This design comes from an exercise in tuning for small area and a short achievable clock period on the open sky130 flow, not from production work. Where RTL was checked, it was by simulation tests only, not by an equivalence proof against the original. The series may have gaps, and a smaller design here may also do less where the tests do not look. For runs 2 to 4 and 7, only the layout was checked, not whether the RTL still works.

<file path="flow/design.v">
`timescale 1ns / 1ps
module fulladder(
    input   A,
    input   B,
    input   Cin,
    output  S,
    output  Cout
);
    assign S	= A ^ B ^ Cin;
	assign Cout	= (A & B) | ((A ^ B) & Cin);
endmodule
`timescale 1ns / 1ps
module rca(
    input   [31 : 0] A,
    input   [31 : 0] B,
    input            Cin,
    output  [31 : 0] S,
    output           Cout
);
    logic [31 : 0] CO;
	fulladder U0 (.A(A[0 ]), .B(B[0 ]), .Cin(Cin   ), .S(S[0 ]), .Cout(CO[0 ]));
	fulladder U1 (.A(A[1 ]), .B(B[1 ]), .Cin(CO[0 ]), .S(S[1 ]), .Cout(CO[1 ]));
	fulladder U2 (.A(A[2 ]), .B(B[2 ]), .Cin(CO[1 ]), .S(S[2 ]), .Cout(CO[2 ]));
	fulladder U3 (.A(A[3 ]), .B(B[3 ]), .Cin(CO[2 ]), .S(S[3 ]), .Cout(CO[3 ]));
	fulladder U4 (.A(A[4 ]), .B(B[4 ]), .Cin(CO[3 ]), .S(S[4 ]), .Cout(CO[4 ]));
	fulladder U5 (.A(A[5 ]), .B(B[5 ]), .Cin(CO[4 ]), .S(S[5 ]), .Cout(CO[5 ]));
	fulladder U6 (.A(A[6 ]), .B(B[6 ]), .Cin(CO[5 ]), .S(S[6 ]), .Cout(CO[6 ]));
	fulladder U7 (.A(A[7 ]), .B(B[7 ]), .Cin(CO[6 ]), .S(S[7 ]), .Cout(CO[7 ]));
	fulladder U8 (.A(A[8 ]), .B(B[8 ]), .Cin(CO[7 ]), .S(S[8 ]), .Cout(CO[8 ]));
	fulladder U9 (.A(A[9 ]), .B(B[9 ]), .Cin(CO[8 ]), .S(S[9 ]), .Cout(CO[9 ]));
	fulladder U10(.A(A[10]), .B(B[10]), .Cin(CO[9 ]), .S(S[10]), .Cout(CO[10]));
	fulladder U11(.A(A[11]), .B(B[11]), .Cin(CO[10]), .S(S[11]), .Cout(CO[11]));
	fulladder U12(.A(A[12]), .B(B[12]), .Cin(CO[11]), .S(S[12]), .Cout(CO[12]));
	fulladder U13(.A(A[13]), .B(B[13]), .Cin(CO[12]), .S(S[13]), .Cout(CO[13]));
	fulladder U14(.A(A[14]), .B(B[14]), .Cin(CO[13]), .S(S[14]), .Cout(CO[14]));
	fulladder U15(.A(A[15]), .B(B[15]), .Cin(CO[14]), .S(S[15]), .Cout(CO[15]));
	fulladder U16(.A(A[16]), .B(B[16]), .Cin(CO[15]), .S(S[16]), .Cout(CO[16]));
	fulladder U17(.A(A[17]), .B(B[17]), .Cin(CO[16]), .S(S[17]), .Cout(CO[17]));
	fulladder U18(.A(A[18]), .B(B[18]), .Cin(CO[17]), .S(S[18]), .Cout(CO[18]));
	fulladder U19(.A(A[19]), .B(B[19]), .Cin(CO[18]), .S(S[19]), .Cout(CO[19]));
	fulladder U20(.A(A[20]), .B(B[20]), .Cin(CO[19]), .S(S[20]), .Cout(CO[20]));
	fulladder U21(.A(A[21]), .B(B[21]), .Cin(CO[20]), .S(S[21]), .Cout(CO[21]));
	fulladder U22(.A(A[22]), .B(B[22]), .Cin(CO[21]), .S(S[22]), .Cout(CO[22]));
	fulladder U23(.A(A[23]), .B(B[23]), .Cin(CO[22]), .S(S[23]), .Cout(CO[23]));
	fulladder U24(.A(A[24]), .B(B[24]), .Cin(CO[23]), .S(S[24]), .Cout(CO[24]));
	fulladder U25(.A(A[25]), .B(B[25]), .Cin(CO[24]), .S(S[25]), .Cout(CO[25]));
	fulladder U26(.A(A[26]), .B(B[26]), .Cin(CO[25]), .S(S[26]), .Cout(CO[26]));
	fulladder U27(.A(A[27]), .B(B[27]), .Cin(CO[26]), .S(S[27]), .Cout(CO[27]));
	fulladder U28(.A(A[28]), .B(B[28]), .Cin(CO[27]), .S(S[28]), .Cout(CO[28]));
	fulladder U29(.A(A[29]), .B(B[29]), .Cin(CO[28]), .S(S[29]), .Cout(CO[29]));
	fulladder U30(.A(A[30]), .B(B[30]), .Cin(CO[29]), .S(S[30]), .Cout(CO[30]));
	fulladder U31(.A(A[31]), .B(B[31]), .Cin(CO[30]), .S(S[31]), .Cout(CO[31]));
	assign Cout = CO[31];
endmodule
`timescale 1ns / 1ps
module alu(
    input        [31 : 0] A,
    input        [31 : 0] B,
    input        [3  : 0] aluop,
    output logic [31 : 0] alures,
    output logic          ZF,
    output logic          OF
);
    localparam	AND   =	4'b0000;
	localparam	OR    =	4'b0001;
	localparam	XOR   =	4'b0010;
	localparam	NAND  =	4'b0011;
	localparam	NOT   =	4'b0100;
	localparam	SLL   =	4'b0101;
	localparam	SRL   =	4'b0110;
	localparam	SRA   =	4'b0111;
	localparam	MULU  =	4'b1000;
	localparam	MUL   =	4'b1001;
	localparam	ADD   =	4'b1010;
	localparam	ADDU  =	4'b1011;
	localparam	SUB   =	4'b1100;
	localparam	SUBU  =	4'b1101;
	localparam	SLT   =	4'b1110;
	localparam	SLTU  =	4'b1111;
    logic [31 : 0]   A_mux, B_mux;
	logic [63 : 0]   Prod_tmp;
	logic [63 : 0]   Prod;
	assign A_mux    = (aluop == MUL) ? ((A[31]) ? (~A + 1) : A) : A;
	assign B_mux    = (aluop == MUL) ? ((B[31]) ? (~B + 1) : B) : B;
	assign Prod_tmp = A_mux * B_mux;
	assign Prod     = (aluop == MUL) ? ((A[31] ^ B[31]) ? (~Prod_tmp + 1): Prod_tmp) : Prod_tmp;
	logic 		    Sub_judge, Cout;
	logic [31 : 0] 	B_temp, S;
	assign Sub_judge = (aluop == SUB | aluop == SUBU) ? 1'b1 : 1'b0; 
	assign B_temp    = (aluop == SUB | aluop == SUBU) ? ~B : B; 
    rca U0( .A(A), .B(B_temp), .Cin(Sub_judge), .S(S), .Cout(Cout));
	always @(*) begin
		case(aluop)
			AND             : alures = { A & B };
			OR              : alures = { A | B };
			XOR             : alures = { A ^ B };
			NAND            : alures = { ~(A & B) };
			NOT             : alures = { ~A };
			SLL             : alures = { A << B[4 : 0] };
			SRL             : alures = { A >> B[4 : 0] };
			SRA             : alures = { $signed(A) >>> B[4 : 0] };
			MULU            : alures = Prod[31 : 0];
			MUL             : alures = Prod[31 : 0];
			ADD             : alures = { S };
			ADDU            : alures = { S };
			SUB             : alures = { S };
			SUBU            : alures = { S };
			SLT             : alures = ($signed(A) < $signed(B)) ? 8'b00000001 : 8'b00000000;
			SLTU            : alures = (A < B) ? 8'b00000001 : 8'b00000000;	
			default 		: alures = 8'b00000000;
		endcase
	end
	always @(*) begin
		if (!alures) ZF = 1'b1;
		else ZF = 1'b0;
		case(aluop)
			ADD: begin
                if(((!A[31] && !B[31]) && S[31]) || ((A[31] && B[31]) && (!S[31]))) OF = 1'b1;
                else OF = 1'b0;
            end
            SUB: begin
                if(((!A[31] && !B_temp[31]) && S[31]) || ((A[31] && B_temp[31]) && (!S[31]))) OF = 1'b1;
                else OF = 1'b0;
            end
            default : OF = 1'b0;
		endcase
	end
endmodule
`timescale 1ns / 1ps
module alu_top(
    input                 clk,
    input        [31 : 0] A,
    input        [31 : 0] B,
    input        [3  : 0] aluop,
    output logic [31 : 0] alures,
    output logic          ZF,
    output logic          OF
);
    logic [31 : 0] A_r, B_r;
    logic [3  : 0] aluop_r;
    logic [31 : 0] alures_w;
    logic          ZF_w, OF_w;
    always_ff @(posedge clk) begin
        A_r     <= A;
        B_r     <= B;
        aluop_r <= aluop;
    end
    alu U_alu(
        .A      (A_r),
        .B      (B_r),
        .aluop  (aluop_r),
        .alures (alures_w),
        .ZF     (ZF_w),
        .OF     (OF_w)
    );
    always_ff @(posedge clk) begin
        alures <= alures_w;
        ZF     <= ZF_w;
        OF     <= OF_w;
    end
endmodule
</file>
<file path="flow/run.sh">
#!/bin/bash
# synth_recipe.tcl (not shown) runs the flow's synth.tcl, then flattens the netlist and writes it again
# the make line also repeats each setting of config.mk as NAME=value (left out here)
make -C /OpenROAD-flow-scripts/flow DESIGN_CONFIG=/design/flow/config.mk WORK_HOME=/design/flow/orfs CLKGATE_MAP_FILE= SYNTH_SCRIPT=/design/flow/synth_recipe.tcl finish
</file>
<file path="flow/constraint.sdc">
create_clock -name core_clock -period 15.0 [get_ports {clk}]
set_input_delay 3.0000 -clock core_clock [delete_from_list [all_inputs] [get_ports {clk}]]
set_output_delay 3.0000 -clock core_clock [all_outputs]
set_load 0.01 [all_outputs]
</file>
<file path="flow/config.mk">
export PLATFORM = sky130hd
export DESIGN_NAME = alu_top
export DESIGN_NICKNAME = alu_top
export VERILOG_FILES = /design/flow/design.v
export SDC_FILE = /design/flow/constraint.sdc
export NUM_CORES = 4
export LEC_CHECK = 0
export CAP_MARGIN = 20
export CORE_MARGIN = 2
export CORE_UTILIZATION = 40
export SLEW_MARGIN = 20
</file>
==> out/results.txt, run 1 <==
port buffer count -> 102
Min-Delay Path Depth -> 2
final-report max-slew violation count -> 0
Arr. time, crit path -> 14780 ps
post-synthesis mux area share -> 6.701%
Initial Utilization -> 40.37%
ratio of cells with drive above 1 in the final layout -> 8.201%
antenna viol nets, final -> 0
Hold Path Class -> flop to flop
Syn-to-layout area delta -> 9.815%
TritonCTS clock tree -> yes
Worst Hold Launch -> aluop_r[3]
RR Startpoint -> aluop_r[1]
critical path data required time -> 15310 ps
slowest stage delay, CP -> 450 ps
Core Region -> 71360 sq um
vias in the first global route -> 25680
later-pin clock latency in the skew report -> 410 ps
Synth Area in Compound Gates -> 12.06%
simple-gate share of the synthesized area -> 16.40%
die width -> 272.4 um
DP HPWL -> 81830 um
vias post-DR -> 25430
WS Path Type -> flop to flop
clock buffer depth -> 2
Setup TNS Final -> 0 ps
# DRC -> 0
pin count of the biggest net entering global routing -> 68
post-synthesis xor/xnor area fraction -> 6.275%
Achievable Freq -> 69.12 MHz
DR iter-0 viols -> 2749
CTS sink count -> 102
Async S/R FF share, synth -> 0%
count of final hold-check violations -> 0
max_slew headroom -> 18.19%
DR pass1 iterations -> 6
total track usage -> 29.49%
Place WS -> 342.0 ps
Die ar. -> 74190 sq um
most common flop cell mapped by yosys -> dfxtp_1
post-CTS setup buffers -> 0
EDFF count, synth -> 0
DRT Wirelength -> 107700 um
synthesized-area fraction occupied by adder cells -> 40.20%
Root Driver -> clkbuf_16
run status -> complete, no violations
largest family of logic cells by synthesized area -> adder cells
clk_skew -> 19.33 ps
Routability Congestion -> 1.019
htree depth -> 3
largest area contributor in the synthesized netlist -> fa_1
RSZ-0062 raised after global routing -> false
crit path launch type -> flop
vias per cell -> 5.775
Setup-failing EPs final -> 0
Final WS setup -> 531.4 ps
crit path time final -> 14470 ps
Synth Cell Area -> 28810 sq um
R2R Setup Slk -> 530 ps
synth unique cells -> 109
number of buffers created by CTS -> 9
Seq/Total Area, Yosys -> 7.087%
Die Height -> 272.4 um
post-DR wirelength/cell -> 24.46 um
Yosys reg bits -> 102
Reg2Reg Capture Point -> ZF
synth warn -> 2
max_cap viols -> 0
crit-path max FO -> 6
Ports -> 103
wire length of the first global-routing pass -> 163800 um
synth top area cells -> fa_1 30%, ha_1 9.8%, inv_1 8.0%, dfxtp_1 7.1%, nand2_1 6.6%
FF-to-FF path depth -> 40
mean area per synthesized cell -> 8.358 sq um
Mapped Cells -> 3447
Synth top area share -> 30.43%
Min-Delay Endpoint -> OF
cell repeated most along the worst path -> fa_1
worst slew pin tran -> 1216 ps
clk slew on worst S/H paths -> 80 ps
aggregate global routing overflow -> 0
[run 1: per-stage QoR]
step                instance area [sq um]  hold slack [ps]  cells  util [%]
floorplan                           28850            643.5   3447         -
finish                              31640            756.5   4403     44.34
global route                        31630            786.2   4401     44.33
detailed placement                  31270            753.4   4384     43.82
CTS                                 31590            752.3   4400     44.26
global placement                    31270            755.9   4384     43.82
[run 1: registers in the layout (all words and copies together) (netlist names)]
| signal | flops |
|---|---|
| ZF | 1 |
| aluop_r | 4 |
| A_r | 32 |
| alures | 32 |
| B_r | 32 |
| OF | 1 |
[run 1: synthesized netlist by cell type (all sizes together) (20+ instances only)]
library cell and instances:
dfxtp 102, buf 59, nor2 208, nand2 506
xnor2 154, a211oi 33, fa 438, mux2i 50
nand3 53, mux2 20, o21ai 83, o31ai 29
ha 225, o22ai 33, a31oi 23, nor2b 30
o211ai 22, clkbuf 162, inv 611, nor3 40
a21o 20, mux4 53, xor2 23, nor4 22
a21oi 113, and2 76
[run 1: layout by cell type (no fill, tap or decap), types with 9 or more instances in the layout]
cell type        count
mux2_2              20
xnor2_1            128
a22oi_1             13
a21oi_1            106
a211oi_1            30
dfxtp_1             98
clkbuf_16            9
o211ai_1            22
o41ai_1             12
nand3_1             53
clkdlybuf4s50_1    102
xnor2_2             14
mux4_2              50
o2111ai_1           11
mux2i_1             50
and2_1              75
o21bai_1            10
xnor3_1              9
fa_2                12
o21ai_0             76
or3_1               13
nor3_1              36
ha_1               225
and3_1              10
xnor2_4             12
nor2_1             208
o22ai_1             33
a31oi_1             23
a21o_1              18
fa_1               426
xor2_1              23
buf_4              106
nand2_1            506
o31ai_1             29
nor4_1              19
inv_1              610
nor2b_1             30
nand2b_1            13
nand4_1             12
[run 1: worst max-delay path, delay by kind of cell (launching register included)]
family	cells	cell delay, ps
DFF	1	310
xor gates and xnor gates	2	340
and+or+nand+nor	3	630
adders and majority gates	30	12440
AOI/OAI and AO/OA	5	690
[run 1: per-layer routing]
layer,GRT usage [%],wire (um)
met5,0,16
met4,14.44,5924
met3,5.298,9859
met1,39.48,43870
met2,46.00,48050
[run 1: worst max path at each step]
stage	start	endpoint	slack (ps)	cells past startpoint
floorplan	B_r[0]	ZF	10	47
global placement	aluop_r[1]	ZF	390	40
detailed placement	aluop_r[1]	ZF	340	40
CTS	aluop_r[1]	ZF	330	40
global route	aluop_r[1]	ZF	40	40
finish	aluop_r[1]	ZF	530	40
[run 1: repair_timing]
action,in CTS,in global routing
gates resized for setup,0,4
setup endpoints to repair,0,1
hold buffers,0,0
[run 1: cell type report]
type                       instances  area, sq um
tap                              950         1189
inverter                         616         2312
sequential                       102         2052
clock inverter                     7        91.34
timing repair buffer             209         1844
fill                            7218        39720
multi-input combinational       2508        23920
antenna                            2        5.005
clock buffer                       9        225.2
[run 1: logic make-up after synthesis]
family | Yosys count
xor gates and xnor gates | 188
adders and majority gates | 663
AOI/OAI and AO/OA | 503
DFF | 102
muxes | 123
buffers and inverters | 837
and+or+nand+nor | 1031
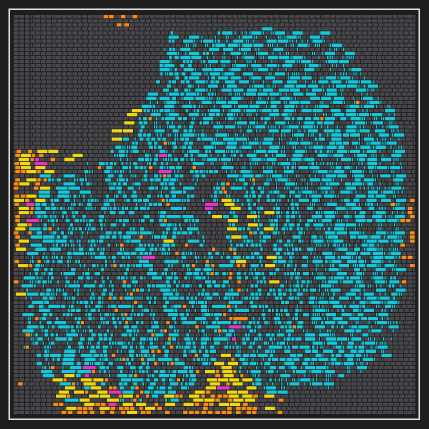
(run_1/placement_by_type.png)
(1.5 px per um) Fill, decap, tap and diode cells in gray.
color	class	cells
magenta	clock drivers and dummy loads	16
yellow	sequential cells	102
cyan	combinational and other logic	3124
orange	remaining buffers and delay cells	209

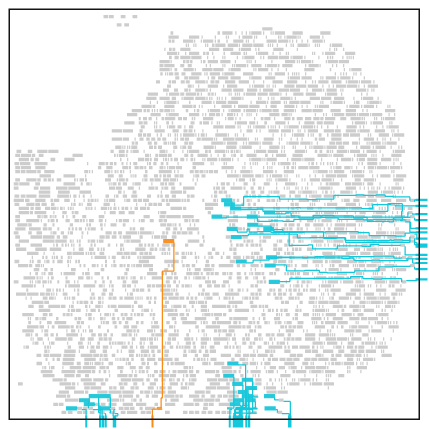
(run_1/io_fan.png)
(1.5 px per um)
color	port	direction	edge	end cells	buffers	wire
cyan	`alures`	output	18 bottom, 14 right	32	32	2070 um
orange	`OF`	output	bottom	1	1	134 um

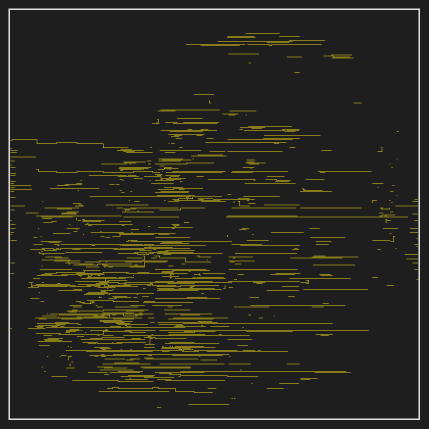
(run_1/layer_met3.png)
(1.5 px per um)
nets with wire on the layer	385
longest straight run	121 um
main direction	horizontal
wire length on this layer	9860 um
share of all routed wire	9.2%

==> run_1/io_placement.png <==
(1.5 px per um) Pins as bars across the die edge, other pins in gray.
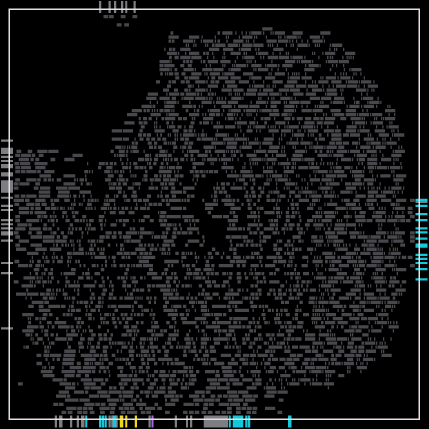

==> run 1 -> run 2 <==
==> flow/design.v (replaced) <==
`timescale 1ns / 1ps
module alu(
    input        [31 : 0] A,
    input        [31 : 0] B,
    input        [3  : 0] aluop,
    output logic [31 : 0] alures,
    output logic          ZF,
    output logic          OF
);
    logic [31 : 0] prod;
    assign prod = A * B;
    logic          sub;
    logic [31 : 0] bx, S;
    logic          cout;
    assign sub = aluop[2];
    assign bx  = B ^ {32{sub}};
    assign {cout, S} = {1'b0, A} + {1'b0, bx} + {32'b0, sub};
    logic ovf, slt, sltu;
    assign ovf  = (A[31] == bx[31]) & (S[31] != A[31]);
    assign slt  = S[31] ^ ovf;
    assign sltu = ~cout;
    logic [31 : 0] shin, shout, rev_a, rev_o;
    logic          fill;
    genvar i;
    generate for (i = 0; i < 32; i++) begin : g_rev
        assign rev_a[i] = A[31 - i];
        assign rev_o[i] = shout[31 - i];
    end endgenerate
    assign shin  = (aluop[1:0] == 2'b01) ? rev_a : A;
    assign fill  = aluop[1] & aluop[0] & A[31];
    assign shout = $signed({fill, shin}) >>> B[4:0];
    always_comb begin
        case (aluop)
            4'b0000: alures = A & B;
            4'b0001: alures = A | B;
            4'b0010: alures = A ^ B;
            4'b0011: alures = ~(A & B);
            4'b0100: alures = ~A;
            4'b0101: alures = rev_o;
            4'b0110: alures = shout;
            4'b0111: alures = shout;
            4'b1000: alures = prod;
            4'b1001: alures = prod;
            4'b1010: alures = S;
            4'b1011: alures = S;
            4'b1100: alures = S;
            4'b1101: alures = S;
            4'b1110: alures = {31'b0, slt};
            default: alures = {31'b0, sltu};
        endcase
    end
    assign ZF = (alures == 32'b0);
    assign OF = ((aluop == 4'b1010) | (aluop == 4'b1100)) & ovf;
endmodule
`timescale 1ns / 1ps
module alu_top(
    input                 clk,
    input        [31 : 0] A,
    input        [31 : 0] B,
    input        [3  : 0] aluop,
    output logic [31 : 0] alures,
    output logic          ZF,
    output logic          OF
);
    logic [31 : 0] A_r, B_r;
    logic [3  : 0] aluop_r;
    logic [31 : 0] alures_w;
    logic          ZF_w, OF_w;
    always_ff @(posedge clk) begin
        A_r     <= A;
        B_r     <= B;
        aluop_r <= aluop;
    end
    alu U_alu(
        .A      (A_r),
        .B      (B_r),
        .aluop  (aluop_r),
        .alures (alures_w),
        .ZF     (ZF_w),
        .OF     (OF_w)
    );
    always_ff @(posedge clk) begin
        alures <= alures_w;
        ZF     <= ZF_w;
        OF     <= OF_w;
    end
endmodule
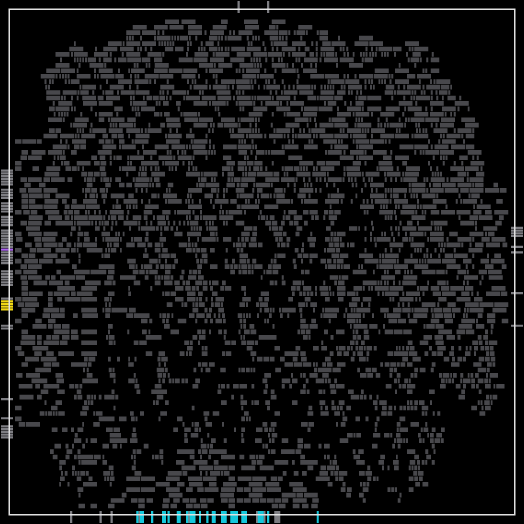
(run_2/io_placement.png)
(2 px per um) Pins as bars across the die edge, other pins in gray.
color	port	pins	direction	edge
cyan	`alures`	32	output	bottom
purple	`OF`	1	output	left
yellow	`aluop`	4	input	left

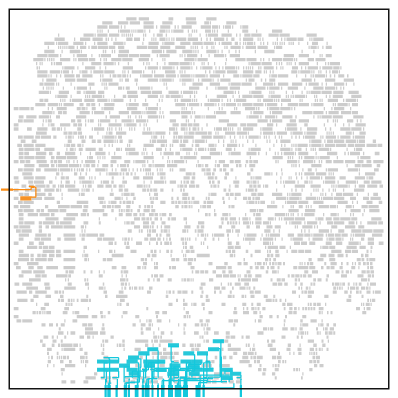
(run_2/io_fan.png)
(1.5 px per um)
color	port	direction	edge	end cells	buffers	wire
orange	`OF`	output	left	1	1	31.9 um
cyan	`alures`	output	bottom	32	32	896 um

==> run 2 against run 1 <==
Against the previous run:
- clock skew grew 14 ps
- area after synthesis shrank 15%
- final area down 15%
- wire length rose by 2.1%
- non-clock buffer count is 35 lower
- first-iteration DRC count increased by 3.4%
- fmax grew 47%
- via count fell by 12%
- global-route usage grew 5.6 points
- setup slack better by 4600 ps
- highest routed layer unchanged
==> out/results.txt, run 2 <==
run status -> complete, no violations
Synth Cell Area -> 24610 sq um (-15%)
wire length of the first global-routing pass -> 160400 um (-2.0%)
pin count of the biggest net entering global routing -> 42 (-38%)
Core Region -> 60580 sq um (-15%)
clock buffer depth -> 2 (unchanged)
most common flop cell mapped by yosys -> dfxtp_1
RSZ-0062 raised after global routing -> false
ratio of cells with drive above 1 in the final layout -> 6.047% (-2.2 points)
Async S/R FF share, synth -> 0% (unchanged)
aggregate global routing overflow -> 0 (unchanged)
CTS sink count -> 102 (unchanged)
Die Height -> 252.1 um (-7.5%)
Tcrit/Tclk final -> 65.81%
Setup-failing EPs final -> 0 (unchanged)
leading cell types by count after synthesis -> 449 x inv_1, 409 x fa_1, 409 x nor2_1
vias in the first global route -> 23100 (-10%)
Cell Count Post-Placement -> 3693 (-16%)
Final WS setup -> 5128 ps (+4597 ps)
most frequent cells in the layout -> 449 x inv_1, 409 x nor2_1, 409 x fa_1
Initial Utilization -> 40.63% (+0.26 points)
crit-path max FO -> 41 (+35)
vias per cell -> 6.040 (+4.6%)
Die ar. -> 63530 sq um (-14%)
Seq. cell area -> 2047 sq um (-0.24%)
Cell Rows -> 90
antenna viol nets, final -> 0 (unchanged)
post-CTS setup buffers -> 0 (unchanged)
CTS resizes -> 0 (unchanged)
critical path data required time -> 15310 ps (about the same)
CP max stage cell -> nor4_1
later-pin clock latency in the skew report -> 420 ps (about the same)
Fill cells -> 6029 (-16%)
simple-gate share of the synthesized area -> 15.07% (-1.3 points)
Place WS -> 5304 ps (+4962 ps)
Setup crit end kind -> flop
most common cell after layout, fill and taps aside -> inv_1
crit path launch type -> flop
synth warn -> 2 (unchanged)
Ports -> 103 (unchanged)
largest family of logic cells by synthesized area -> adder cells
max_slew headroom -> 26.95% (+8.8 points)
TritonCTS clock tree -> yes
WS Path Type -> flop to flop
Root Driver -> clkbuf_16
number of buffers created by CTS -> 9 (unchanged)
Seq/Total Area, Yosys -> 8.296% (+1.2 points)
initial antenna violation count -> 12
Largest regs -> A_r (32), B_r (32), alures (32)
mean area per synthesized cell -> 8.482 sq um (+1.5%)
clk slew on worst S/H paths -> 80 ps (about the same)
synth unique cells -> 80 (-27%)
# DRC -> 0 (unchanged)
post-synthesis mux area share -> 6.120% (-0.58 points)
Layout Nets -> 3618
EDFF count, synth -> 0 (unchanged)
die width -> 252.1 um (-7.5%)
max_cap viols -> 0 (unchanged)
Arr. time, crit path -> 10180 ps (-4600 ps)
clk_skew -> 33.51 ps (+14.18 ps)
DR iter-0 viols -> 2843 (+3.4%)
htree depth -> 3 (unchanged)
Synth Area in Compound Gates -> 11.84% (-0.22 points)
Multi-input gate area -> 20180 sq um (-16%)
Post-CTS Hold Buffers -> 0 (unchanged)
count of final hold-check violations -> 0 (unchanged)
Setup TNS Final -> 0 ps (unchanged)
synth top area cells -> fa_1 33%, ha_1 11%, dfxtp_1 8.3%, inv_1 6.8%, nor2_1 6.2%
Finished Layout Cells -> 3715 (-16%)
DRT Wirelength -> 109900 um (+2.1%)
Syn-to-layout area delta -> 9.038%
cell repeated most along the worst path -> fa_1
DR pass1 iterations -> 7 (+1)
total track usage -> 35.11% (+5.6 points)
synthesized-area fraction occupied by adder cells -> 44.35% (+4.1 points)
port buffer count -> 102 (unchanged)
Hold Path Class -> flop to flop
crit path time final -> 9872 ps (-4597 ps)
post-synthesis xor/xnor area fraction -> 4.555% (-1.7 points)
Routability Congestion -> 0.9993 (-1.9%)
Yosys reg bits -> 102 (unchanged)
slowest stage delay, CP -> 830 ps (+380 ps)
worst slew pin tran -> 1082 ps (-133.9 ps)
post-DR wirelength/cell -> 29.59 um (+21%)
final-report max-slew violation count -> 0 (unchanged)
crit path buf inv count -> 7 (+7)
largest area contributor in the synthesized netlist -> fa_1
CP top delay family -> adder cells
dominant cell by count in the synthesized netlist -> inv_1
Mapped Cells -> 2902 (-16%)
Achievable Freq -> 101.3 MHz (+47%)
Synth top area share -> 33.27% (+2.8 points)
vias post-DR -> 22440 (-12%)
DP HPWL -> 87050 um (+6.4%)
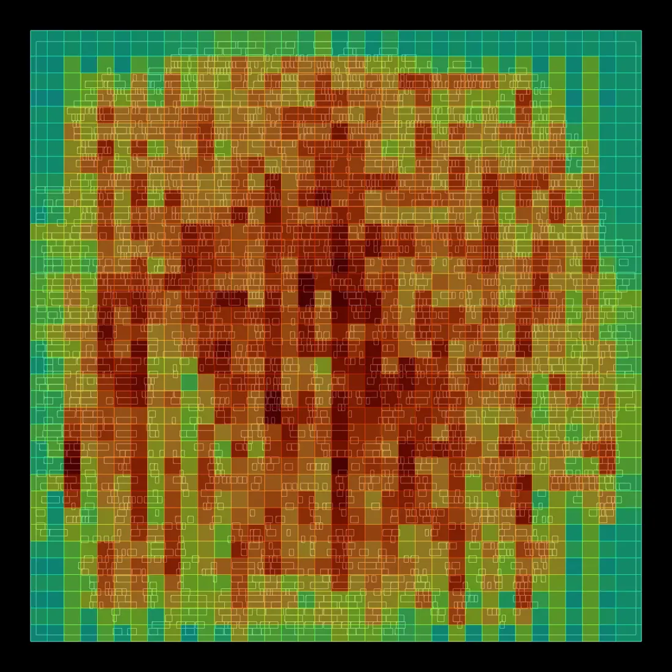
(run_2/congestion.png)
met3 usage: 7.934%
Final Util: 44.30%

run 2: cell types whose count changed after synthesis, sizes merged, moves of 19 or more:
cell,delta
nor2,+201
nand2,-192
inv,-154
xnor2,-85
and2,-68
clkbuf,-42
xor2,+36
a21oi,-31
fa,-29
nand3,-25
o31ai,-19
run 2: worst paths after layout:
check        startpoint  end  slack (ps)  cells past startpoint
max              B_r[2]   ZF        5130                     27
min             B_r[31]   OF        1020                      3
max reg2reg      B_r[2]   ZF        5130                     27
min reg2reg     B_r[31]   OF        1020                      3
run 2: worst register-to-register path, cell delays in order (launching register included):
cell,delay [ps]
dfxtp_1,300
buf_4,250
inv_1,120
buf_4,500
nor2_1,210
fa_1,570
inv_1,50
fa_1,490
fa_1,460
fa_1,550
inv_1,50
fa_1,490
inv_1,50
fa_1,520
inv_1,70
fa_1,500
fa_1,470
ha_1,310
nor4_1,420
o21ai_0,140
nor4_1,830
o311ai_0,570
a21oi_1,410
o31ai_1,150
xnor2_1,150
o21ai_0,290
or4b_1,630
nor4b_2,210
run 2: layer usage:
metal	up-vias	global-route usage (%)	share of wire, %
met5	-	0	0.048
met4	8	17.41	5.8
met3	332	7.934	10
met2	1411	53.79	44
met1	11250	46.77	40
li1	9435	-	-
run 2: cell families (layout without fill, tap and decap cells):
logic type,count (synthesis),count (layout)
compound gates,428,428
other cells,0,6
buf+inv,632,657
xor+xnor,128,128
fa+ha+maj,627,627
flops,102,102
mux,104,104
simple gates,881,881
run 2: area by class of cell:
class | count | area share (%)
diodes | 6 | 0.05594
clock buffers | 9 | 0.8392
clock inverters | 7 | 0.2751
inverters | 467 | 6.531
multi-input cells | 2168 | 75.21
flip-flops and latches | 102 | 7.627
well taps | 782 | 3.646
repair buffers | 174 | 5.818
run 2: metrics by stage:
| stage | cell area [sq um] | hold WS [ps] |
|---|---|---|
| after floorplan | 24610 | 675.6 |
| after global placement | 26520 | 964.8 |
| after detailed placement | 26520 | 967.7 |
| after CTS | 26820 | 979.2 |
| after global routing | 26820 | 1029 |
| final | 26840 | 1020 |
==> run_2/layer_met3.png <==
(1.5 px per um)
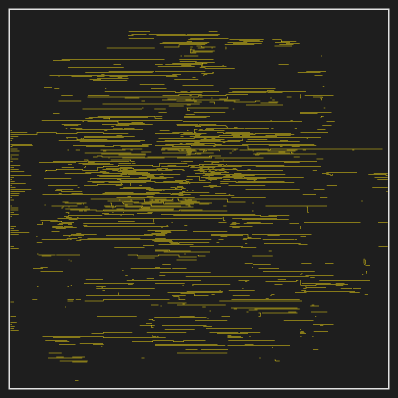

--- run 3: outline of the changes from run 2 ---
flow/design.v: 87 -> 777 lines; modules unchanged: 1
  fa: new, 10 lines
  ha: new, 9 lines
  benc: new, 13 lines
  benc0: new, 12 lines
  bpp: new, 10 lines
  mac32: new, 628 lines
  alu: edited, 53 -> 60 lines
==> module alu as of run 3 <==
module alu(
    input        [31 : 0] A,
    input        [31 : 0] B,
    input        [3  : 0] aluop,
    output logic [31 : 0] alures,
    output logic          ZF,
    output logic          OF
);
    logic          m, sub;
    logic [31 : 0] x, y, S;
    assign m   = (aluop[3:1] == 3'b100);
    assign sub = aluop[2];
    mac32 U_mac(.a(A), .b(B), .m(m), .sub(sub), .x(x), .y(y));
    assign S = x + y;
    logic [31 : 0] px, ox;
    logic          zS;
    assign px = x ^ y;
    assign ox = x | y;
    assign zS = ~px[0] & ((px[31 : 1] ^ ox[30 : 0]) == 31'b0);
    logic bx31, ovf, lt;
    assign bx31 = B[31] ^ sub;
    assign ovf  = (A[31] == bx31) & (S[31] != A[31]);
    assign lt   = (A[31] ^ B[31]) ? (aluop[0] ? B[31] : A[31]) : S[31];
    logic [31 : 0] shin, shout, rev_a, rev_o;
    logic          fill;
    genvar i;
    generate for (i = 0; i < 32; i++) begin : g_rev
        assign rev_a[i] = A[31 - i];
        assign rev_o[i] = shout[31 - i];
    end endgenerate
    assign shin  = (aluop[1:0] == 2'b01) ? rev_a : A;
    assign fill  = aluop[1] & aluop[0] & A[31];
    assign shout = $signed({fill, shin}) >>> B[4:0];
    logic [31 : 0] lres;
    always_comb begin
        case (aluop[2:0])
            3'b000:  lres = A & B;
            3'b001:  lres = A | B;
            3'b010:  lres = A ^ B;
            3'b011:  lres = ~(A & B);
            3'b100:  lres = ~A;
            3'b101:  lres = rev_o;
            default: lres = shout;
        endcase
    end
    logic selS, selL;
    assign selS = aluop[3] & ~(aluop[2] & aluop[1]);
    assign selL = aluop[3] & aluop[2] & aluop[1];
    always_comb begin
        if (selS)      alures = S;
        else if (selL) alures = {31'b0, lt};
        else           alures = lres;
    end
    always_comb begin
        if (selS)      ZF = zS;
        else if (selL) ZF = ~lt;
        else           ZF = (lres == 32'b0);
    end
    assign OF = ((aluop == 4'b1010) | (aluop == 4'b1100)) & ovf;
endmodule
==> module ha as of run 3 <==
module ha(
    input  x,
    input  y,
    output s,
    output c
);
    assign s = x ^ y;
    assign c = x & y;
endmodule
==> module fa as of run 3 <==
module fa(
    input  x,
    input  y,
    input  z,
    output s,
    output c
);
    assign s = x ^ y ^ z;
    assign c = (x & y) | (x & z) | (y & z);
endmodule
==> module bpp as of run 3 <==
module bpp(
    input  one,
    input  two,
    input  neg,
    input  a1,
    input  a0,
    output pp
);
    assign pp = ((one & a1) | (two & a0)) ^ neg;
endmodule
==> module benc as of run 3 <==
module benc(
    input  m,
    input  b2,
    input  b1,
    input  b0,
    output one,
    output two,
    output neg
);
    assign one = m & (b1 ^ b0);
    assign two = m & ((b2 & ~b1 & ~b0) | (~b2 & b1 & b0));
    assign neg = m & b2;
endmodule
==> module benc0 as of run 3 <==
module benc0(
    input  m,
    input  b2,
    input  b1,
    output one,
    output two,
    output neg
);
    assign one = ~m | b1;
    assign two = m & b2 & ~b1;
    assign neg = m & b2;
endmodule
--- a/flow/config.mk
+++ b/flow/config.mk
@@ -10,2 +10,3 @@
 export CORE_UTILIZATION = 40
 export SLEW_MARGIN = 20
+export SYNTH_HIERARCHICAL = 1
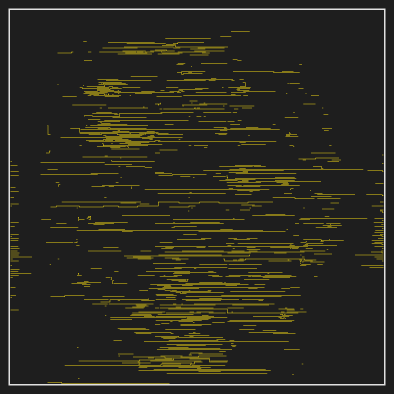
(run_3/layer_met3.png)
(1.5 px per um)
share of all routed wire	10%
main direction	horizontal
longest straight run	133 um

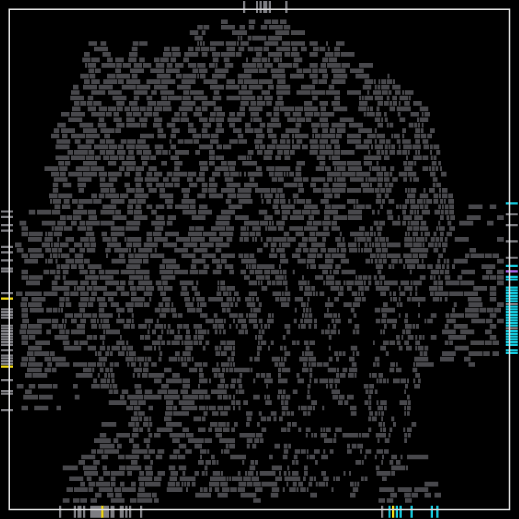
(run_3/io_placement.png)
(2 px per um) Pins as bars across the die edge, other pins in gray.
color	port	pins	direction	edge
cyan	`alures`	32	output	26 right, 6 bottom
purple	`OF`	1	output	right
yellow	`aluop`	4	input	2 left, 2 bottom
all pins by edge	33 left, 33 right, 30 bottom, 7 top

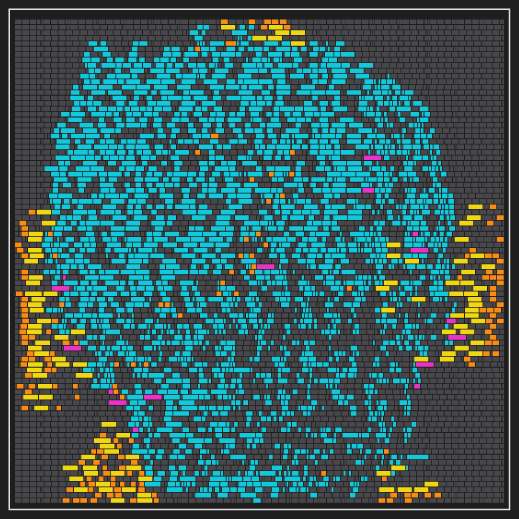
(run_3/placement_by_type.png)
(2 px per um) Fill, decap, tap and diode cells in gray.
color	class	cells
magenta	clock drivers and dummy loads	16
yellow	sequential cells	102
orange	remaining buffers and delay cells	168
cyan	combinational and other logic	2177

==> run 3 against run 2 <==
Against the previous run:
- worst hold slack got worse by 110 ps
- fmax rose by 6.6%
- flip-flop and latch count did not move
- clock skew rose by 12 ps
- synthesized cell count fell by 16%
- critical path depth fell by 2
==> out/results.txt, run 3 <==
synth warn -> 8 (+6)
antenna viol nets, final -> 0 (unchanged)
Die ar. -> 62170 sq um (-2.2%)
RSZ-0062 raised after global routing -> false
worst slew pin tran -> 1200 ps (+117.8 ps)
count of final hold-check violations -> 0 (unchanged)
Core Region -> 59240 sq um (-2.2%)
Final WS setup -> 5736 ps (+607.9 ps)
final-report max-slew violation count -> 0 (unchanged)
later-pin clock latency in the skew report -> 430 ps (about the same)
Seq. cell area -> 2071 sq um (+1.2%)
Yosys reg bits -> 102 (unchanged)
Multi-input gate area -> 20540 sq um (+1.7%)
leading cell types by count after synthesis -> 333 x xnor2_1, 272 x a22oi_2, 242 x fa_1
Cell Rows -> 89 (-1.1%)
initial antenna violation count -> 0 (-12)
run status -> complete, no violations
die width -> 249.3 um (-1.1%)
Achievable Freq -> 107.9 MHz (+6.6%)
clock buffer depth -> 2 (unchanged)
clk slew on worst S/H paths -> 90 ps (about the same)
crit-path max FO -> 42 (+2.4%)
Seq/Total Area, Yosys -> 8.481% (+0.19 points)
# DRC -> 0 (unchanged)
Setup TNS Final -> 0 ps (unchanged)
post-CTS setup buffers -> 0 (unchanged)
port buffer count -> 102 (unchanged)
TritonCTS clock tree -> yes
DRT Wirelength -> 95600 um (-13%)
mean area per synthesized cell -> 9.871 sq um (+16%)
WS Path Type -> flop to flop
total track usage -> 30.42% (-4.7 points)
max_slew headroom -> 20.01% (-6.9 points)
Tcrit/Tclk final -> 61.76% (-4.1 points)
vias post-DR -> 20860 (-7.0%)
Die Height -> 249.3 um (-1.1%)
Mapped Cells -> 2439 (-16%)
Place WS -> 5916 ps (+611.3 ps)
crit path launch type -> flop
dominant cell by count in the synthesized netlist -> xnor2_1
EDFF count, synth -> 0 (unchanged)
clk_skew -> 45.78 ps (+12.27 ps)
max_cap viols -> 0 (unchanged)
Hold Path Class -> flop to flop
crit path time final -> 9264 ps (-608.0 ps)
Synth top area share -> 20.12% (-13 points)
aggregate global routing overflow -> 0 (unchanged)
DR iter-0 viols -> 2482 (-13%)
Post-CTS Hold Buffers -> 0 (unchanged)
Syn-to-layout area delta -> 8.029%
htree depth -> 3 (unchanged)
synth top area cells -> fa_1 20%, a22oi_2 14%, xnor2_1 12%, dfxtp_1 8.5%, ha_1 8.2%
Arr. time, crit path -> 9580 ps (-600 ps)
Setup-failing EPs final -> 0 (unchanged)
Fill cells -> 5705 (-5.4%)
critical path data required time -> 15320 ps (about the same)
Initial Utilization -> 40.64% (about the same)
CTS sink count -> 102 (unchanged)
synth unique cells -> 97 (+21%)
pin count of the biggest net entering global routing -> 78 (+86%)
Setup crit end kind -> flop
most common cell after layout, fill and taps aside -> xnor2_1
Layout Nets -> 2926 (-19%)
CTS resizes -> 0 (unchanged)
vias per cell -> 6.445 (+6.7%)
ratio of cells with drive above 1 in the final layout -> 20.02% (+14 points)
most common flop cell mapped by yosys -> dfxtp_1
Largest regs -> A_r (32), B_r (32), alures (32)
largest area contributor in the synthesized netlist -> fa_1
vias in the first global route -> 20960 (-9.3%)
wire length of the first global-routing pass -> 141600 um (-12%)
Synth Cell Area -> 24080 sq um (-2.2%)
Root Driver -> clkbuf_16
Async S/R FF share, synth -> 0% (unchanged)
Ports -> 103 (unchanged)
number of buffers created by CTS -> 9 (unchanged)
most frequent cells in the layout -> 333 x xnor2_1, 272 x a22oi_2, 242 x fa_1
Routability Congestion -> 0.9840 (-1.5%)
DP HPWL -> 69030 um (-21%)
post-DR wirelength/cell -> 29.53 um (-0.21%)
DR pass1 iterations -> 5 (-2)
[run 3: cell types whose count changed after synthesis, sizes merged, moves of 15 or more]
| cell | delta |
|---|---|
| a22oi | +274 |
| and2 | +15 |
| buf | +56 |
| clkbuf | -46 |
| fa | -167 |
| ha | -61 |
| inv | -304 |
| mux2 | +36 |
| nand2 | -233 |
| nor2 | -299 |
| o21ai | -18 |
| xnor2 | +264 |
| xor2 | -15 |
[run 3: final cells by class]
type                       instances  area share (%)
timing repair buffer             168           5.874
antenna                            1        0.009621
inverter                         156           2.352
clock buffer                      10          0.9188
tap                              773           3.719
sequential                       102           7.962
multi-input combinational       2021           78.96
clock inverter                     6          0.2069
[run 3: per-module statistics from Yosys (local to each module, per instance)]
module / cells inside / cell area [sq um] / flops+latches
alu: 1289 / 9438 / 0
alu_top: 102 / 2042 / 102
mac32: 139 / 994.7 / 0
benc: 6 / 38.79 / 0
benc0: 3 / 21.27 / 0
bpp: 2 / 21.27 / 0
fa: 1 / 20.02 / 0
ha: 1 / 12.51 / 0
[run 3: path summary, 6_finish.rpt]
path                    from        end  slack, ps  cells past startpoint
setup reg to reg  aluop_r[3]  alures[0]       5740                     25
hold reg to reg      B_r[31]         OF        910                      3
hold / removal       B_r[31]         OF        910                      3
setup / recovery  aluop_r[3]  alures[0]       5740                     25
[run 3: metrics by stage]
step,hold WS [ps],cell area (sq um),std cells,util (%)
2_1_floorplan,642.7,24130,2454,-
3_3_place_gp,844.1,25670,3217,43.33
3_5_place_dp,849.4,25690,3218,43.36
4_1_cts,895.1,25980,3234,43.85
5_1_grt,960.2,26010,3236,43.90
6_report,908.8,26010,3237,43.90
[run 3: critical path, stage by stage, from the launching register on]
cell and delay, ps:
dfxtp_1 970, inv_1 560, nor2_4 210, buf_4 460, buf_4 470, nand2_1 180
o31ai_4 210, buf_4 440, a22oi_2 110, xnor2_1 190, fa_1 580, fa_1 450
fa_1 430, fa_1 490, fa_1 600, inv_1 60, ha_1 400, nand3_1 150
or2_1 280, nor4_1 400, nor2_1 100, a211oi_1 470, nor3b_1 200, a311oi_1 390
a21oi_1 130, nor3b_1 200
[run 3: kinds of logic (layout without fill, tap and decap cells)]
| family | count (synthesis) | after routing | share of synthesized area (%) |
|---|---|---|---|
| other | 1 | 17 | 0.01558 |
| buffers and inverters | 331 | 340 | 7.058 |
| muxes | 126 | 126 | 7.125 |
| and+or+nand+nor | 389 | 389 | 8.341 |
| AOI/OAI and AO/OA | 714 | 714 | 26.98 |
| xor gates and xnor gates | 377 | 377 | 13.71 |
| adders and majority gates | 399 | 399 | 28.28 |
| DFF | 102 | 102 | 8.481 |
[run 3: layer usage]
layer	share of wire (%)	global-route usage, %	routed length (um)
met1	42	42.02	40010
met2	44	45.93	41790
met3	10	6.489	9536
met4	4.4	12.69	4253
met5	0	0	0
==> run_3/io_fan.png <==
(1.5 px per um)
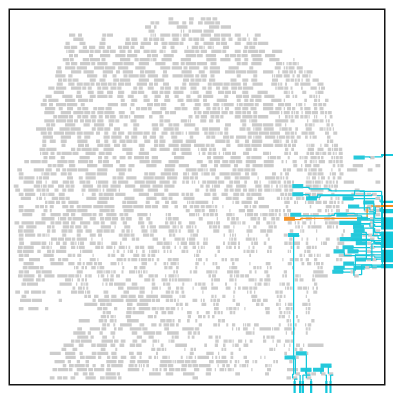

==> run 3 -> run 4 <==
==> flow/flow/run.sh (new file) <==
#!/bin/bash
# The standard layout (standard.sh, standard synthesis unchanged), with the
# timing repair after CTS and global routing aiming for a larger setup margin.
set -euo pipefail
bash standard.sh SETUP_SLACK_MARGIN=9 finish > flow.log 2>&1
==> flow/standard.sh (new file) <==
#!/bin/bash
# synth_recipe.tcl (not shown) runs the flow's synth.tcl, then flattens the netlist and writes it again
# the make line also repeats each setting of config.mk as NAME=value (left out here)
make -C /OpenROAD-flow-scripts/flow DESIGN_CONFIG=/design/flow/config.mk WORK_HOME=/design/flow/orfs CLKGATE_MAP_FILE= SYNTH_SCRIPT=/design/flow/synth_recipe.tcl "${@:-finish}"
removed: flow/run.sh
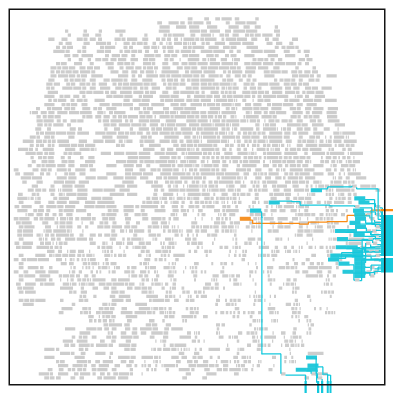
(run_4/io_fan.png)
(1.5 px per um)
color	port	direction	edge	end cells	buffers	wire
orange	`OF`	output	right	1	1	96.4 um
cyan	`alures`	output	27 right, 5 bottom	32	32	809 um

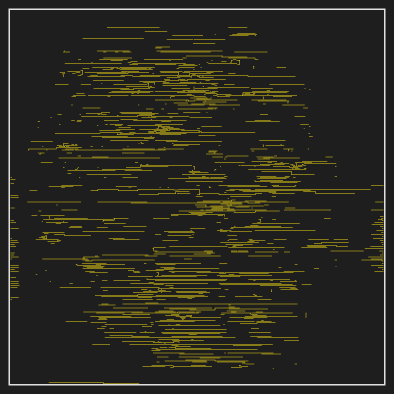
(run_4/layer_met3.png)
(1.5 px per um)
wire length on this layer	10200 um
main direction	horizontal
nets with wire on the layer	440
longest straight run	116 um

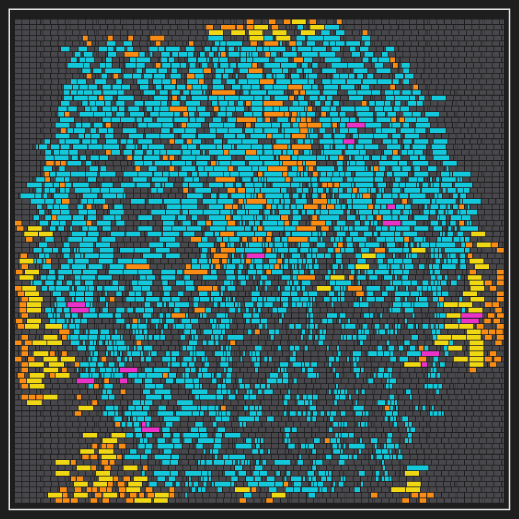
(run_4/placement_by_type.png)
(2 px per um) Fill, decap, tap and diode cells in gray.
color	class	cells
cyan	combinational and other logic	2178
orange	remaining buffers and delay cells	326
magenta	clock drivers and dummy loads	16
yellow	sequential cells	102

==> run 4 against run 3 <==
Against the previous run:
- non-clock buffer count is 158 higher
- count of clock-buffer cells in the layout stayed put
- register-to-register slack better by 2400 ps
- die area stayed put
- synthesized cell count stayed put
- final area is 13% higher
- first-iteration DRC count is 15% higher
- sequential share of layout area is 0.91 points lower
- critical path type unchanged
==> out/results.txt, run 4 <==
Seq/Total Area, Yosys -> 8.481% (unchanged)
R2R Setup Slk -> 8130 ps (+2390 ps)
Setup TNS Final -> 0 ps (unchanged)
critical path data required time -> 15330 ps (about the same)
initial antenna violation count -> 2 (+2)
Final WS setup -> 8129 ps (+2393 ps)
run status -> complete, no violations
post-synthesis mux area share -> 7.125% (unchanged)
DP Area -> 26020 sq um (+1.3%)
Tcrit/Tclk final -> 45.80% (-16 points)
port buffer count -> 102 (unchanged)
most common cell after layout, fill and taps aside -> xnor2_1
antenna viol nets, final -> 0 (unchanged)
Initial Utilization -> 40.64% (unchanged)
cell repeated most along the worst path -> fa_2
ANT cells -> 0 (-1)
max_cap viols -> 0 (unchanged)
hold slack -> 789.1 ps (-119.7 ps)
Synth Area in Compound Gates -> 26.98% (unchanged)
clk slew on worst S/H paths -> 90 ps (about the same)
TritonCTS clock tree -> yes
Hold Path Class -> flop to flop
wire length of the first global-routing pass -> 150800 um (+6.5%)
final instance area -> 29380 sq um (+13%)
Largest regs -> A_r (32), B_r (32), alures (32)
synthesized-area fraction occupied by adder cells -> 28.28% (unchanged)
DP HPWL -> 71390 um (+3.4%)
Synth top area share -> 20.12% (unchanged)
DR iter-0 viols -> 2862 (+15%)
count of final hold-check violations -> 0 (unchanged)
most common flop cell mapped by yosys -> dfxtp_1
htree depth -> 3 (unchanged)
clock buffer depth -> 2 (unchanged)
pin count of the biggest net entering global routing -> 82 (+5.1%)
crit path buf inv count -> 6 (+1)
Finished Layout Cells -> 3395 (+4.9%)
Yosys reg bits -> 102 (unchanged)
Ports -> 103 (unchanged)
Cell Count Post-Placement -> 3223 (+0.16%)
CP top delay family -> adder cells
# DRC -> 0 (unchanged)
dominant cell by count in the synthesized netlist -> xnor2_1
post-DR wirelength/cell -> 30.97 um (+4.9%)
Die Height -> 249.3 um (unchanged)
most frequent cells in the layout -> 282 x xnor2_1, 272 x a22oi_2, 188 x fa_1
vias in the first global route -> 21670 (+3.4%)
die width -> 249.3 um (unchanged)
DR pass1 iterations -> 6 (+1)
Final Util -> 49.59% (+5.7 points)
worst slew pin tran -> 1028 ps (-172.1 ps)
Arr. time, crit path -> 7200 ps (-2380 ps)
DRT Wirelength -> 105100 um (+10%)
Synth Cell Area -> 24080 sq um (unchanged)
Mapped Cells -> 2439 (unchanged)
later-pin clock latency in the skew report -> 430 ps (about the same)
synth warn -> 8 (unchanged)
post-synthesis xor/xnor area fraction -> 13.71% (unchanged)
ratio of cells with drive above 1 in the final layout -> 33.87% (+14 points)
total track usage -> 32.68% (+2.3 points)
Routability Congestion -> 0.9938 (+1.0%)
CTS sink count -> 102 (unchanged)
mean area per synthesized cell -> 9.871 sq um (unchanged)
crit path launch type -> flop
RSZ-0062 raised after global routing -> true
Cell Rows -> 89 (unchanged)
aggregate global routing overflow -> 0 (unchanged)
final-report max-slew violation count -> 0 (unchanged)
slowest stage delay, CP -> 590 ps (-380 ps)
Core Region -> 59240 sq um (unchanged)
synth unique cells -> 97 (unchanged)
Place WS -> 5921 ps (+5.180 ps)
largest area contributor in the synthesized netlist -> fa_1
synth top area cells -> fa_1 20%, a22oi_2 14%, xnor2_1 12%, dfxtp_1 8.5%, ha_1 8.2%
EDFF count, synth -> 0 (unchanged)
Async S/R FF share, synth -> 0% (unchanged)
Achievable Freq -> 145.5 MHz (+35%)
largest family of logic cells by synthesized area -> adder cells
vias per cell -> 6.515 (+1.1%)
crit-path max FO -> 7 (-83%)
vias post-DR -> 22120 (+6.0%)
crit path time final -> 6871 ps (-2393 ps)
Die ar. -> 62170 sq um (unchanged)
clk_skew -> 38.55 ps (-7.234 ps)
Root Driver -> clkbuf_16
number of buffers created by CTS -> 9 (unchanged)
CP max stage cell -> fa_2
Layout Nets -> 3085 (+5.4%)
leading cell types by count after synthesis -> 333 x xnor2_1, 272 x a22oi_2, 242 x fa_1
max_slew headroom -> 31.49% (+11 points)
Syn-to-layout area delta -> 22.02%
Setup crit end kind -> flop
WS Path Type -> flop to flop
simple-gate share of the synthesized area -> 8.341% (unchanged)
Setup-failing EPs final -> 0 (unchanged)
-- run 4: cell counts after synthesis --
No cell type changed its count.
-- run 4: final cells by class --
class / instances / area [sq um]
Clock buffer: 10 / 250.2
Multi-Input combinational cell: 2022 / 22010
Inverter: 156 / 634.4
Timing Repair Buffer: 326 / 3366
Clock inverter: 6 / 83.83
Fill cell: 5339 / 29860
Sequential cell: 102 / 2071
Tap cell: 773 / 967.2
-- run 4: repair_timing --
action                     in CTS  in global routing
buffers inserted               91                 51
gates resized for setup       221                 88
setup endpoints to repair      31                 22
gates cloned                   12                  2
pin swaps                     143                 69
hold buffers                    0                  0
-- run 4: kinds of logic (layout without fill, tap and decap cells) --
| kind of cell | count (synthesis) | in the layout |
|---|---|---|
| compound gates | 714 | 714 |
| fa+ha+maj | 399 | 399 |
| simple gates | 389 | 390 |
| xor+xnor | 377 | 377 |
| buf+inv | 331 | 498 |
| mux | 126 | 126 |
| flops | 102 | 102 |
| other cells | 1 | 16 |
-- run 4: final timing paths --
kind                            depth (start not counted)    endpoint       start
worst max-delay path                                   28          OF  aluop_r[2]
worst min-delay path                                    2  alures[22]  aluop_r[3]
worst max register to register                         28          OF  aluop_r[2]
worst min register to register                          2  alures[22]  aluop_r[3]
-- run 4: per-layer routing --
metal / vias up / track usage (%) / share of wire [%]
met4: 2 / 13.68 / 4.9
met1: 11240 / 46.09 / 41
li1: 9180 / - / -
met3: 269 / 5.057 / 9.7
met5: - / 0 / 0.012
met2: 1431 / 49.61 / 44
-- run 4: Yosys stat by module, one instance, submodules excluded --
module   cells inside  cell area (sq um)
benc                6              38.79
alu              1289               9438
bpp                 2              21.27
ha                  1              12.51
mac32             139              994.7
benc0               3              21.27
alu_top           102               2042
fa                  1              20.02
-- run 4: worst register-to-register path, delay by kind of cell (launching register included) --
family	cells	cell delay (ps)
AND/OR/NAND/NOR	8	1160
AO/OA/AOI/OAI	7	1470
flip-flops	1	360
buffers and inverters	6	830
adder cells (fa/ha/maj)	6	2790
XOR/XNOR	1	190
==> run_4/io_placement.png <==
(2 px per um) Pins as bars across the die edge, other pins in gray.
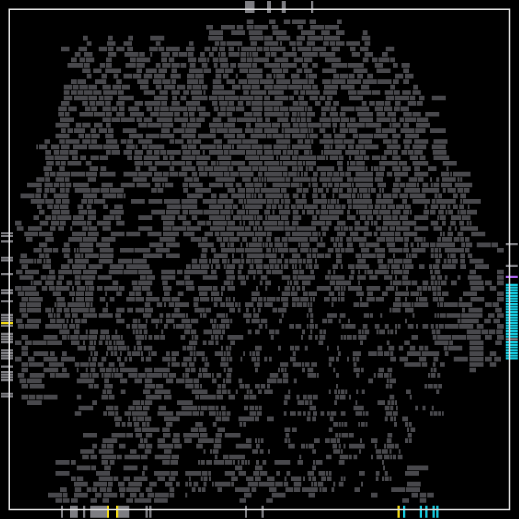

==> run 4 -> run 5 <==
--- a/flow/design.v
+++ b/flow/design.v
@@ -24,22 +24,12 @@
     input  b1,
     input  b0,
+    input  f1,
+    input  f2,
     output one,
     output two,
     output neg
 );
-    assign one = m & (b1 ^ b0);
-    assign two = m & ((b2 & ~b1 & ~b0) | (~b2 & b1 & b0));
-    assign neg = m & b2;
-endmodule
-module benc0(
-    input  m,
-    input  b2,
-    input  b1,
-    output one,
-    output two,
-    output neg
-);
-    assign one = ~m | b1;
-    assign two = m & b2 & ~b1;
+    assign one = m ? (b1 ^ b0) : f1;
+    assign two = m ? ((b2 & ~b1 & ~b0) | (~b2 & b1 & b0)) : f2;
     assign neg = m & b2;
 endmodule
@@ -58,11 +48,12 @@
     input  [31 : 0] b,
     input           m,
-    input           sub,
+    input  [15 : 0] f1,
+    input  [15 : 0] f2,
+    input  [31 : 0] r,
+    input           cin,
     output [31 : 0] x,
     output [31 : 0] y
 );
     wire [15 : 0] one, two, neg;
-    wire [31 : 0] r;
-    wire cin;
     wire pp1, pp2, pp3, pp4, pp5, pp6, pp7, pp8, pp9, pp10, pp11, pp12, pp13, pp14, pp15, pp16;
     wire pp17, pp18, pp19, pp20, pp21, pp22, pp23, pp24, pp25, pp26, pp27, pp28, pp29, pp30, pp31, pp32;
@@ -116,7 +107,5 @@
     wire c785, s786, c787, s788, c789, s790, c791, s792, c793, s794, c795, s796, c797, s798, c799, s800;
     wire c801, s802;
-    assign r = {32{~m}} & (b ^ {32{sub}});
-    assign cin = ~m & sub;
-    benc0 E0(.m(m), .b2(b[1]), .b1(b[0]), .one(one[0]), .two(two[0]), .neg(neg[0]));
+    benc E0(.m(m), .b2(b[1]), .b1(b[0]), .b0(1'b0), .f1(f1[0]), .f2(f2[0]), .one(one[0]), .two(two[0]), .neg(neg[0]));
     bpp P0_0(.one(one[0]), .two(two[0]), .neg(neg[0]), .a1(a[0]), .a0(1'b0), .pp(pp1));
     bpp P0_1(.one(one[0]), .two(two[0]), .neg(neg[0]), .a1(a[1]), .a0(a[0]), .pp(pp2));
@@ -151,5 +140,5 @@
     bpp P0_30(.one(one[0]), .two(two[0]), .neg(neg[0]), .a1(a[30]), .a0(a[29]), .pp(pp31));
     bpp P0_31(.one(one[0]), .two(two[0]), .neg(neg[0]), .a1(a[31]), .a0(a[30]), .pp(pp32));
-    benc E1(.m(m), .b2(b[3]), .b1(b[2]), .b0(b[1]), .one(one[1]), .two(two[1]), .neg(neg[1]));
+    benc E1(.m(m), .b2(b[3]), .b1(b[2]), .b0(b[1]), .f1(f1[1]), .f2(f2[1]), .one(one[1]), .two(two[1]), .neg(neg[1]));
     bpp P1_0(.one(one[1]), .two(two[1]), .neg(neg[1]), .a1(a[0]), .a0(1'b0), .pp(pp33));
     bpp P1_1(.one(one[1]), .two(two[1]), .neg(neg[1]), .a1(a[1]), .a0(a[0]), .pp(pp34));
@@ -182,5 +171,5 @@
     bpp P1_28(.one(one[1]), .two(two[1]), .neg(neg[1]), .a1(a[28]), .a0(a[27]), .pp(pp61));
     bpp P1_29(.one(one[1]), .two(two[1]), .neg(neg[1]), .a1(a[29]), .a0(a[28]), .pp(pp62));
-    benc E2(.m(m), .b2(b[5]), .b1(b[4]), .b0(b[3]), .one(one[2]), .two(two[2]), .neg(neg[2]));
+    benc E2(.m(m), .b2(b[5]), .b1(b[4]), .b0(b[3]), .f1(f1[2]), .f2(f2[2]), .one(one[2]), .two(two[2]), .neg(neg[2]));
     bpp P2_0(.one(one[2]), .two(two[2]), .neg(neg[2]), .a1(a[0]), .a0(1'b0), .pp(pp63));
     bpp P2_1(.one(one[2]), .two(two[2]), .neg(neg[2]), .a1(a[1]), .a0(a[0]), .pp(pp64));
@@ -211,5 +200,5 @@
     bpp P2_26(.one(one[2]), .two(two[2]), .neg(neg[2]), .a1(a[26]), .a0(a[25]), .pp(pp89));
     bpp P2_27(.one(one[2]), .two(two[2]), .neg(neg[2]), .a1(a[27]), .a0(a[26]), .pp(pp90));
-    benc E3(.m(m), .b2(b[7]), .b1(b[6]), .b0(b[5]), .one(one[3]), .two(two[3]), .neg(neg[3]));
+    benc E3(.m(m), .b2(b[7]), .b1(b[6]), .b0(b[5]), .f1(f1[3]), .f2(f2[3]), .one(one[3]), .two(two[3]), .neg(neg[3]));
     bpp P3_0(.one(one[3]), .two(two[3]), .neg(neg[3]), .a1(a[0]), .a0(1'b0), .pp(pp91));
     bpp P3_1(.one(one[3]), .two(two[3]), .neg(neg[3]), .a1(a[1]), .a0(a[0]), .pp(pp92));
@@ -238,5 +227,5 @@
     bpp P3_24(.one(one[3]), .two(two[3]), .neg(neg[3]), .a1(a[24]), .a0(a[23]), .pp(pp115));
     bpp P3_25(.one(one[3]), .two(two[3]), .neg(neg[3]), .a1(a[25]), .a0(a[24]), .pp(pp116));
-    benc E4(.m(m), .b2(b[9]), .b1(b[8]), .b0(b[7]), .one(one[4]), .two(two[4]), .neg(neg[4]));
+    benc E4(.m(m), .b2(b[9]), .b1(b[8]), .b0(b[7]), .f1(f1[4]), .f2(f2[4]), .one(one[4]), .two(two[4]), .neg(neg[4]));
     bpp P4_0(.one(one[4]), .two(two[4]), .neg(neg[4]), .a1(a[0]), .a0(1'b0), .pp(pp117));
     bpp P4_1(.one(one[4]), .two(two[4]), .neg(neg[4]), .a1(a[1]), .a0(a[0]), .pp(pp118));
@@ -263,5 +252,5 @@
     bpp P4_22(.one(one[4]), .two(two[4]), .neg(neg[4]), .a1(a[22]), .a0(a[21]), .pp(pp139));
     bpp P4_23(.one(one[4]), .two(two[4]), .neg(neg[4]), .a1(a[23]), .a0(a[22]), .pp(pp140));
-    benc E5(.m(m), .b2(b[11]), .b1(b[10]), .b0(b[9]), .one(one[5]), .two(two[5]), .neg(neg[5]));
+    benc E5(.m(m), .b2(b[11]), .b1(b[10]), .b0(b[9]), .f1(f1[5]), .f2(f2[5]), .one(one[5]), .two(two[5]), .neg(neg[5]));
     bpp P5_0(.one(one[5]), .two(two[5]), .neg(neg[5]), .a1(a[0]), .a0(1'b0), .pp(pp141));
     bpp P5_1(.one(one[5]), .two(two[5]), .neg(neg[5]), .a1(a[1]), .a0(a[0]), .pp(pp142));
@@ -286,5 +275,5 @@
     bpp P5_20(.one(one[5]), .two(two[5]), .neg(neg[5]), .a1(a[20]), .a0(a[19]), .pp(pp161));
     bpp P5_21(.one(one[5]), .two(two[5]), .neg(neg[5]), .a1(a[21]), .a0(a[20]), .pp(pp162));
-    benc E6(.m(m), .b2(b[13]), .b1(b[12]), .b0(b[11]), .one(one[6]), .two(two[6]), .neg(neg[6]));
+    benc E6(.m(m), .b2(b[13]), .b1(b[12]), .b0(b[11]), .f1(f1[6]), .f2(f2[6]), .one(one[6]), .two(two[6]), .neg(neg[6]));
     bpp P6_0(.one(one[6]), .two(two[6]), .neg(neg[6]), .a1(a[0]), .a0(1'b0), .pp(pp163));
     bpp P6_1(.one(one[6]), .two(two[6]), .neg(neg[6]), .a1(a[1]), .a0(a[0]), .pp(pp164));
@@ -307,5 +296,5 @@
     bpp P6_18(.one(one[6]), .two(two[6]), .neg(neg[6]), .a1(a[18]), .a0(a[17]), .pp(pp181));
     bpp P6_19(.one(one[6]), .two(two[6]), .neg(neg[6]), .a1(a[19]), .a0(a[18]), .pp(pp182));
-    benc E7(.m(m), .b2(b[15]), .b1(b[14]), .b0(b[13]), .one(one[7]), .two(two[7]), .neg(neg[7]));
+    benc E7(.m(m), .b2(b[15]), .b1(b[14]), .b0(b[13]), .f1(f1[7]), .f2(f2[7]), .one(one[7]), .two(two[7]), .neg(neg[7]));
     bpp P7_0(.one(one[7]), .two(two[7]), .neg(neg[7]), .a1(a[0]), .a0(1'b0), .pp(pp183));
     bpp P7_1(.one(one[7]), .two(two[7]), .neg(neg[7]), .a1(a[1]), .a0(a[0]), .pp(pp184));
@@ -326,5 +315,5 @@
     bpp P7_16(.one(one[7]), .two(two[7]), .neg(neg[7]), .a1(a[16]), .a0(a[15]), .pp(pp199));
     bpp P7_17(.one(one[7]), .two(two[7]), .neg(neg[7]), .a1(a[17]), .a0(a[16]), .pp(pp200));
-    benc E8(.m(m), .b2(b[17]), .b1(b[16]), .b0(b[15]), .one(one[8]), .two(two[8]), .neg(neg[8]));
+    benc E8(.m(m), .b2(b[17]), .b1(b[16]), .b0(b[15]), .f1(f1[8]), .f2(f2[8]), .one(one[8]), .two(two[8]), .neg(neg[8]));
     bpp P8_0(.one(one[8]), .two(two[8]), .neg(neg[8]), .a1(a[0]), .a0(1'b0), .pp(pp201));
     bpp P8_1(.one(one[8]), .two(two[8]), .neg(neg[8]), .a1(a[1]), .a0(a[0]), .pp(pp202));
@@ -343,5 +332,5 @@
     bpp P8_14(.one(one[8]), .two(two[8]), .neg(neg[8]), .a1(a[14]), .a0(a[13]), .pp(pp215));
     bpp P8_15(.one(one[8]), .two(two[8]), .neg(neg[8]), .a1(a[15]), .a0(a[14]), .pp(pp216));
-    benc E9(.m(m), .b2(b[19]), .b1(b[18]), .b0(b[17]), .one(one[9]), .two(two[9]), .neg(neg[9]));
+    benc E9(.m(m), .b2(b[19]), .b1(b[18]), .b0(b[17]), .f1(f1[9]), .f2(f2[9]), .one(one[9]), .two(two[9]), .neg(neg[9]));
     bpp P9_0(.one(one[9]), .two(two[9]), .neg(neg[9]), .a1(a[0]), .a0(1'b0), .pp(pp217));
     bpp P9_1(.one(one[9]), .two(two[9]), .neg(neg[9]), .a1(a[1]), .a0(a[0]), .pp(pp218));
@@ -358,5 +347,5 @@
     bpp P9_12(.one(one[9]), .two(two[9]), .neg(neg[9]), .a1(a[12]), .a0(a[11]), .pp(pp229));
     bpp P9_13(.one(one[9]), .two(two[9]), .neg(neg[9]), .a1(a[13]), .a0(a[12]), .pp(pp230));
-    benc E10(.m(m), .b2(b[21]), .b1(b[20]), .b0(b[19]), .one(one[10]), .two(two[10]), .neg(neg[10]));
+    benc E10(.m(m), .b2(b[21]), .b1(b[20]), .b0(b[19]), .f1(f1[10]), .f2(f2[10]), .one(one[10]), .two(two[10]), .neg(neg[10]));
     bpp P10_0(.one(one[10]), .two(two[10]), .neg(neg[10]), .a1(a[0]), .a0(1'b0), .pp(pp231));
     bpp P10_1(.one(one[10]), .two(two[10]), .neg(neg[10]), .a1(a[1]), .a0(a[0]), .pp(pp232));
@@ -371,5 +360,5 @@
     bpp P10_10(.one(one[10]), .two(two[10]), .neg(neg[10]), .a1(a[10]), .a0(a[9]), .pp(pp241));
     bpp P10_11(.one(one[10]), .two(two[10]), .neg(neg[10]), .a1(a[11]), .a0(a[10]), .pp(pp242));
-    benc E11(.m(m), .b2(b[23]), .b1(b[22]), .b0(b[21]), .one(one[11]), .two(two[11]), .neg(neg[11]));
+    benc E11(.m(m), .b2(b[23]), .b1(b[22]), .b0(b[21]), .f1(f1[11]), .f2(f2[11]), .one(one[11]), .two(two[11]), .neg(neg[11]));
     bpp P11_0(.one(one[11]), .two(two[11]), .neg(neg[11]), .a1(a[0]), .a0(1'b0), .pp(pp243));
     bpp P11_1(.one(one[11]), .two(two[11]), .neg(neg[11]), .a1(a[1]), .a0(a[0]), .pp(pp244));
@@ -382,5 +371,5 @@
     bpp P11_8(.one(one[11]), .two(two[11]), .neg(neg[11]), .a1(a[8]), .a0(a[7]), .pp(pp251));
     bpp P11_9(.one(one[11]), .two(two[11]), .neg(neg[11]), .a1(a[9]), .a0(a[8]), .pp(pp252));
-    benc E12(.m(m), .b2(b[25]), .b1(b[24]), .b0(b[23]), .one(one[12]), .two(two[12]), .neg(neg[12]));
+    benc E12(.m(m), .b2(b[25]), .b1(b[24]), .b0(b[23]), .f1(f1[12]), .f2(f2[12]), .one(one[12]), .two(two[12]), .neg(neg[12]));
     bpp P12_0(.one(one[12]), .two(two[12]), .neg(neg[12]), .a1(a[0]), .a0(1'b0), .pp(pp253));
     bpp P12_1(.one(one[12]), .two(two[12]), .neg(neg[12]), .a1(a[1]), .a0(a[0]), .pp(pp254));
@@ -391,5 +380,5 @@
     bpp P12_6(.one(one[12]), .two(two[12]), .neg(neg[12]), .a1(a[6]), .a0(a[5]), .pp(pp259));
     bpp P12_7(.one(one[12]), .two(two[12]), .neg(neg[12]), .a1(a[7]), .a0(a[6]), .pp(pp260));
-    benc E13(.m(m), .b2(b[27]), .b1(b[26]), .b0(b[25]), .one(one[13]), .two(two[13]), .neg(neg[13]));
+    benc E13(.m(m), .b2(b[27]), .b1(b[26]), .b0(b[25]), .f1(f1[13]), .f2(f2[13]), .one(one[13]), .two(two[13]), .neg(neg[13]));
     bpp P13_0(.one(one[13]), .two(two[13]), .neg(neg[13]), .a1(a[0]), .a0(1'b0), .pp(pp261));
     bpp P13_1(.one(one[13]), .two(two[13]), .neg(neg[13]), .a1(a[1]), .a0(a[0]), .pp(pp262));
@@ -398,10 +387,10 @@
     bpp P13_4(.one(one[13]), .two(two[13]), .neg(neg[13]), .a1(a[4]), .a0(a[3]), .pp(pp265));
     bpp P13_5(.one(one[13]), .two(two[13]), .neg(neg[13]), .a1(a[5]), .a0(a[4]), .pp(pp266));
-    benc E14(.m(m), .b2(b[29]), .b1(b[28]), .b0(b[27]), .one(one[14]), .two(two[14]), .neg(neg[14]));
+    benc E14(.m(m), .b2(b[29]), .b1(b[28]), .b0(b[27]), .f1(f1[14]), .f2(f2[14]), .one(one[14]), .two(two[14]), .neg(neg[14]));
     bpp P14_0(.one(one[14]), .two(two[14]), .neg(neg[14]), .a1(a[0]), .a0(1'b0), .pp(pp267));
     bpp P14_1(.one(one[14]), .two(two[14]), .neg(neg[14]), .a1(a[1]), .a0(a[0]), .pp(pp268));
     bpp P14_2(.one(one[14]), .two(two[14]), .neg(neg[14]), .a1(a[2]), .a0(a[1]), .pp(pp269));
     bpp P14_3(.one(one[14]), .two(two[14]), .neg(neg[14]), .a1(a[3]), .a0(a[2]), .pp(pp270));
-    benc E15(.m(m), .b2(b[31]), .b1(b[30]), .b0(b[29]), .one(one[15]), .two(two[15]), .neg(neg[15]));
+    benc E15(.m(m), .b2(b[31]), .b1(b[30]), .b0(b[29]), .f1(f1[15]), .f2(f2[15]), .one(one[15]), .two(two[15]), .neg(neg[15]));
     bpp P15_0(.one(one[15]), .two(two[15]), .neg(neg[15]), .a1(a[0]), .a0(1'b0), .pp(pp271));
     bpp P15_1(.one(one[15]), .two(two[15]), .neg(neg[15]), .a1(a[1]), .a0(a[0]), .pp(pp272));
@@ -691,10 +680,30 @@
     output logic          OF
 );
-    logic          m, sub;
-    logic [31 : 0] x, y, S;
-    assign m   = (aluop[3:1] == 3'b100);
-    assign sub = aluop[2];
-    mac32 U_mac(.a(A), .b(B), .m(m), .sub(sub), .x(x), .y(y));
+    logic          m, addm, shm, rv, sub;
+    assign m    = (aluop[3:1] == 3'b100);
+    assign addm = aluop[3] & (aluop[2] | aluop[1]);
+    assign shm  = ~aluop[3] & aluop[2] & (aluop[1] | aluop[0]);
+    assign rv   = ~aluop[3] & aluop[2] & aluop[1];
+    assign sub  = aluop[2];
+    logic [4 : 0]  t;
+    logic [15 : 0] f1, f2;
+    assign t = shm ? B[4:0] : 5'b0;
+    genvar i;
+    generate for (i = 0; i < 16; i++) begin : g_dig
+        assign f1[i] = (t[4:1] == i) & ~t[0];
+        assign f2[i] = (t[4:1] == i) & t[0];
+    end endgenerate
+    logic [31 : 0] rev_a, ma, r;
+    generate for (i = 0; i < 32; i++) begin : g_rev
+        assign rev_a[i] = A[31 - i];
+    end endgenerate
+    assign ma = rv ? rev_a : A;
+    assign r  = {32{addm}} & (B ^ {32{sub}});
+    logic [31 : 0] x, y, S, rev_s;
+    mac32 U_mac(.a(ma), .b(B), .m(m), .f1(f1), .f2(f2), .r(r), .cin(addm & sub), .x(x), .y(y));
     assign S = x + y;
+    generate for (i = 0; i < 32; i++) begin : g_revs
+        assign rev_s[i] = S[31 - i];
+    end endgenerate
     logic [31 : 0] px, ox;
     logic          zS;
@@ -706,38 +715,39 @@
     assign ovf  = (A[31] == bx31) & (S[31] != A[31]);
     assign lt   = (A[31] ^ B[31]) ? (aluop[0] ? B[31] : A[31]) : S[31];
-    logic [31 : 0] shin, shout, rev_a, rev_o;
-    logic          fill;
-    genvar i;
-    generate for (i = 0; i < 32; i++) begin : g_rev
-        assign rev_a[i] = A[31 - i];
-        assign rev_o[i] = shout[31 - i];
-    end endgenerate
-    assign shin  = (aluop[1:0] == 2'b01) ? rev_a : A;
-    assign fill  = aluop[1] & aluop[0] & A[31];
-    assign shout = $signed({fill, shin}) >>> B[4:0];
+    logic          sfill;
+    logic [31 : 0] fmask;
+    assign sfill = rv & aluop[0] & A[31];
+    assign fmask = {32{sfill}} & ~(32'hffffffff >> B[4:0]);
+    logic [3 : 0]  tt;
     logic [31 : 0] lres;
     always_comb begin
         case (aluop[2:0])
-            3'b000:  lres = A & B;
-            3'b001:  lres = A | B;
-            3'b010:  lres = A ^ B;
-            3'b011:  lres = ~(A & B);
-            3'b100:  lres = ~A;
-            3'b101:  lres = rev_o;
-            default: lres = shout;
+            3'b000:  tt = 4'b1000;
+            3'b001:  tt = 4'b1110;
+            3'b010:  tt = 4'b0110;
+            3'b011:  tt = 4'b0111;
+            default: tt = 4'b0011;
         endcase
     end
-    logic selS, selL;
-    assign selS = aluop[3] & ~(aluop[2] & aluop[1]);
-    assign selL = aluop[3] & aluop[2] & aluop[1];
+    generate for (i = 0; i < 32; i++) begin : g_log
+        assign lres[i] = A[i] ? (B[i] ? tt[3] : tt[2]) : (B[i] ? tt[1] : tt[0]);
+    end endgenerate
+    logic selS, selR, selL, selG;
+    assign selS = aluop[3] & ~(aluop[2] & aluop[1]);        
+    assign selL = aluop[3] & aluop[2] & aluop[1];           
+    assign selR = rv;                                       
+    assign selG = ~aluop[3] & ~(aluop[2] & (aluop[1] | aluop[0]));   
+    logic [31 : 0] other;
+    assign other = ({32{selG}} & lres) | fmask | {31'b0, selL & lt};
     always_comb begin
-        if (selS)      alures = S;
-        else if (selL) alures = {31'b0, lt};
-        else           alures = lres;
+        if (selS | (aluop == 4'b0101)) alures = S;
+        else if (selR)                 alures = rev_s | fmask;
+        else                           alures = other;
     end
     always_comb begin
-        if (selS)      ZF = zS;
-        else if (selL) ZF = ~lt;
-        else           ZF = (lres == 32'b0);
+        if (selS | (aluop == 4'b0101)) ZF = zS;
+        else if (selR)                 ZF = zS & ~sfill;
+        else if (selL)                 ZF = ~lt;
+        else                           ZF = (lres == 32'b0);
     end
     assign OF = ((aluop == 4'b1010) | (aluop == 4'b1100)) & ovf;
==> flow/run.sh (new file) <==
#!/bin/bash
# synth_recipe.tcl (not shown) runs the flow's synth.tcl, then flattens the netlist and writes it again
# the make line also repeats each setting of config.mk as NAME=value (left out here)
make -C /OpenROAD-flow-scripts/flow DESIGN_CONFIG=/design/flow/config.mk WORK_HOME=/design/flow/orfs CLKGATE_MAP_FILE= SYNTH_SCRIPT=/design/flow/synth_recipe.tcl finish
removed: flow/flow/run.sh
removed: flow/standard.sh
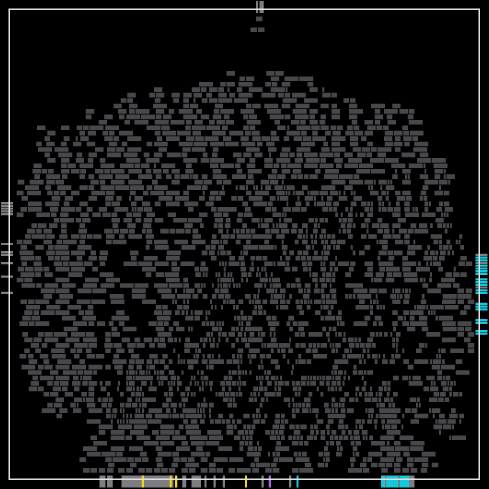
(run_5/io_placement.png)
(2 px per um) Pins as bars across the die edge, other pins in gray.
color	port	pins	direction	edge
cyan	`alures`	32	output	18 right, 14 bottom
yellow	`aluop`	4	input	bottom
purple	`OF`	1	output	bottom
all pins by edge	68 bottom, 21 right, 11 left, 3 top

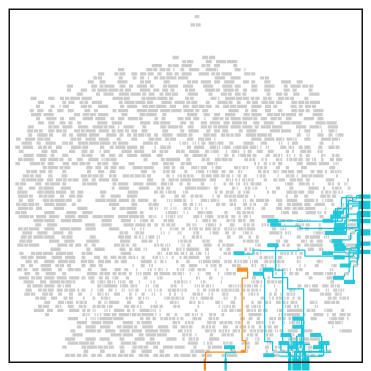
(run_5/io_fan.png)
(1.5 px per um)
color	port	direction	edge	end cells	buffers	wire
orange	`OF`	output	bottom	1	1	95.7 um
cyan	`alures`	output	18 right, 14 bottom	32	32	1040 um

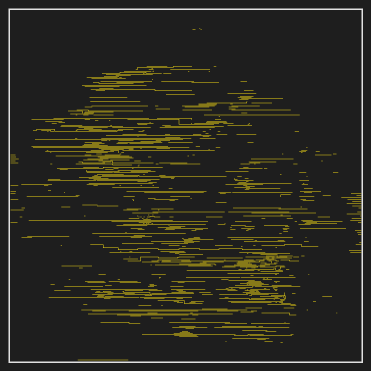
(run_5/layer_met3.png)
(1.5 px per um)
nets with wire on the layer	354
wire length on this layer	8450 um
share of all routed wire	9.9%
longest straight run	110 um
main direction	horizontal

==> run 5 against run 4 <==
Against the previous run:
- critical path type unchanged
- register-to-register slack got worse by 2600 ps
- fmax fell by 28%
==> out/results.txt, run 5 <==
Root Driver -> clkbuf_16
Hold Path Class -> flop to flop
Fill cells -> 5119 (-4.1%)
Synth Area in Compound Gates -> 27.35% (+0.37 points)
leading cell types by count after synthesis -> 348 x xnor2_1, 272 x a22oi_2, 242 x fa_1
DR pass1 iterations -> 6 (unchanged)
wire length of the first global-routing pass -> 125400 um (-17%)
max_cap viols -> 0 (unchanged)
DP HPWL -> 62760 um (-12%)
Worst Hold Launch -> aluop_r[3]
EDFF count, synth -> 0 (unchanged)
htree depth -> 3 (unchanged)
CTS sink count -> 102 (unchanged)
Seq/Total Area, Yosys -> 9.625% (+1.1 points)
crit-path max FO -> 80 (+73)
Layout Nets -> 2673 (-13%)
run status -> complete, no violations
Min-Delay Endpoint -> OF
port buffer count -> 102 (unchanged)
largest area contributor in the synthesized netlist -> fa_1
simple-gate share of the synthesized area -> 11.71% (+3.4 points)
DP Area -> 23000 sq um (-12%)
RR Startpoint -> aluop_r[2]
Routability Congestion -> 1.026 (+3.3%)
Die Height -> 234.3 um (-6.0%)
max_slew headroom -> 23.67% (-7.8 points)
Initial Utilization -> 40.37% (-0.27 points)
Setup-failing EPs final -> 0 (unchanged)
Min-Delay Path Depth -> 3 (+1)
largest family of logic cells by synthesized area -> adder cells
critical path data required time -> 15280 ps (-50 ps)
antenna viol nets, final -> 0 (unchanged)
later-pin clock latency in the skew report -> 390 ps (-40 ps)
post-synthesis xor/xnor area fraction -> 16.10% (+2.4 points)
worst slew pin tran -> 1142 ps (+114.7 ps)
CTS resizes -> 0 (-100%)
R2R Setup Slk -> 5480 ps (-2650 ps)
Multi-input gate area -> 18310 sq um (-17%)
Setup TNS Final -> 0 ps (unchanged)
aggregate global routing overflow -> 0 (unchanged)
die width -> 234.3 um (-6.0%)
total track usage -> 31.19% (-1.5 points)
post-synthesis mux area share -> 0.1415% (-7.0 points)
post-CTS setup buffers -> 0 (-100%)
Achievable Freq -> 105.1 MHz (-28%)
Core Region -> 52550 sq um (-11%)
DR iter-0 viols -> 2207 (-23%)
ratio of cells with drive above 1 in the final layout -> 18.21% (-16 points)
WS Path Type -> flop to flop
DRT Wirelength -> 85290 um (-19%)
Synth top area share -> 22.84% (+2.7 points)
synthesized-area fraction occupied by adder cells -> 29.41% (+1.1 points)
clk slew on worst S/H paths -> 90 ps (about the same)
final instance area -> 23370 sq um (-20%)
clk_skew -> 15.98 ps (-22.57 ps)
crit path launch type -> flop
Syn-to-layout area delta -> 10.15%
Yosys reg bits -> 102 (unchanged)
vias in the first global route -> 18740 (-14%)
# DRC -> 0 (unchanged)
mean area per synthesized cell -> 9.484 sq um (-3.9%)
Reg2Reg Capture Point -> alures[0]
Setup crit end kind -> flop
Largest regs -> A_r (32), B_r (32), alures (32)
TritonCTS clock tree -> yes
post-DR wirelength/cell -> 28.79 um (-7.0%)
Tcrit/Tclk final -> 63.44% (+18 points)
Cell Rows -> 84 (-5.6%)
synth top area cells -> fa_1 23%, a22oi_2 16%, xnor2_1 14%, dfxtp_1 9.6%, ha_1 5.5%
most frequent cells in the layout -> 348 x xnor2_1, 272 x a22oi_2, 242 x fa_1
Async S/R FF share, synth -> 0% (unchanged)
most common cell after layout, fill and taps aside -> xnor2_1
count of final hold-check violations -> 0 (unchanged)
pin count of the biggest net entering global routing -> 81 (-1.2%)
Post-CTS Hold Buffers -> 0 (unchanged)
crit path time final -> 9516 ps (+2646 ps)
Die ar. -> 54900 sq um (-12%)
Mapped Cells -> 2237 (-8.3%)
FF-to-FF path depth -> 26 (-7.1%)
final-report max-slew violation count -> 0 (unchanged)
Seq. cell area -> 2048 sq um (-1.1%)
vias post-DR -> 18710 (-15%)
most common flop cell mapped by yosys -> dfxtp_1
vias per cell -> 6.317 (-3.0%)
Ports -> 103 (unchanged)
ANT cells -> 0 (unchanged)
initial antenna violation count -> 0 (-2)
synth warn -> 8 (unchanged)
RSZ-0062 raised after global routing -> false
dominant cell by count in the synthesized netlist -> xnor2_1
clock buffer depth -> 2 (unchanged)
number of buffers created by CTS -> 9 (unchanged)
Arr. time, crit path -> 9800 ps (+2600 ps)
Synth Cell Area -> 21220 sq um (-12%)
synth unique cells -> 82 (-15%)
==> run 5: cell types whose count changed after synthesis, sizes merged, moves of 29 or more <==
| cell | delta |
|---|---|
| mux4 | -29 |
| mux2i | -36 |
| inv | -77 |
| nand2 | +65 |
| nor2 | +56 |
| ha | -64 |
| mux2 | -58 |
| a21o | +34 |
==> run 5: metal layers <==
metal	part of all wire, %	global-route usage, %	routed length (um)
met1	40	41.05	34430
met2	45	49.01	38130
met3	9.9	6.992	8446
met4	5.0	13.64	4284
met5	0	0	0
==> run 5: through the flow <==
step | std cells | hold WS (ps) | util [%] | setup WS (ps)
floorplan | 2255 | 653.6 | - | 4030
global placement | 2944 | 669.8 | 43.76 | 5822
detailed placement | 2944 | 678.6 | 43.77 | 5646
CTS | 2960 | 681.9 | 44.36 | 5665
global route | 2962 | 719.4 | 44.47 | 5057
finish | 2962 | 694.5 | 44.47 | 5484
==> run 5: cells by family after synthesis <==
| logic type | Yosys count |
|---|---|
| XOR/XNOR | 390 |
| flip-flops | 102 |
| AO/OA/AOI/OAI | 634 |
| buffers and inverters | 240 |
| adder cells (fa/ha/maj) | 358 |
| other | 1 |
| multiplexers | 3 |
| AND/OR/NAND/NOR | 509 |
==> run 5: modules after synthesis, one instance, submodules excluded, excerpt <==
module / flip-flops and latches / cell area, sq um / times used / cells
ha: 0 / 12.51 / 31 / 1
benc: 0 / 50.05 / 16 / 8
alu: 0 / 6882 / 1 / 1125
bpp: 0 / 21.27 / 272 / 2
fa: 0 / 20.02 / 241 / 1
alu_top: 102 / 2042 / 1 / 102
==> run 5: how the worst max path moves through the flow <==
stage | from | end | slack, ps
global placement | aluop_r[2] | alures[0] | 5820
floorplan | aluop_r[1] | ZF | 4030
detailed placement | aluop_r[2] | alures[0] | 5650
global route | aluop_r[2] | ZF | 5060
CTS | aluop_r[2] | alures[0] | 5670
finish | aluop_r[2] | alures[0] | 5480
==> run 5: final cells by class <==
type | count | area share, %
tap | 688 | 3.684
multi-input combinational | 1913 | 78.37
inverter | 76 | 1.221
clock inverter | 6 | 0.3105
clock buffer | 10 | 1.023
sequential | 102 | 8.765
timing repair buffer | 167 | 6.628
==> run 5: critical path: stages (launching register included) <==
cell	delay [ps]
dfxtp_4	520
buf_4	360
buf_4	370
or2_2	520
nor2_4	120
buf_4	790
nor2_1	190
a31oi_4	540
buf_4	470
a22oi_2	100
xnor2_1	210
fa_1	480
fa_1	550
fa_1	440
fa_1	430
fa_1	490
fa_1	600
inv_1	60
ha_1	470
nand4_1	250
nor2_1	180
and2_1	160
o21ai_0	120
a21o_1	220
a41oi_1	230
a2111oi_2	60
or3_1	360
==> run_5/placement_by_type.png <==
(2 px per um) Fill, decap, tap and diode cells in gray.
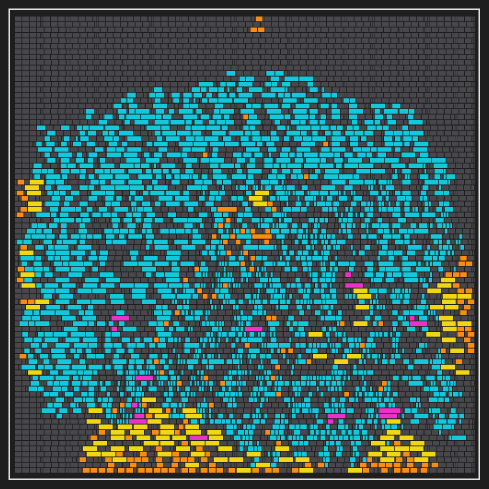

==> run 5 -> run 6 <==
==> flow/flow/run.sh (new file) <==
#!/bin/bash
# The standard layout (standard.sh, standard synthesis unchanged), with the
# timing repair after CTS and global routing aiming for a larger setup margin on the
# worst path only.
set -euo pipefail
bash standard.sh SETUP_SLACK_MARGIN=9 TNS_END_PERCENT=0 finish > flow.log 2>&1
==> flow/standard.sh (new file) <==
#!/bin/bash
# synth_recipe.tcl (not shown) runs the flow's synth.tcl, then flattens the netlist and writes it again
# the make line also repeats each setting of config.mk as NAME=value (left out here)
make -C /OpenROAD-flow-scripts/flow DESIGN_CONFIG=/design/flow/config.mk WORK_HOME=/design/flow/orfs CLKGATE_MAP_FILE= SYNTH_SCRIPT=/design/flow/synth_recipe.tcl "${@:-finish}"
removed: flow/run.sh
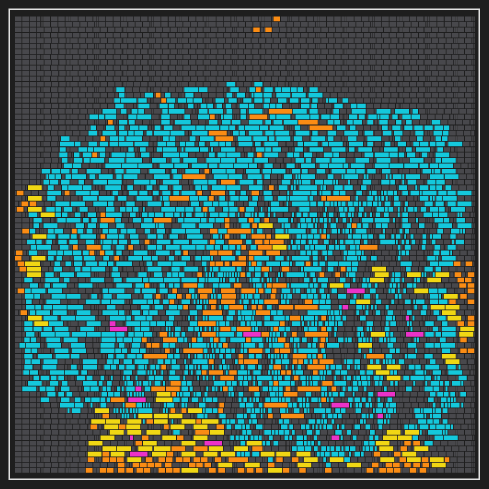
(run_6/placement_by_type.png)
(2 px per um) Fill, decap, tap and diode cells in gray.
color	class	cells
orange	remaining buffers and delay cells	297
magenta	clock drivers and dummy loads	16
cyan	combinational and other logic	1991
yellow	sequential cells	102

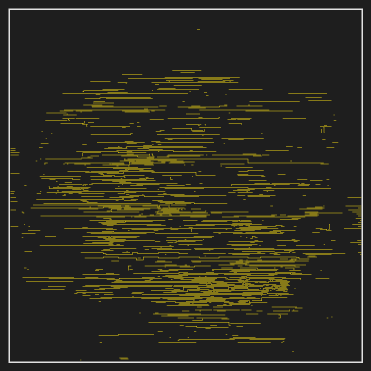
(run_6/layer_met3.png)
(1.5 px per um)
longest straight run	110 um
share of all routed wire	11%
main direction	horizontal

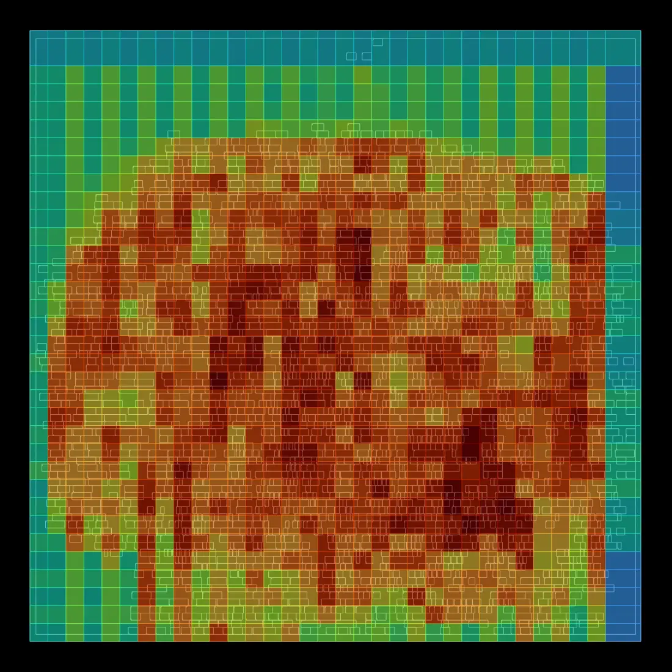
(run_6/congestion.png)
total track usage: 32.98%
met1 usage in global routing: 42.49%

==> run 6 against run 5 <==
Against the previous run:
- global-route usage up 1.8 points
- count of clock-buffer cells in the layout down 1
- final area up 12%
- setup slack better by 2400 ps
- first-iteration DRC count up 16%
- area after synthesis unchanged
- largest cell class unchanged
- die area unchanged
- critical path depth unchanged
- wire length up 7.6%
- highest routed layer is now met5
- synthesized cell count unchanged
- flip-flop and latch count unchanged
==> out/results.txt, run 6 <==
vias per cell -> 6.467 (+2.4%)
die width -> 234.3 um (unchanged)
count of final hold-check violations -> 0 (unchanged)
Hold Path Class -> flop to flop
dominant cell by count in the synthesized netlist -> xnor2_1
most common flop cell mapped by yosys -> dfxtp_1
Die ar. -> 54900 sq um (unchanged)
# DRC -> 0 (unchanged)
synth warn -> 8 (unchanged)
Finished Layout Cells -> 3094 (+4.5%)
DP HPWL -> 61920 um (-1.3%)
max_cap viols -> 0 (unchanged)
most common cell after layout, fill and taps aside -> xnor2_1
Cell Rows -> 84 (unchanged)
Setup TNS Final -> 0 ps (unchanged)
Reg2Reg Capture Point -> alures[0]
synth unique cells -> 82 (unchanged)
Fill cells -> 4798 (-6.3%)
Die Height -> 234.3 um (unchanged)
CP top delay family -> adder cells
vias post-DR -> 20010 (+6.9%)
met2 usage -> 50.68% (+1.7 points)
clk slew on worst S/H paths -> 80 ps (about the same)
slowest stage delay, CP -> 690 ps (-100 ps)
Post-CTS Hold Buffers -> 0 (unchanged)
worst slew pin tran -> 974.0 ps (-168.4 ps)
Synth top area share -> 22.84% (unchanged)
Ports -> 103 (unchanged)
DP Area -> 23170 sq um (+0.72%)
Final Util -> 49.75% (+5.3 points)
Largest regs -> A_r (32), B_r (32), alures (32)
Core Region -> 52550 sq um (unchanged)
FF-to-FF path depth -> 26 (unchanged)
R2R Setup Slk -> 7920 ps (+2430 ps)
Tcrit/Tclk final -> 47.22% (-16 points)
crit-path max FO -> 22 (-73%)
initial antenna violation count -> 1 (+1)
clk_skew -> 16.05 ps (+0.07190 ps)
leading cell types by count after synthesis -> 348 x xnor2_1, 272 x a22oi_2, 242 x fa_1
final instance area -> 26140 sq um (+12%)
Setup-failing EPs final -> 0 (unchanged)
crit path launch type -> flop
DRT Wirelength -> 91730 um (+7.6%)
Initial Utilization -> 40.37% (unchanged)
Arr. time, crit path -> 7360 ps (-2440 ps)
htree depth -> 3 (unchanged)
vias in the first global route -> 19970 (+6.6%)
wire length of the first global-routing pass -> 132100 um (+5.4%)
RSZ-0062 raised after global routing -> true
EDFF count, synth -> 0 (unchanged)
Mapped Cells -> 2237 (unchanged)
Min-Delay Path Depth -> 3 (unchanged)
port buffer count -> 102 (unchanged)
post-DR wirelength/cell -> 29.65 um (+3.0%)
Synth Cell Area -> 21220 sq um (unchanged)
CTS sink count -> 102 (unchanged)
ANT cells -> 0 (unchanged)
crit path buf inv count -> 5 (unchanged)
run status -> complete, no violations
synth top area cells -> fa_1 23%, a22oi_2 16%, xnor2_1 14%, dfxtp_1 9.6%, ha_1 5.5%
layer with the highest usage -> met2
clock buffer depth -> 2 (unchanged)
antenna viol nets, final -> 0 (unchanged)
mean area per synthesized cell -> 9.484 sq um (unchanged)
Yosys reg bits -> 102 (unchanged)
most frequent cells in the layout -> 339 x xnor2_1, 273 x a22oi_2, 207 x fa_1
CP max stage cell -> fa_2
cell repeated most along the worst path -> fa_1
DR pass1 iterations -> 8 (+2)
Routability Congestion -> 1.057 (+3.0%)
final-report max-slew violation count -> 0 (unchanged)
met3 usage -> 8.123% (+1.1 points)
RR Startpoint -> aluop_r[2]
later-pin clock latency in the skew report -> 390 ps (about the same)
Cell Count Post-Placement -> 2949 (+0.17%)
Worst Hold Launch -> aluop_r[3]
Root Driver -> clkbuf_16
number of buffers created by CTS -> 9 (unchanged)
DR iter-0 viols -> 2564 (+16%)
critical path data required time -> 15270 ps (about the same)
Async S/R FF share, synth -> 0% (unchanged)
Achievable Freq -> 141.2 MHz (+34%)
crit path time final -> 7083 ps (-2433 ps)
TritonCTS clock tree -> yes
Min-Delay Endpoint -> OF
pin count of the biggest net entering global routing -> 55 (-32%)
max_slew headroom -> 34.38% (+11 points)
largest area contributor in the synthesized netlist -> fa_1
Setup crit end kind -> flop
aggregate global routing overflow -> 0 (unchanged)
Seq. cell area -> 2061 sq um (+0.61%)
Syn-to-layout area delta -> 23.22%
Multi-input gate area -> 19030 sq um (+3.9%)
ratio of cells with drive above 1 in the final layout -> 27.51% (+9.3 points)
WS Path Type -> flop to flop
Seq/Total Area, Yosys -> 9.625% (unchanged)
Layout Nets -> 2805 (+4.9%)
run 6: timing repair:
| action | CTS | global route |
|---|---|---|
| resized for setup | 194 | 54 |
| buffers inserted | 65 | 39 |
| endpoints found under the setup margin | 34 | 34 |
| gates cloned | 17 | 8 |
| pin swaps | 33 | 28 |
run 6: worst reg2reg max path: stages, from the launching register on:
cell       delay [ps]
dfxtp_4           390
buf_12            130
buf_4             120
nand2_2           130
nor2_4            290
buf_12            230
nand2_1           170
nand2_8           240
a22oi_2           140
xnor2_2           170
fa_1              600
fa_1              460
fa_1              510
fa_2              390
fa_1              500
fa_2              690
inv_2              70
ha_4              260
nand3_4           100
nor2_4             50
and2_4            140
a22oi_2           220
nand4_1           190
buf_4             180
a41oi_2           160
a2111oi_4         120
or3_1             320
run 6: stage by stage:
| stage | setup slack, ps | hold slack (ps) |
|---|---|---|
| 2_1_floorplan | 6889 | 653.6 |
| 3_3_place_gp | 6014 | 700.1 |
| 3_5_place_dp | 5938 | 710.2 |
| 4_1_cts | 8069 | 727.6 |
| 5_1_grt | 7763 | 726.0 |
| 6_report | 7917 | 692.2 |
run 6: kinds of logic after synthesis:
family / synth area share (%)
buffers and inverters: 5.650
multiplexers: 0.1415
flip-flops: 9.625
other: 0.01768
XOR/XNOR: 16.10
adder cells (fa/ha/maj): 29.41
AO/OA/AOI/OAI: 27.35
AND/OR/NAND/NOR: 11.71
run 6: cell type report:
cell class                      instances  share of cell area, %
Sequential cell                       102                  7.883
Clock inverter                          7                 0.2154
Tap cell                              688                  3.293
Multi-Input combinational cell       1915                  72.80
Clock buffer                            9                 0.8615
Inverter                               76                  1.101
Timing Repair Buffer                  297                  13.85
run 6: how the worst max path moves through the flow:
stage / cells past startpoint / from / endpoint / slack (ps)
after global routing: 31 / aluop_r[0] / alures[0] / 7760
after detailed placement: 26 / aluop_r[2] / OF / 5940
after floorplan: 27 / aluop_r[1] / alures[0] / 6890
after CTS: 29 / aluop_r[3] / alures[0] / 8070
final: 26 / aluop_r[2] / alures[0] / 7920
after global placement: 26 / aluop_r[2] / OF / 6010
run 6: routing by layer:
layer  vias to the layer above  routed length [um]  share of wire (%)
met4                         2                6067                6.6
met1                     10050               35250                 38
met2                      1379               40040                 44
met5                         -                  13              0.014
li1                       8197                   -                  -
met3                       384               10360                 11
run 6: per-module statistics from Yosys, one instance, submodules excluded:
module | flip-flops and latches | cells inside | cell area [sq um]
alu | 0 | 1125 | 6882
alu_top | 102 | 102 | 2042
benc | 0 | 8 | 50.05
bpp | 0 | 2 | 21.27
fa | 0 | 1 | 20.02
ha | 0 | 1 | 12.51
mac32 | 0 | 66 | 493.0
==> run_6/io_fan.png <==
(1.5 px per um)
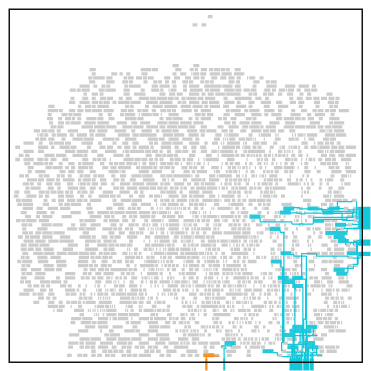

==> run 6 -> run 7 <==
--- a/flow/design.v
+++ b/flow/design.v
@@ -21,15 +21,17 @@
 module benc(
     input  m,
+    input  s,
     input  b2,
     input  b1,
     input  b0,
-    input  f1,
-    input  f2,
+    input  d1,
+    input  d2,
+    input  c1,
     output one,
     output two,
     output neg
 );
-    assign one = m ? (b1 ^ b0) : f1;
-    assign two = m ? ((b2 & ~b1 & ~b0) | (~b2 & b1 & b0)) : f2;
+    assign one = m ? (b1 ^ b0) : (s ? d1 : c1);
+    assign two = m ? ((b2 & ~b1 & ~b0) | (~b2 & b1 & b0)) : (s & d2);
     assign neg = m & b2;
 endmodule
@@ -48,6 +50,7 @@
     input  [31 : 0] b,
     input           m,
-    input  [15 : 0] f1,
-    input  [15 : 0] f2,
+    input           s,
+    input  [15 : 0] d1,
+    input  [15 : 0] d2,
     input  [31 : 0] r,
     input           cin,
@@ -107,5 +110,5 @@
     wire c785, s786, c787, s788, c789, s790, c791, s792, c793, s794, c795, s796, c797, s798, c799, s800;
     wire c801, s802;
-    benc E0(.m(m), .b2(b[1]), .b1(b[0]), .b0(1'b0), .f1(f1[0]), .f2(f2[0]), .one(one[0]), .two(two[0]), .neg(neg[0]));
+    benc E0(.m(m), .s(s), .b2(b[1]), .b1(b[0]), .b0(1'b0), .d1(d1[0]), .d2(d2[0]), .c1(1'b1), .one(one[0]), .two(two[0]), .neg(neg[0]));
     bpp P0_0(.one(one[0]), .two(two[0]), .neg(neg[0]), .a1(a[0]), .a0(1'b0), .pp(pp1));
     bpp P0_1(.one(one[0]), .two(two[0]), .neg(neg[0]), .a1(a[1]), .a0(a[0]), .pp(pp2));
@@ -140,5 +143,5 @@
     bpp P0_30(.one(one[0]), .two(two[0]), .neg(neg[0]), .a1(a[30]), .a0(a[29]), .pp(pp31));
     bpp P0_31(.one(one[0]), .two(two[0]), .neg(neg[0]), .a1(a[31]), .a0(a[30]), .pp(pp32));
-    benc E1(.m(m), .b2(b[3]), .b1(b[2]), .b0(b[1]), .f1(f1[1]), .f2(f2[1]), .one(one[1]), .two(two[1]), .neg(neg[1]));
+    benc E1(.m(m), .s(s), .b2(b[3]), .b1(b[2]), .b0(b[1]), .d1(d1[1]), .d2(d2[1]), .c1(1'b0), .one(one[1]), .two(two[1]), .neg(neg[1]));
     bpp P1_0(.one(one[1]), .two(two[1]), .neg(neg[1]), .a1(a[0]), .a0(1'b0), .pp(pp33));
     bpp P1_1(.one(one[1]), .two(two[1]), .neg(neg[1]), .a1(a[1]), .a0(a[0]), .pp(pp34));
@@ -171,5 +174,5 @@
     bpp P1_28(.one(one[1]), .two(two[1]), .neg(neg[1]), .a1(a[28]), .a0(a[27]), .pp(pp61));
     bpp P1_29(.one(one[1]), .two(two[1]), .neg(neg[1]), .a1(a[29]), .a0(a[28]), .pp(pp62));
-    benc E2(.m(m), .b2(b[5]), .b1(b[4]), .b0(b[3]), .f1(f1[2]), .f2(f2[2]), .one(one[2]), .two(two[2]), .neg(neg[2]));
+    benc E2(.m(m), .s(s), .b2(b[5]), .b1(b[4]), .b0(b[3]), .d1(d1[2]), .d2(d2[2]), .c1(1'b0), .one(one[2]), .two(two[2]), .neg(neg[2]));
     bpp P2_0(.one(one[2]), .two(two[2]), .neg(neg[2]), .a1(a[0]), .a0(1'b0), .pp(pp63));
     bpp P2_1(.one(one[2]), .two(two[2]), .neg(neg[2]), .a1(a[1]), .a0(a[0]), .pp(pp64));
@@ -200,5 +203,5 @@
     bpp P2_26(.one(one[2]), .two(two[2]), .neg(neg[2]), .a1(a[26]), .a0(a[25]), .pp(pp89));
     bpp P2_27(.one(one[2]), .two(two[2]), .neg(neg[2]), .a1(a[27]), .a0(a[26]), .pp(pp90));
-    benc E3(.m(m), .b2(b[7]), .b1(b[6]), .b0(b[5]), .f1(f1[3]), .f2(f2[3]), .one(one[3]), .two(two[3]), .neg(neg[3]));
+    benc E3(.m(m), .s(s), .b2(b[7]), .b1(b[6]), .b0(b[5]), .d1(d1[3]), .d2(d2[3]), .c1(1'b0), .one(one[3]), .two(two[3]), .neg(neg[3]));
     bpp P3_0(.one(one[3]), .two(two[3]), .neg(neg[3]), .a1(a[0]), .a0(1'b0), .pp(pp91));
     bpp P3_1(.one(one[3]), .two(two[3]), .neg(neg[3]), .a1(a[1]), .a0(a[0]), .pp(pp92));
@@ -227,5 +230,5 @@
     bpp P3_24(.one(one[3]), .two(two[3]), .neg(neg[3]), .a1(a[24]), .a0(a[23]), .pp(pp115));
     bpp P3_25(.one(one[3]), .two(two[3]), .neg(neg[3]), .a1(a[25]), .a0(a[24]), .pp(pp116));
-    benc E4(.m(m), .b2(b[9]), .b1(b[8]), .b0(b[7]), .f1(f1[4]), .f2(f2[4]), .one(one[4]), .two(two[4]), .neg(neg[4]));
+    benc E4(.m(m), .s(s), .b2(b[9]), .b1(b[8]), .b0(b[7]), .d1(d1[4]), .d2(d2[4]), .c1(1'b0), .one(one[4]), .two(two[4]), .neg(neg[4]));
     bpp P4_0(.one(one[4]), .two(two[4]), .neg(neg[4]), .a1(a[0]), .a0(1'b0), .pp(pp117));
     bpp P4_1(.one(one[4]), .two(two[4]), .neg(neg[4]), .a1(a[1]), .a0(a[0]), .pp(pp118));
@@ -252,5 +255,5 @@
     bpp P4_22(.one(one[4]), .two(two[4]), .neg(neg[4]), .a1(a[22]), .a0(a[21]), .pp(pp139));
     bpp P4_23(.one(one[4]), .two(two[4]), .neg(neg[4]), .a1(a[23]), .a0(a[22]), .pp(pp140));
-    benc E5(.m(m), .b2(b[11]), .b1(b[10]), .b0(b[9]), .f1(f1[5]), .f2(f2[5]), .one(one[5]), .two(two[5]), .neg(neg[5]));
+    benc E5(.m(m), .s(s), .b2(b[11]), .b1(b[10]), .b0(b[9]), .d1(d1[5]), .d2(d2[5]), .c1(1'b0), .one(one[5]), .two(two[5]), .neg(neg[5]));
     bpp P5_0(.one(one[5]), .two(two[5]), .neg(neg[5]), .a1(a[0]), .a0(1'b0), .pp(pp141));
     bpp P5_1(.one(one[5]), .two(two[5]), .neg(neg[5]), .a1(a[1]), .a0(a[0]), .pp(pp142));
@@ -275,5 +278,5 @@
     bpp P5_20(.one(one[5]), .two(two[5]), .neg(neg[5]), .a1(a[20]), .a0(a[19]), .pp(pp161));
     bpp P5_21(.one(one[5]), .two(two[5]), .neg(neg[5]), .a1(a[21]), .a0(a[20]), .pp(pp162));
-    benc E6(.m(m), .b2(b[13]), .b1(b[12]), .b0(b[11]), .f1(f1[6]), .f2(f2[6]), .one(one[6]), .two(two[6]), .neg(neg[6]));
+    benc E6(.m(m), .s(s), .b2(b[13]), .b1(b[12]), .b0(b[11]), .d1(d1[6]), .d2(d2[6]), .c1(1'b0), .one(one[6]), .two(two[6]), .neg(neg[6]));
     bpp P6_0(.one(one[6]), .two(two[6]), .neg(neg[6]), .a1(a[0]), .a0(1'b0), .pp(pp163));
     bpp P6_1(.one(one[6]), .two(two[6]), .neg(neg[6]), .a1(a[1]), .a0(a[0]), .pp(pp164));
@@ -296,5 +299,5 @@
     bpp P6_18(.one(one[6]), .two(two[6]), .neg(neg[6]), .a1(a[18]), .a0(a[17]), .pp(pp181));
     bpp P6_19(.one(one[6]), .two(two[6]), .neg(neg[6]), .a1(a[19]), .a0(a[18]), .pp(pp182));
-    benc E7(.m(m), .b2(b[15]), .b1(b[14]), .b0(b[13]), .f1(f1[7]), .f2(f2[7]), .one(one[7]), .two(two[7]), .neg(neg[7]));
+    benc E7(.m(m), .s(s), .b2(b[15]), .b1(b[14]), .b0(b[13]), .d1(d1[7]), .d2(d2[7]), .c1(1'b0), .one(one[7]), .two(two[7]), .neg(neg[7]));
     bpp P7_0(.one(one[7]), .two(two[7]), .neg(neg[7]), .a1(a[0]), .a0(1'b0), .pp(pp183));
     bpp P7_1(.one(one[7]), .two(two[7]), .neg(neg[7]), .a1(a[1]), .a0(a[0]), .pp(pp184));
@@ -315,5 +318,5 @@
     bpp P7_16(.one(one[7]), .two(two[7]), .neg(neg[7]), .a1(a[16]), .a0(a[15]), .pp(pp199));
     bpp P7_17(.one(one[7]), .two(two[7]), .neg(neg[7]), .a1(a[17]), .a0(a[16]), .pp(pp200));
-    benc E8(.m(m), .b2(b[17]), .b1(b[16]), .b0(b[15]), .f1(f1[8]), .f2(f2[8]), .one(one[8]), .two(two[8]), .neg(neg[8]));
+    benc E8(.m(m), .s(s), .b2(b[17]), .b1(b[16]), .b0(b[15]), .d1(d1[8]), .d2(d2[8]), .c1(1'b0), .one(one[8]), .two(two[8]), .neg(neg[8]));
     bpp P8_0(.one(one[8]), .two(two[8]), .neg(neg[8]), .a1(a[0]), .a0(1'b0), .pp(pp201));
     bpp P8_1(.one(one[8]), .two(two[8]), .neg(neg[8]), .a1(a[1]), .a0(a[0]), .pp(pp202));
@@ -332,5 +335,5 @@
     bpp P8_14(.one(one[8]), .two(two[8]), .neg(neg[8]), .a1(a[14]), .a0(a[13]), .pp(pp215));
     bpp P8_15(.one(one[8]), .two(two[8]), .neg(neg[8]), .a1(a[15]), .a0(a[14]), .pp(pp216));
-    benc E9(.m(m), .b2(b[19]), .b1(b[18]), .b0(b[17]), .f1(f1[9]), .f2(f2[9]), .one(one[9]), .two(two[9]), .neg(neg[9]));
+    benc E9(.m(m), .s(s), .b2(b[19]), .b1(b[18]), .b0(b[17]), .d1(d1[9]), .d2(d2[9]), .c1(1'b0), .one(one[9]), .two(two[9]), .neg(neg[9]));
     bpp P9_0(.one(one[9]), .two(two[9]), .neg(neg[9]), .a1(a[0]), .a0(1'b0), .pp(pp217));
     bpp P9_1(.one(one[9]), .two(two[9]), .neg(neg[9]), .a1(a[1]), .a0(a[0]), .pp(pp218));
@@ -347,5 +350,5 @@
     bpp P9_12(.one(one[9]), .two(two[9]), .neg(neg[9]), .a1(a[12]), .a0(a[11]), .pp(pp229));
     bpp P9_13(.one(one[9]), .two(two[9]), .neg(neg[9]), .a1(a[13]), .a0(a[12]), .pp(pp230));
-    benc E10(.m(m), .b2(b[21]), .b1(b[20]), .b0(b[19]), .f1(f1[10]), .f2(f2[10]), .one(one[10]), .two(two[10]), .neg(neg[10]));
+    benc E10(.m(m), .s(s), .b2(b[21]), .b1(b[20]), .b0(b[19]), .d1(d1[10]), .d2(d2[10]), .c1(1'b0), .one(one[10]), .two(two[10]), .neg(neg[10]));
     bpp P10_0(.one(one[10]), .two(two[10]), .neg(neg[10]), .a1(a[0]), .a0(1'b0), .pp(pp231));
     bpp P10_1(.one(one[10]), .two(two[10]), .neg(neg[10]), .a1(a[1]), .a0(a[0]), .pp(pp232));
@@ -360,5 +363,5 @@
     bpp P10_10(.one(one[10]), .two(two[10]), .neg(neg[10]), .a1(a[10]), .a0(a[9]), .pp(pp241));
     bpp P10_11(.one(one[10]), .two(two[10]), .neg(neg[10]), .a1(a[11]), .a0(a[10]), .pp(pp242));
-    benc E11(.m(m), .b2(b[23]), .b1(b[22]), .b0(b[21]), .f1(f1[11]), .f2(f2[11]), .one(one[11]), .two(two[11]), .neg(neg[11]));
+    benc E11(.m(m), .s(s), .b2(b[23]), .b1(b[22]), .b0(b[21]), .d1(d1[11]), .d2(d2[11]), .c1(1'b0), .one(one[11]), .two(two[11]), .neg(neg[11]));
     bpp P11_0(.one(one[11]), .two(two[11]), .neg(neg[11]), .a1(a[0]), .a0(1'b0), .pp(pp243));
     bpp P11_1(.one(one[11]), .two(two[11]), .neg(neg[11]), .a1(a[1]), .a0(a[0]), .pp(pp244));
@@ -371,5 +374,5 @@
     bpp P11_8(.one(one[11]), .two(two[11]), .neg(neg[11]), .a1(a[8]), .a0(a[7]), .pp(pp251));
     bpp P11_9(.one(one[11]), .two(two[11]), .neg(neg[11]), .a1(a[9]), .a0(a[8]), .pp(pp252));
-    benc E12(.m(m), .b2(b[25]), .b1(b[24]), .b0(b[23]), .f1(f1[12]), .f2(f2[12]), .one(one[12]), .two(two[12]), .neg(neg[12]));
+    benc E12(.m(m), .s(s), .b2(b[25]), .b1(b[24]), .b0(b[23]), .d1(d1[12]), .d2(d2[12]), .c1(1'b0), .one(one[12]), .two(two[12]), .neg(neg[12]));
     bpp P12_0(.one(one[12]), .two(two[12]), .neg(neg[12]), .a1(a[0]), .a0(1'b0), .pp(pp253));
     bpp P12_1(.one(one[12]), .two(two[12]), .neg(neg[12]), .a1(a[1]), .a0(a[0]), .pp(pp254));
@@ -380,5 +383,5 @@
     bpp P12_6(.one(one[12]), .two(two[12]), .neg(neg[12]), .a1(a[6]), .a0(a[5]), .pp(pp259));
     bpp P12_7(.one(one[12]), .two(two[12]), .neg(neg[12]), .a1(a[7]), .a0(a[6]), .pp(pp260));
-    benc E13(.m(m), .b2(b[27]), .b1(b[26]), .b0(b[25]), .f1(f1[13]), .f2(f2[13]), .one(one[13]), .two(two[13]), .neg(neg[13]));
+    benc E13(.m(m), .s(s), .b2(b[27]), .b1(b[26]), .b0(b[25]), .d1(d1[13]), .d2(d2[13]), .c1(1'b0), .one(one[13]), .two(two[13]), .neg(neg[13]));
     bpp P13_0(.one(one[13]), .two(two[13]), .neg(neg[13]), .a1(a[0]), .a0(1'b0), .pp(pp261));
     bpp P13_1(.one(one[13]), .two(two[13]), .neg(neg[13]), .a1(a[1]), .a0(a[0]), .pp(pp262));
@@ -387,10 +390,10 @@
     bpp P13_4(.one(one[13]), .two(two[13]), .neg(neg[13]), .a1(a[4]), .a0(a[3]), .pp(pp265));
     bpp P13_5(.one(one[13]), .two(two[13]), .neg(neg[13]), .a1(a[5]), .a0(a[4]), .pp(pp266));
-    benc E14(.m(m), .b2(b[29]), .b1(b[28]), .b0(b[27]), .f1(f1[14]), .f2(f2[14]), .one(one[14]), .two(two[14]), .neg(neg[14]));
+    benc E14(.m(m), .s(s), .b2(b[29]), .b1(b[28]), .b0(b[27]), .d1(d1[14]), .d2(d2[14]), .c1(1'b0), .one(one[14]), .two(two[14]), .neg(neg[14]));
     bpp P14_0(.one(one[14]), .two(two[14]), .neg(neg[14]), .a1(a[0]), .a0(1'b0), .pp(pp267));
     bpp P14_1(.one(one[14]), .two(two[14]), .neg(neg[14]), .a1(a[1]), .a0(a[0]), .pp(pp268));
     bpp P14_2(.one(one[14]), .two(two[14]), .neg(neg[14]), .a1(a[2]), .a0(a[1]), .pp(pp269));
     bpp P14_3(.one(one[14]), .two(two[14]), .neg(neg[14]), .a1(a[3]), .a0(a[2]), .pp(pp270));
-    benc E15(.m(m), .b2(b[31]), .b1(b[30]), .b0(b[29]), .f1(f1[15]), .f2(f2[15]), .one(one[15]), .two(two[15]), .neg(neg[15]));
+    benc E15(.m(m), .s(s), .b2(b[31]), .b1(b[30]), .b0(b[29]), .d1(d1[15]), .d2(d2[15]), .c1(1'b0), .one(one[15]), .two(two[15]), .neg(neg[15]));
     bpp P15_0(.one(one[15]), .two(two[15]), .neg(neg[15]), .a1(a[0]), .a0(1'b0), .pp(pp271));
     bpp P15_1(.one(one[15]), .two(two[15]), .neg(neg[15]), .a1(a[1]), .a0(a[0]), .pp(pp272));
@@ -681,16 +684,14 @@
 );
     logic          m, addm, shm, rv, sub;
-    assign m    = (aluop[3:1] == 3'b100);
+    assign m    = aluop[3] & ~aluop[2] & ~aluop[1];
     assign addm = aluop[3] & (aluop[2] | aluop[1]);
     assign shm  = ~aluop[3] & aluop[2] & (aluop[1] | aluop[0]);
     assign rv   = ~aluop[3] & aluop[2] & aluop[1];
     assign sub  = aluop[2];
-    logic [4 : 0]  t;
-    logic [15 : 0] f1, f2;
-    assign t = shm ? B[4:0] : 5'b0;
+    logic [15 : 0] d1, d2;
     genvar i;
     generate for (i = 0; i < 16; i++) begin : g_dig
-        assign f1[i] = (t[4:1] == i) & ~t[0];
-        assign f2[i] = (t[4:1] == i) & t[0];
+        assign d1[i] = (B[4:1] == i) & ~B[0];
+        assign d2[i] = (B[4:1] == i) & B[0];
     end endgenerate
     logic [31 : 0] rev_a, ma, r;
@@ -701,5 +702,5 @@
     assign r  = {32{addm}} & (B ^ {32{sub}});
     logic [31 : 0] x, y, S, rev_s;
-    mac32 U_mac(.a(ma), .b(B), .m(m), .f1(f1), .f2(f2), .r(r), .cin(addm & sub), .x(x), .y(y));
+    mac32 U_mac(.a(ma), .b(B), .m(m), .s(shm), .d1(d1), .d2(d2), .r(r), .cin(addm & sub), .x(x), .y(y));
     assign S = x + y;
     generate for (i = 0; i < 32; i++) begin : g_revs
==> flow/run.sh (new file) <==
#!/bin/bash
# synth_recipe.tcl (not shown) runs the flow's synth.tcl, then flattens the netlist and writes it again
# the make line also repeats each setting of config.mk as NAME=value (left out here)
make -C /OpenROAD-flow-scripts/flow DESIGN_CONFIG=/design/flow/config.mk WORK_HOME=/design/flow/orfs CLKGATE_MAP_FILE= SYNTH_SCRIPT=/design/flow/synth_recipe.tcl finish
removed: flow/flow/run.sh
removed: flow/standard.sh
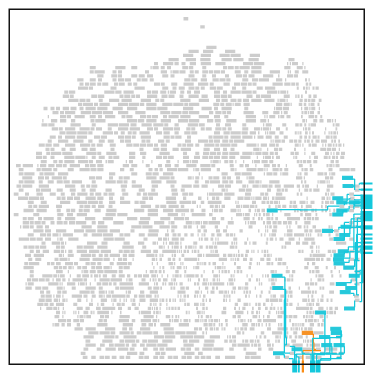
(run_7/io_fan.png)
(1.5 px per um)
color	port	direction	edge	end cells	buffers	wire
cyan	`alures`	output	22 right, 10 bottom	32	32	913 um
orange	`OF`	output	bottom	1	1	32.8 um

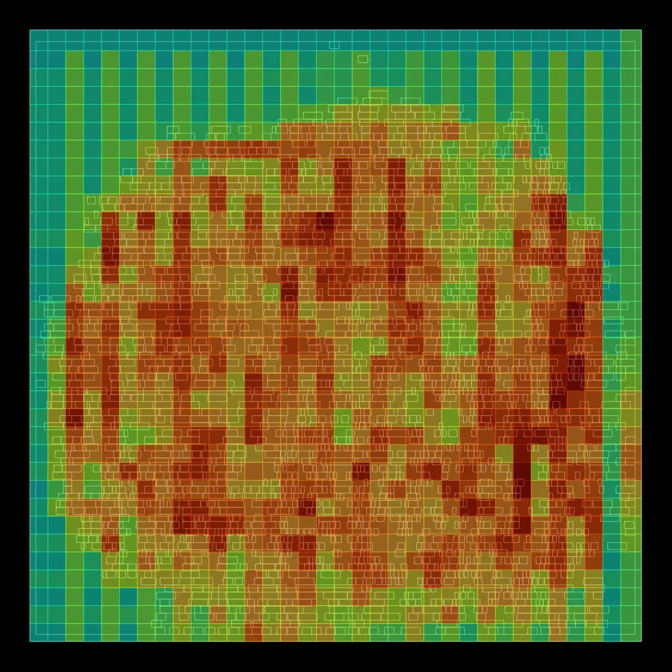
(run_7/congestion.png)
Final Util: 44.97%
layer with the highest usage: met2
post-DR wirelength/cell: 27.32 um
met2 usage: 47.18%
total track usage: 29.39%

==> run 7 against run 6 <==
Against the previous run:
- still clean on timing, DRC and antenna
- clock skew is 1.8 ps higher
- sequential share of layout area is 0.76 points higher
- die area is 1.2% higher
- area after synthesis is 1.2% higher
- cell count is 2.9% lower
- critical endpoint is now OF
- largest cell class unchanged
==> out/results.txt, run 7 <==
run status -> complete, no violations
most common cell after layout, fill and taps aside -> xnor2_1
Achievable Freq -> 113.1 MHz (-20%)
crit-path max FO -> 64 (+190%)
crit path time final -> 8845 ps (+1762 ps)
DRT Wirelength -> 82100 um (-11%)
final-report max-slew violation count -> 0 (unchanged)
Cell Count Post-Placement -> 2989 (+1.4%)
Die ar. -> 55540 sq um (+1.2%)
crit path launch type -> flop
Setup crit end kind -> flop
RSZ-0062 raised after global routing -> false
leading cell types by count after synthesis -> 342 x xnor2_1, 272 x a22oi_2, 242 x fa_1
post-CTS setup buffers -> 0 (-100%)
Cell Rows -> 84 (unchanged)
clk_skew -> 17.89 ps (+1.842 ps)
Setup-failing EPs final -> 0 (unchanged)
Mapped Cells -> 2263 (+1.2%)
Yosys reg bits -> 102 (unchanged)
port buffer count -> 102 (unchanged)
Async S/R FF share, synth -> 0% (unchanged)
Core Region -> 52760 sq um (+0.40%)
critical path data required time -> 15310 ps (+40 ps)
Root Driver -> clkbuf_16
Largest regs -> A_r (32), B_r (32), alures (32)
dominant cell by count in the synthesized netlist -> xnor2_1
aggregate global routing overflow -> 0 (unchanged)
count of final hold-check violations -> 0 (unchanged)
synth top area cells -> fa_1 23%, a22oi_2 16%, xnor2_1 14%, dfxtp_1 9.5%, ha_1 5.4%
DR iter-0 viols -> 2122 (-17%)
initial antenna violation count -> 0 (-1)
synth warn -> 8 (unchanged)
vias in the first global route -> 18590 (-6.9%)
vias per cell -> 6.208 (-4.0%)
pin count of the biggest net entering global routing -> 83 (+51%)
Arr. time, crit path -> 9150 ps (+1790 ps)
DR pass1 iterations -> 6 (-2)
most common flop cell mapped by yosys -> dfxtp_1
EDFF count, synth -> 0 (unchanged)
clock buffer depth -> 2 (unchanged)
htree depth -> 3 (unchanged)
die width -> 235.7 um (+0.58%)
Seq/Total Area, Yosys -> 9.512% (-0.11 points)
Die Height -> 235.7 um (+0.58%)
worst slew pin tran -> 1144 ps (+169.7 ps)
vias post-DR -> 18660 (-6.8%)
Setup TNS Final -> 0 ps (unchanged)
later-pin clock latency in the skew report -> 380 ps (about the same)
max_slew headroom -> 22.13% (-12 points)
Layout Nets -> 2716 (-3.2%)
ratio of cells with drive above 1 in the final layout -> 18.77% (-8.7 points)
DP HPWL -> 61370 um (-0.89%)
synth unique cells -> 74 (-9.8%)
ANT cells -> 0 (unchanged)
Syn-to-layout area delta -> 10.51%
wire length of the first global-routing pass -> 122900 um (-7.0%)
# DRC -> 0 (unchanged)
Initial Utilization -> 40.69% (+0.32 points)
most frequent cells in the layout -> 342 x xnor2_1, 272 x a22oi_2, 242 x fa_1
Post-CTS Hold Buffers -> 0 (unchanged)
number of buffers created by CTS -> 9 (unchanged)
Routability Congestion -> 0.9436 (-11%)
max_cap viols -> 0 (unchanged)
TritonCTS clock tree -> yes
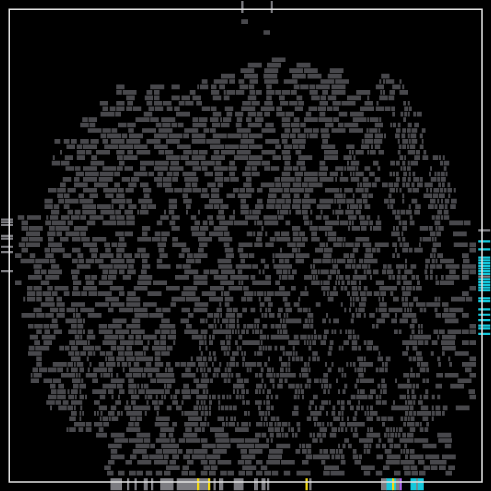
(run_7/io_placement.png)
(2 px per um) Pins as bars across the die edge, other pins in gray.
color	port	pins	direction	edge
yellow	`aluop`	4	input	bottom
cyan	`alures`	32	output	22 right, 10 bottom
purple	`OF`	1	output	bottom
all pins by edge	69 bottom, 24 right, 8 left, 2 top

-- run 7: changes by cell type after synthesis, moves of 18 or more --
cell     delta
inv_1      +44
a21o_1     -41
nand2_1    -37
mux2i_1    +32
o21ai_0    +24
nor3_1     +22
o22ai_1    +22
and2_1     -18
-- run 7: worst paths after layout --
kind / from / end / slack (ps) / cells past startpoint
setup / recovery: aluop_r[3] / OF / 6150 / 22
hold / removal: aluop_r[3] / alures[0] / 720 / 2
setup reg to reg: aluop_r[3] / OF / 6150 / 22
hold reg to reg: aluop_r[3] / alures[0] / 720 / 2
-- run 7: modules after synthesis (local to each module, per instance) --
module | times used | cell area (sq um)
ha | 31 | 12.51
alu_top | 1 | 2042
mac32 | 1 | 496.7
bpp | 272 | 21.27
fa | 241 | 20.02
benc | 16 | 68.82
alu | 1 | 6830
-- run 7: worst max-delay path, stage by stage, from the launching register on --
cell and delay [ps]:
dfxtp_1 610, inv_1 360, nor3_2 180, buf_4 690, mux2i_4 1020, a22oi_2 210
xnor2_1 190, fa_1 450, fa_1 580, fa_1 440, fa_1 430, fa_1 500
fa_1 590, inv_1 70, ha_1 550, a21oi_1 130, o21ai_0 350, and4bb_2 340
nand3_1 90, a21oi_1 120, nor2_1 310, mux2_2 370, o22ai_1 150
-- run 7: layer usage --
metal | GRT usage (%) | vias up | share of wire, %
met4 | 9.380 | 0 | 3.4
met2 | 47.18 | 1018 | 46
met5 | 0 | - | 0
met3 | 5.242 | 156 | 8.9
met1 | 40.06 | 9451 | 42
li1 | - | 8030 | -
-- run 7: final cells by class --
class                   instances  area (sq um)
flip-flops and latches        102          2051
multi-input cells            1908         18540
well taps                     688         860.8
clock buffers                  10         229.0
clock inverters                 6         55.05
fillers                      5045         29040
inverters                     120         450.4
repair buffers                171          1539
-- run 7: kinds of logic after synthesis --
family,after synthesis,synth area share [%]
AO/OA/AOI/OAI,635,27.16
AND/OR/NAND/NOR,450,10.09
multiplexers,37,1.737
buffers and inverters,286,6.324
flip-flops,102,9.512
other,2,0.03498
adder cells (fa/ha/maj),366,29.43
XOR/XNOR,385,15.71
-- run 7: per-stage QoR --
stage | util [%] | worst slack (ps) | instance area (sq um) | hold WS [ps]
global route | 44.97 | 5705 | 23730 | 781.2
detailed placement | 44.42 | 6269 | 23440 | 690.8
global placement | 44.41 | 6347 | 23430 | 681.8
finish | 44.97 | 6155 | 23730 | 724.4
CTS | 44.96 | 6217 | 23720 | 706.4
floorplan | - | 2249 | 21590 | 598.7

## Gallery

Routing congestion map.
picture 1
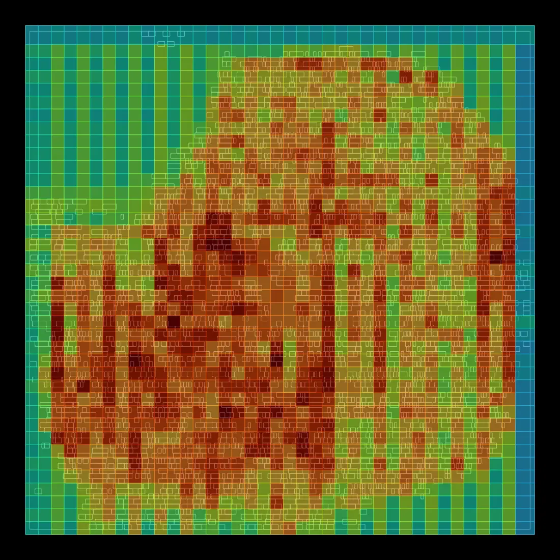
picture 2
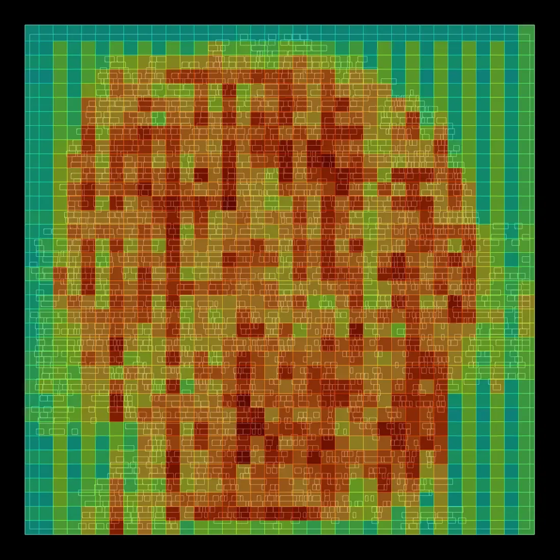
picture 3
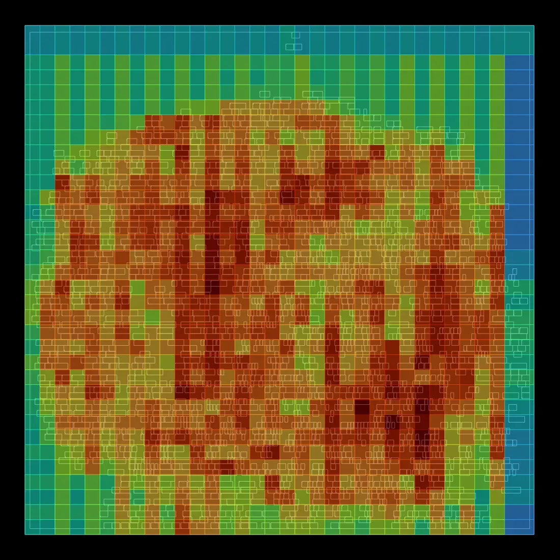
picture 4
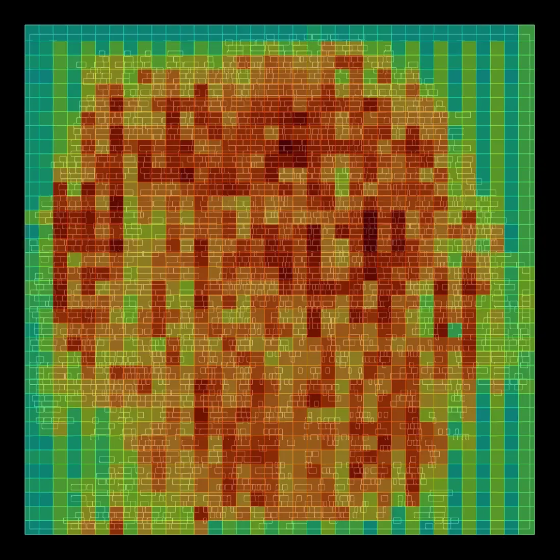
Of these, least wire per cell: picture 1
| picture | from |
|---|---|
| picture 4 | run 4 |
| picture 1 | run 1 |
| picture 2 | run 3 |
| picture 3 | run 5 |

[static timing again, ports no longer ideal]
No port has a modelled driver above. Below, the same layouts with a new extraction and two added sets of constraints.
Step 1 sets driving cells, clkbuf_16 on the clock port and buf_2 on the other inputs (assumed; they add their load-dependent delay and slew).
Step 2 adds t to the input delays and takes it off the output delays; t is the mean of the earliest and latest rising clock arrival at the registers after step 1. Input paths then give back, and output paths get back, about the clock's delay inside the block.
Three values: no drivers, after step 1, after step 2; two values: the first two.
run	shift t [ns]	slack for setup (ns)	worst hold slack (ns)	worst data-port slew with drivers (ns)	cell pins on the clock port's net
run 1	0.450	0.531 / 0.531 / 0.531	0.757 / 0.757 / 0.757	0.07	1
run 2	0.463	5.128 / 5.128 / 5.128	1.020 / 1.020 / 1.020	0.05	1
run 3	0.462	5.736 / 5.736 / 5.736	0.909 / 0.909 / 0.909	0.05	1
run 4	0.471	8.129 / 8.129 / 8.129	0.789 / 0.789 / 0.789	0.06	1
run 5	0.438	5.484 / 5.484 / 5.484	0.694 / 0.694 / 0.694	0.05	1
run 6	0.436	7.917 / 7.917 / 7.917	0.692 / 0.692 / 0.692	0.05	1
run 7	0.418	6.155 / 6.155 / 6.155	0.724 / 0.724 / 0.724	0.07	1
After both steps setup and hold are still met in every run listed.
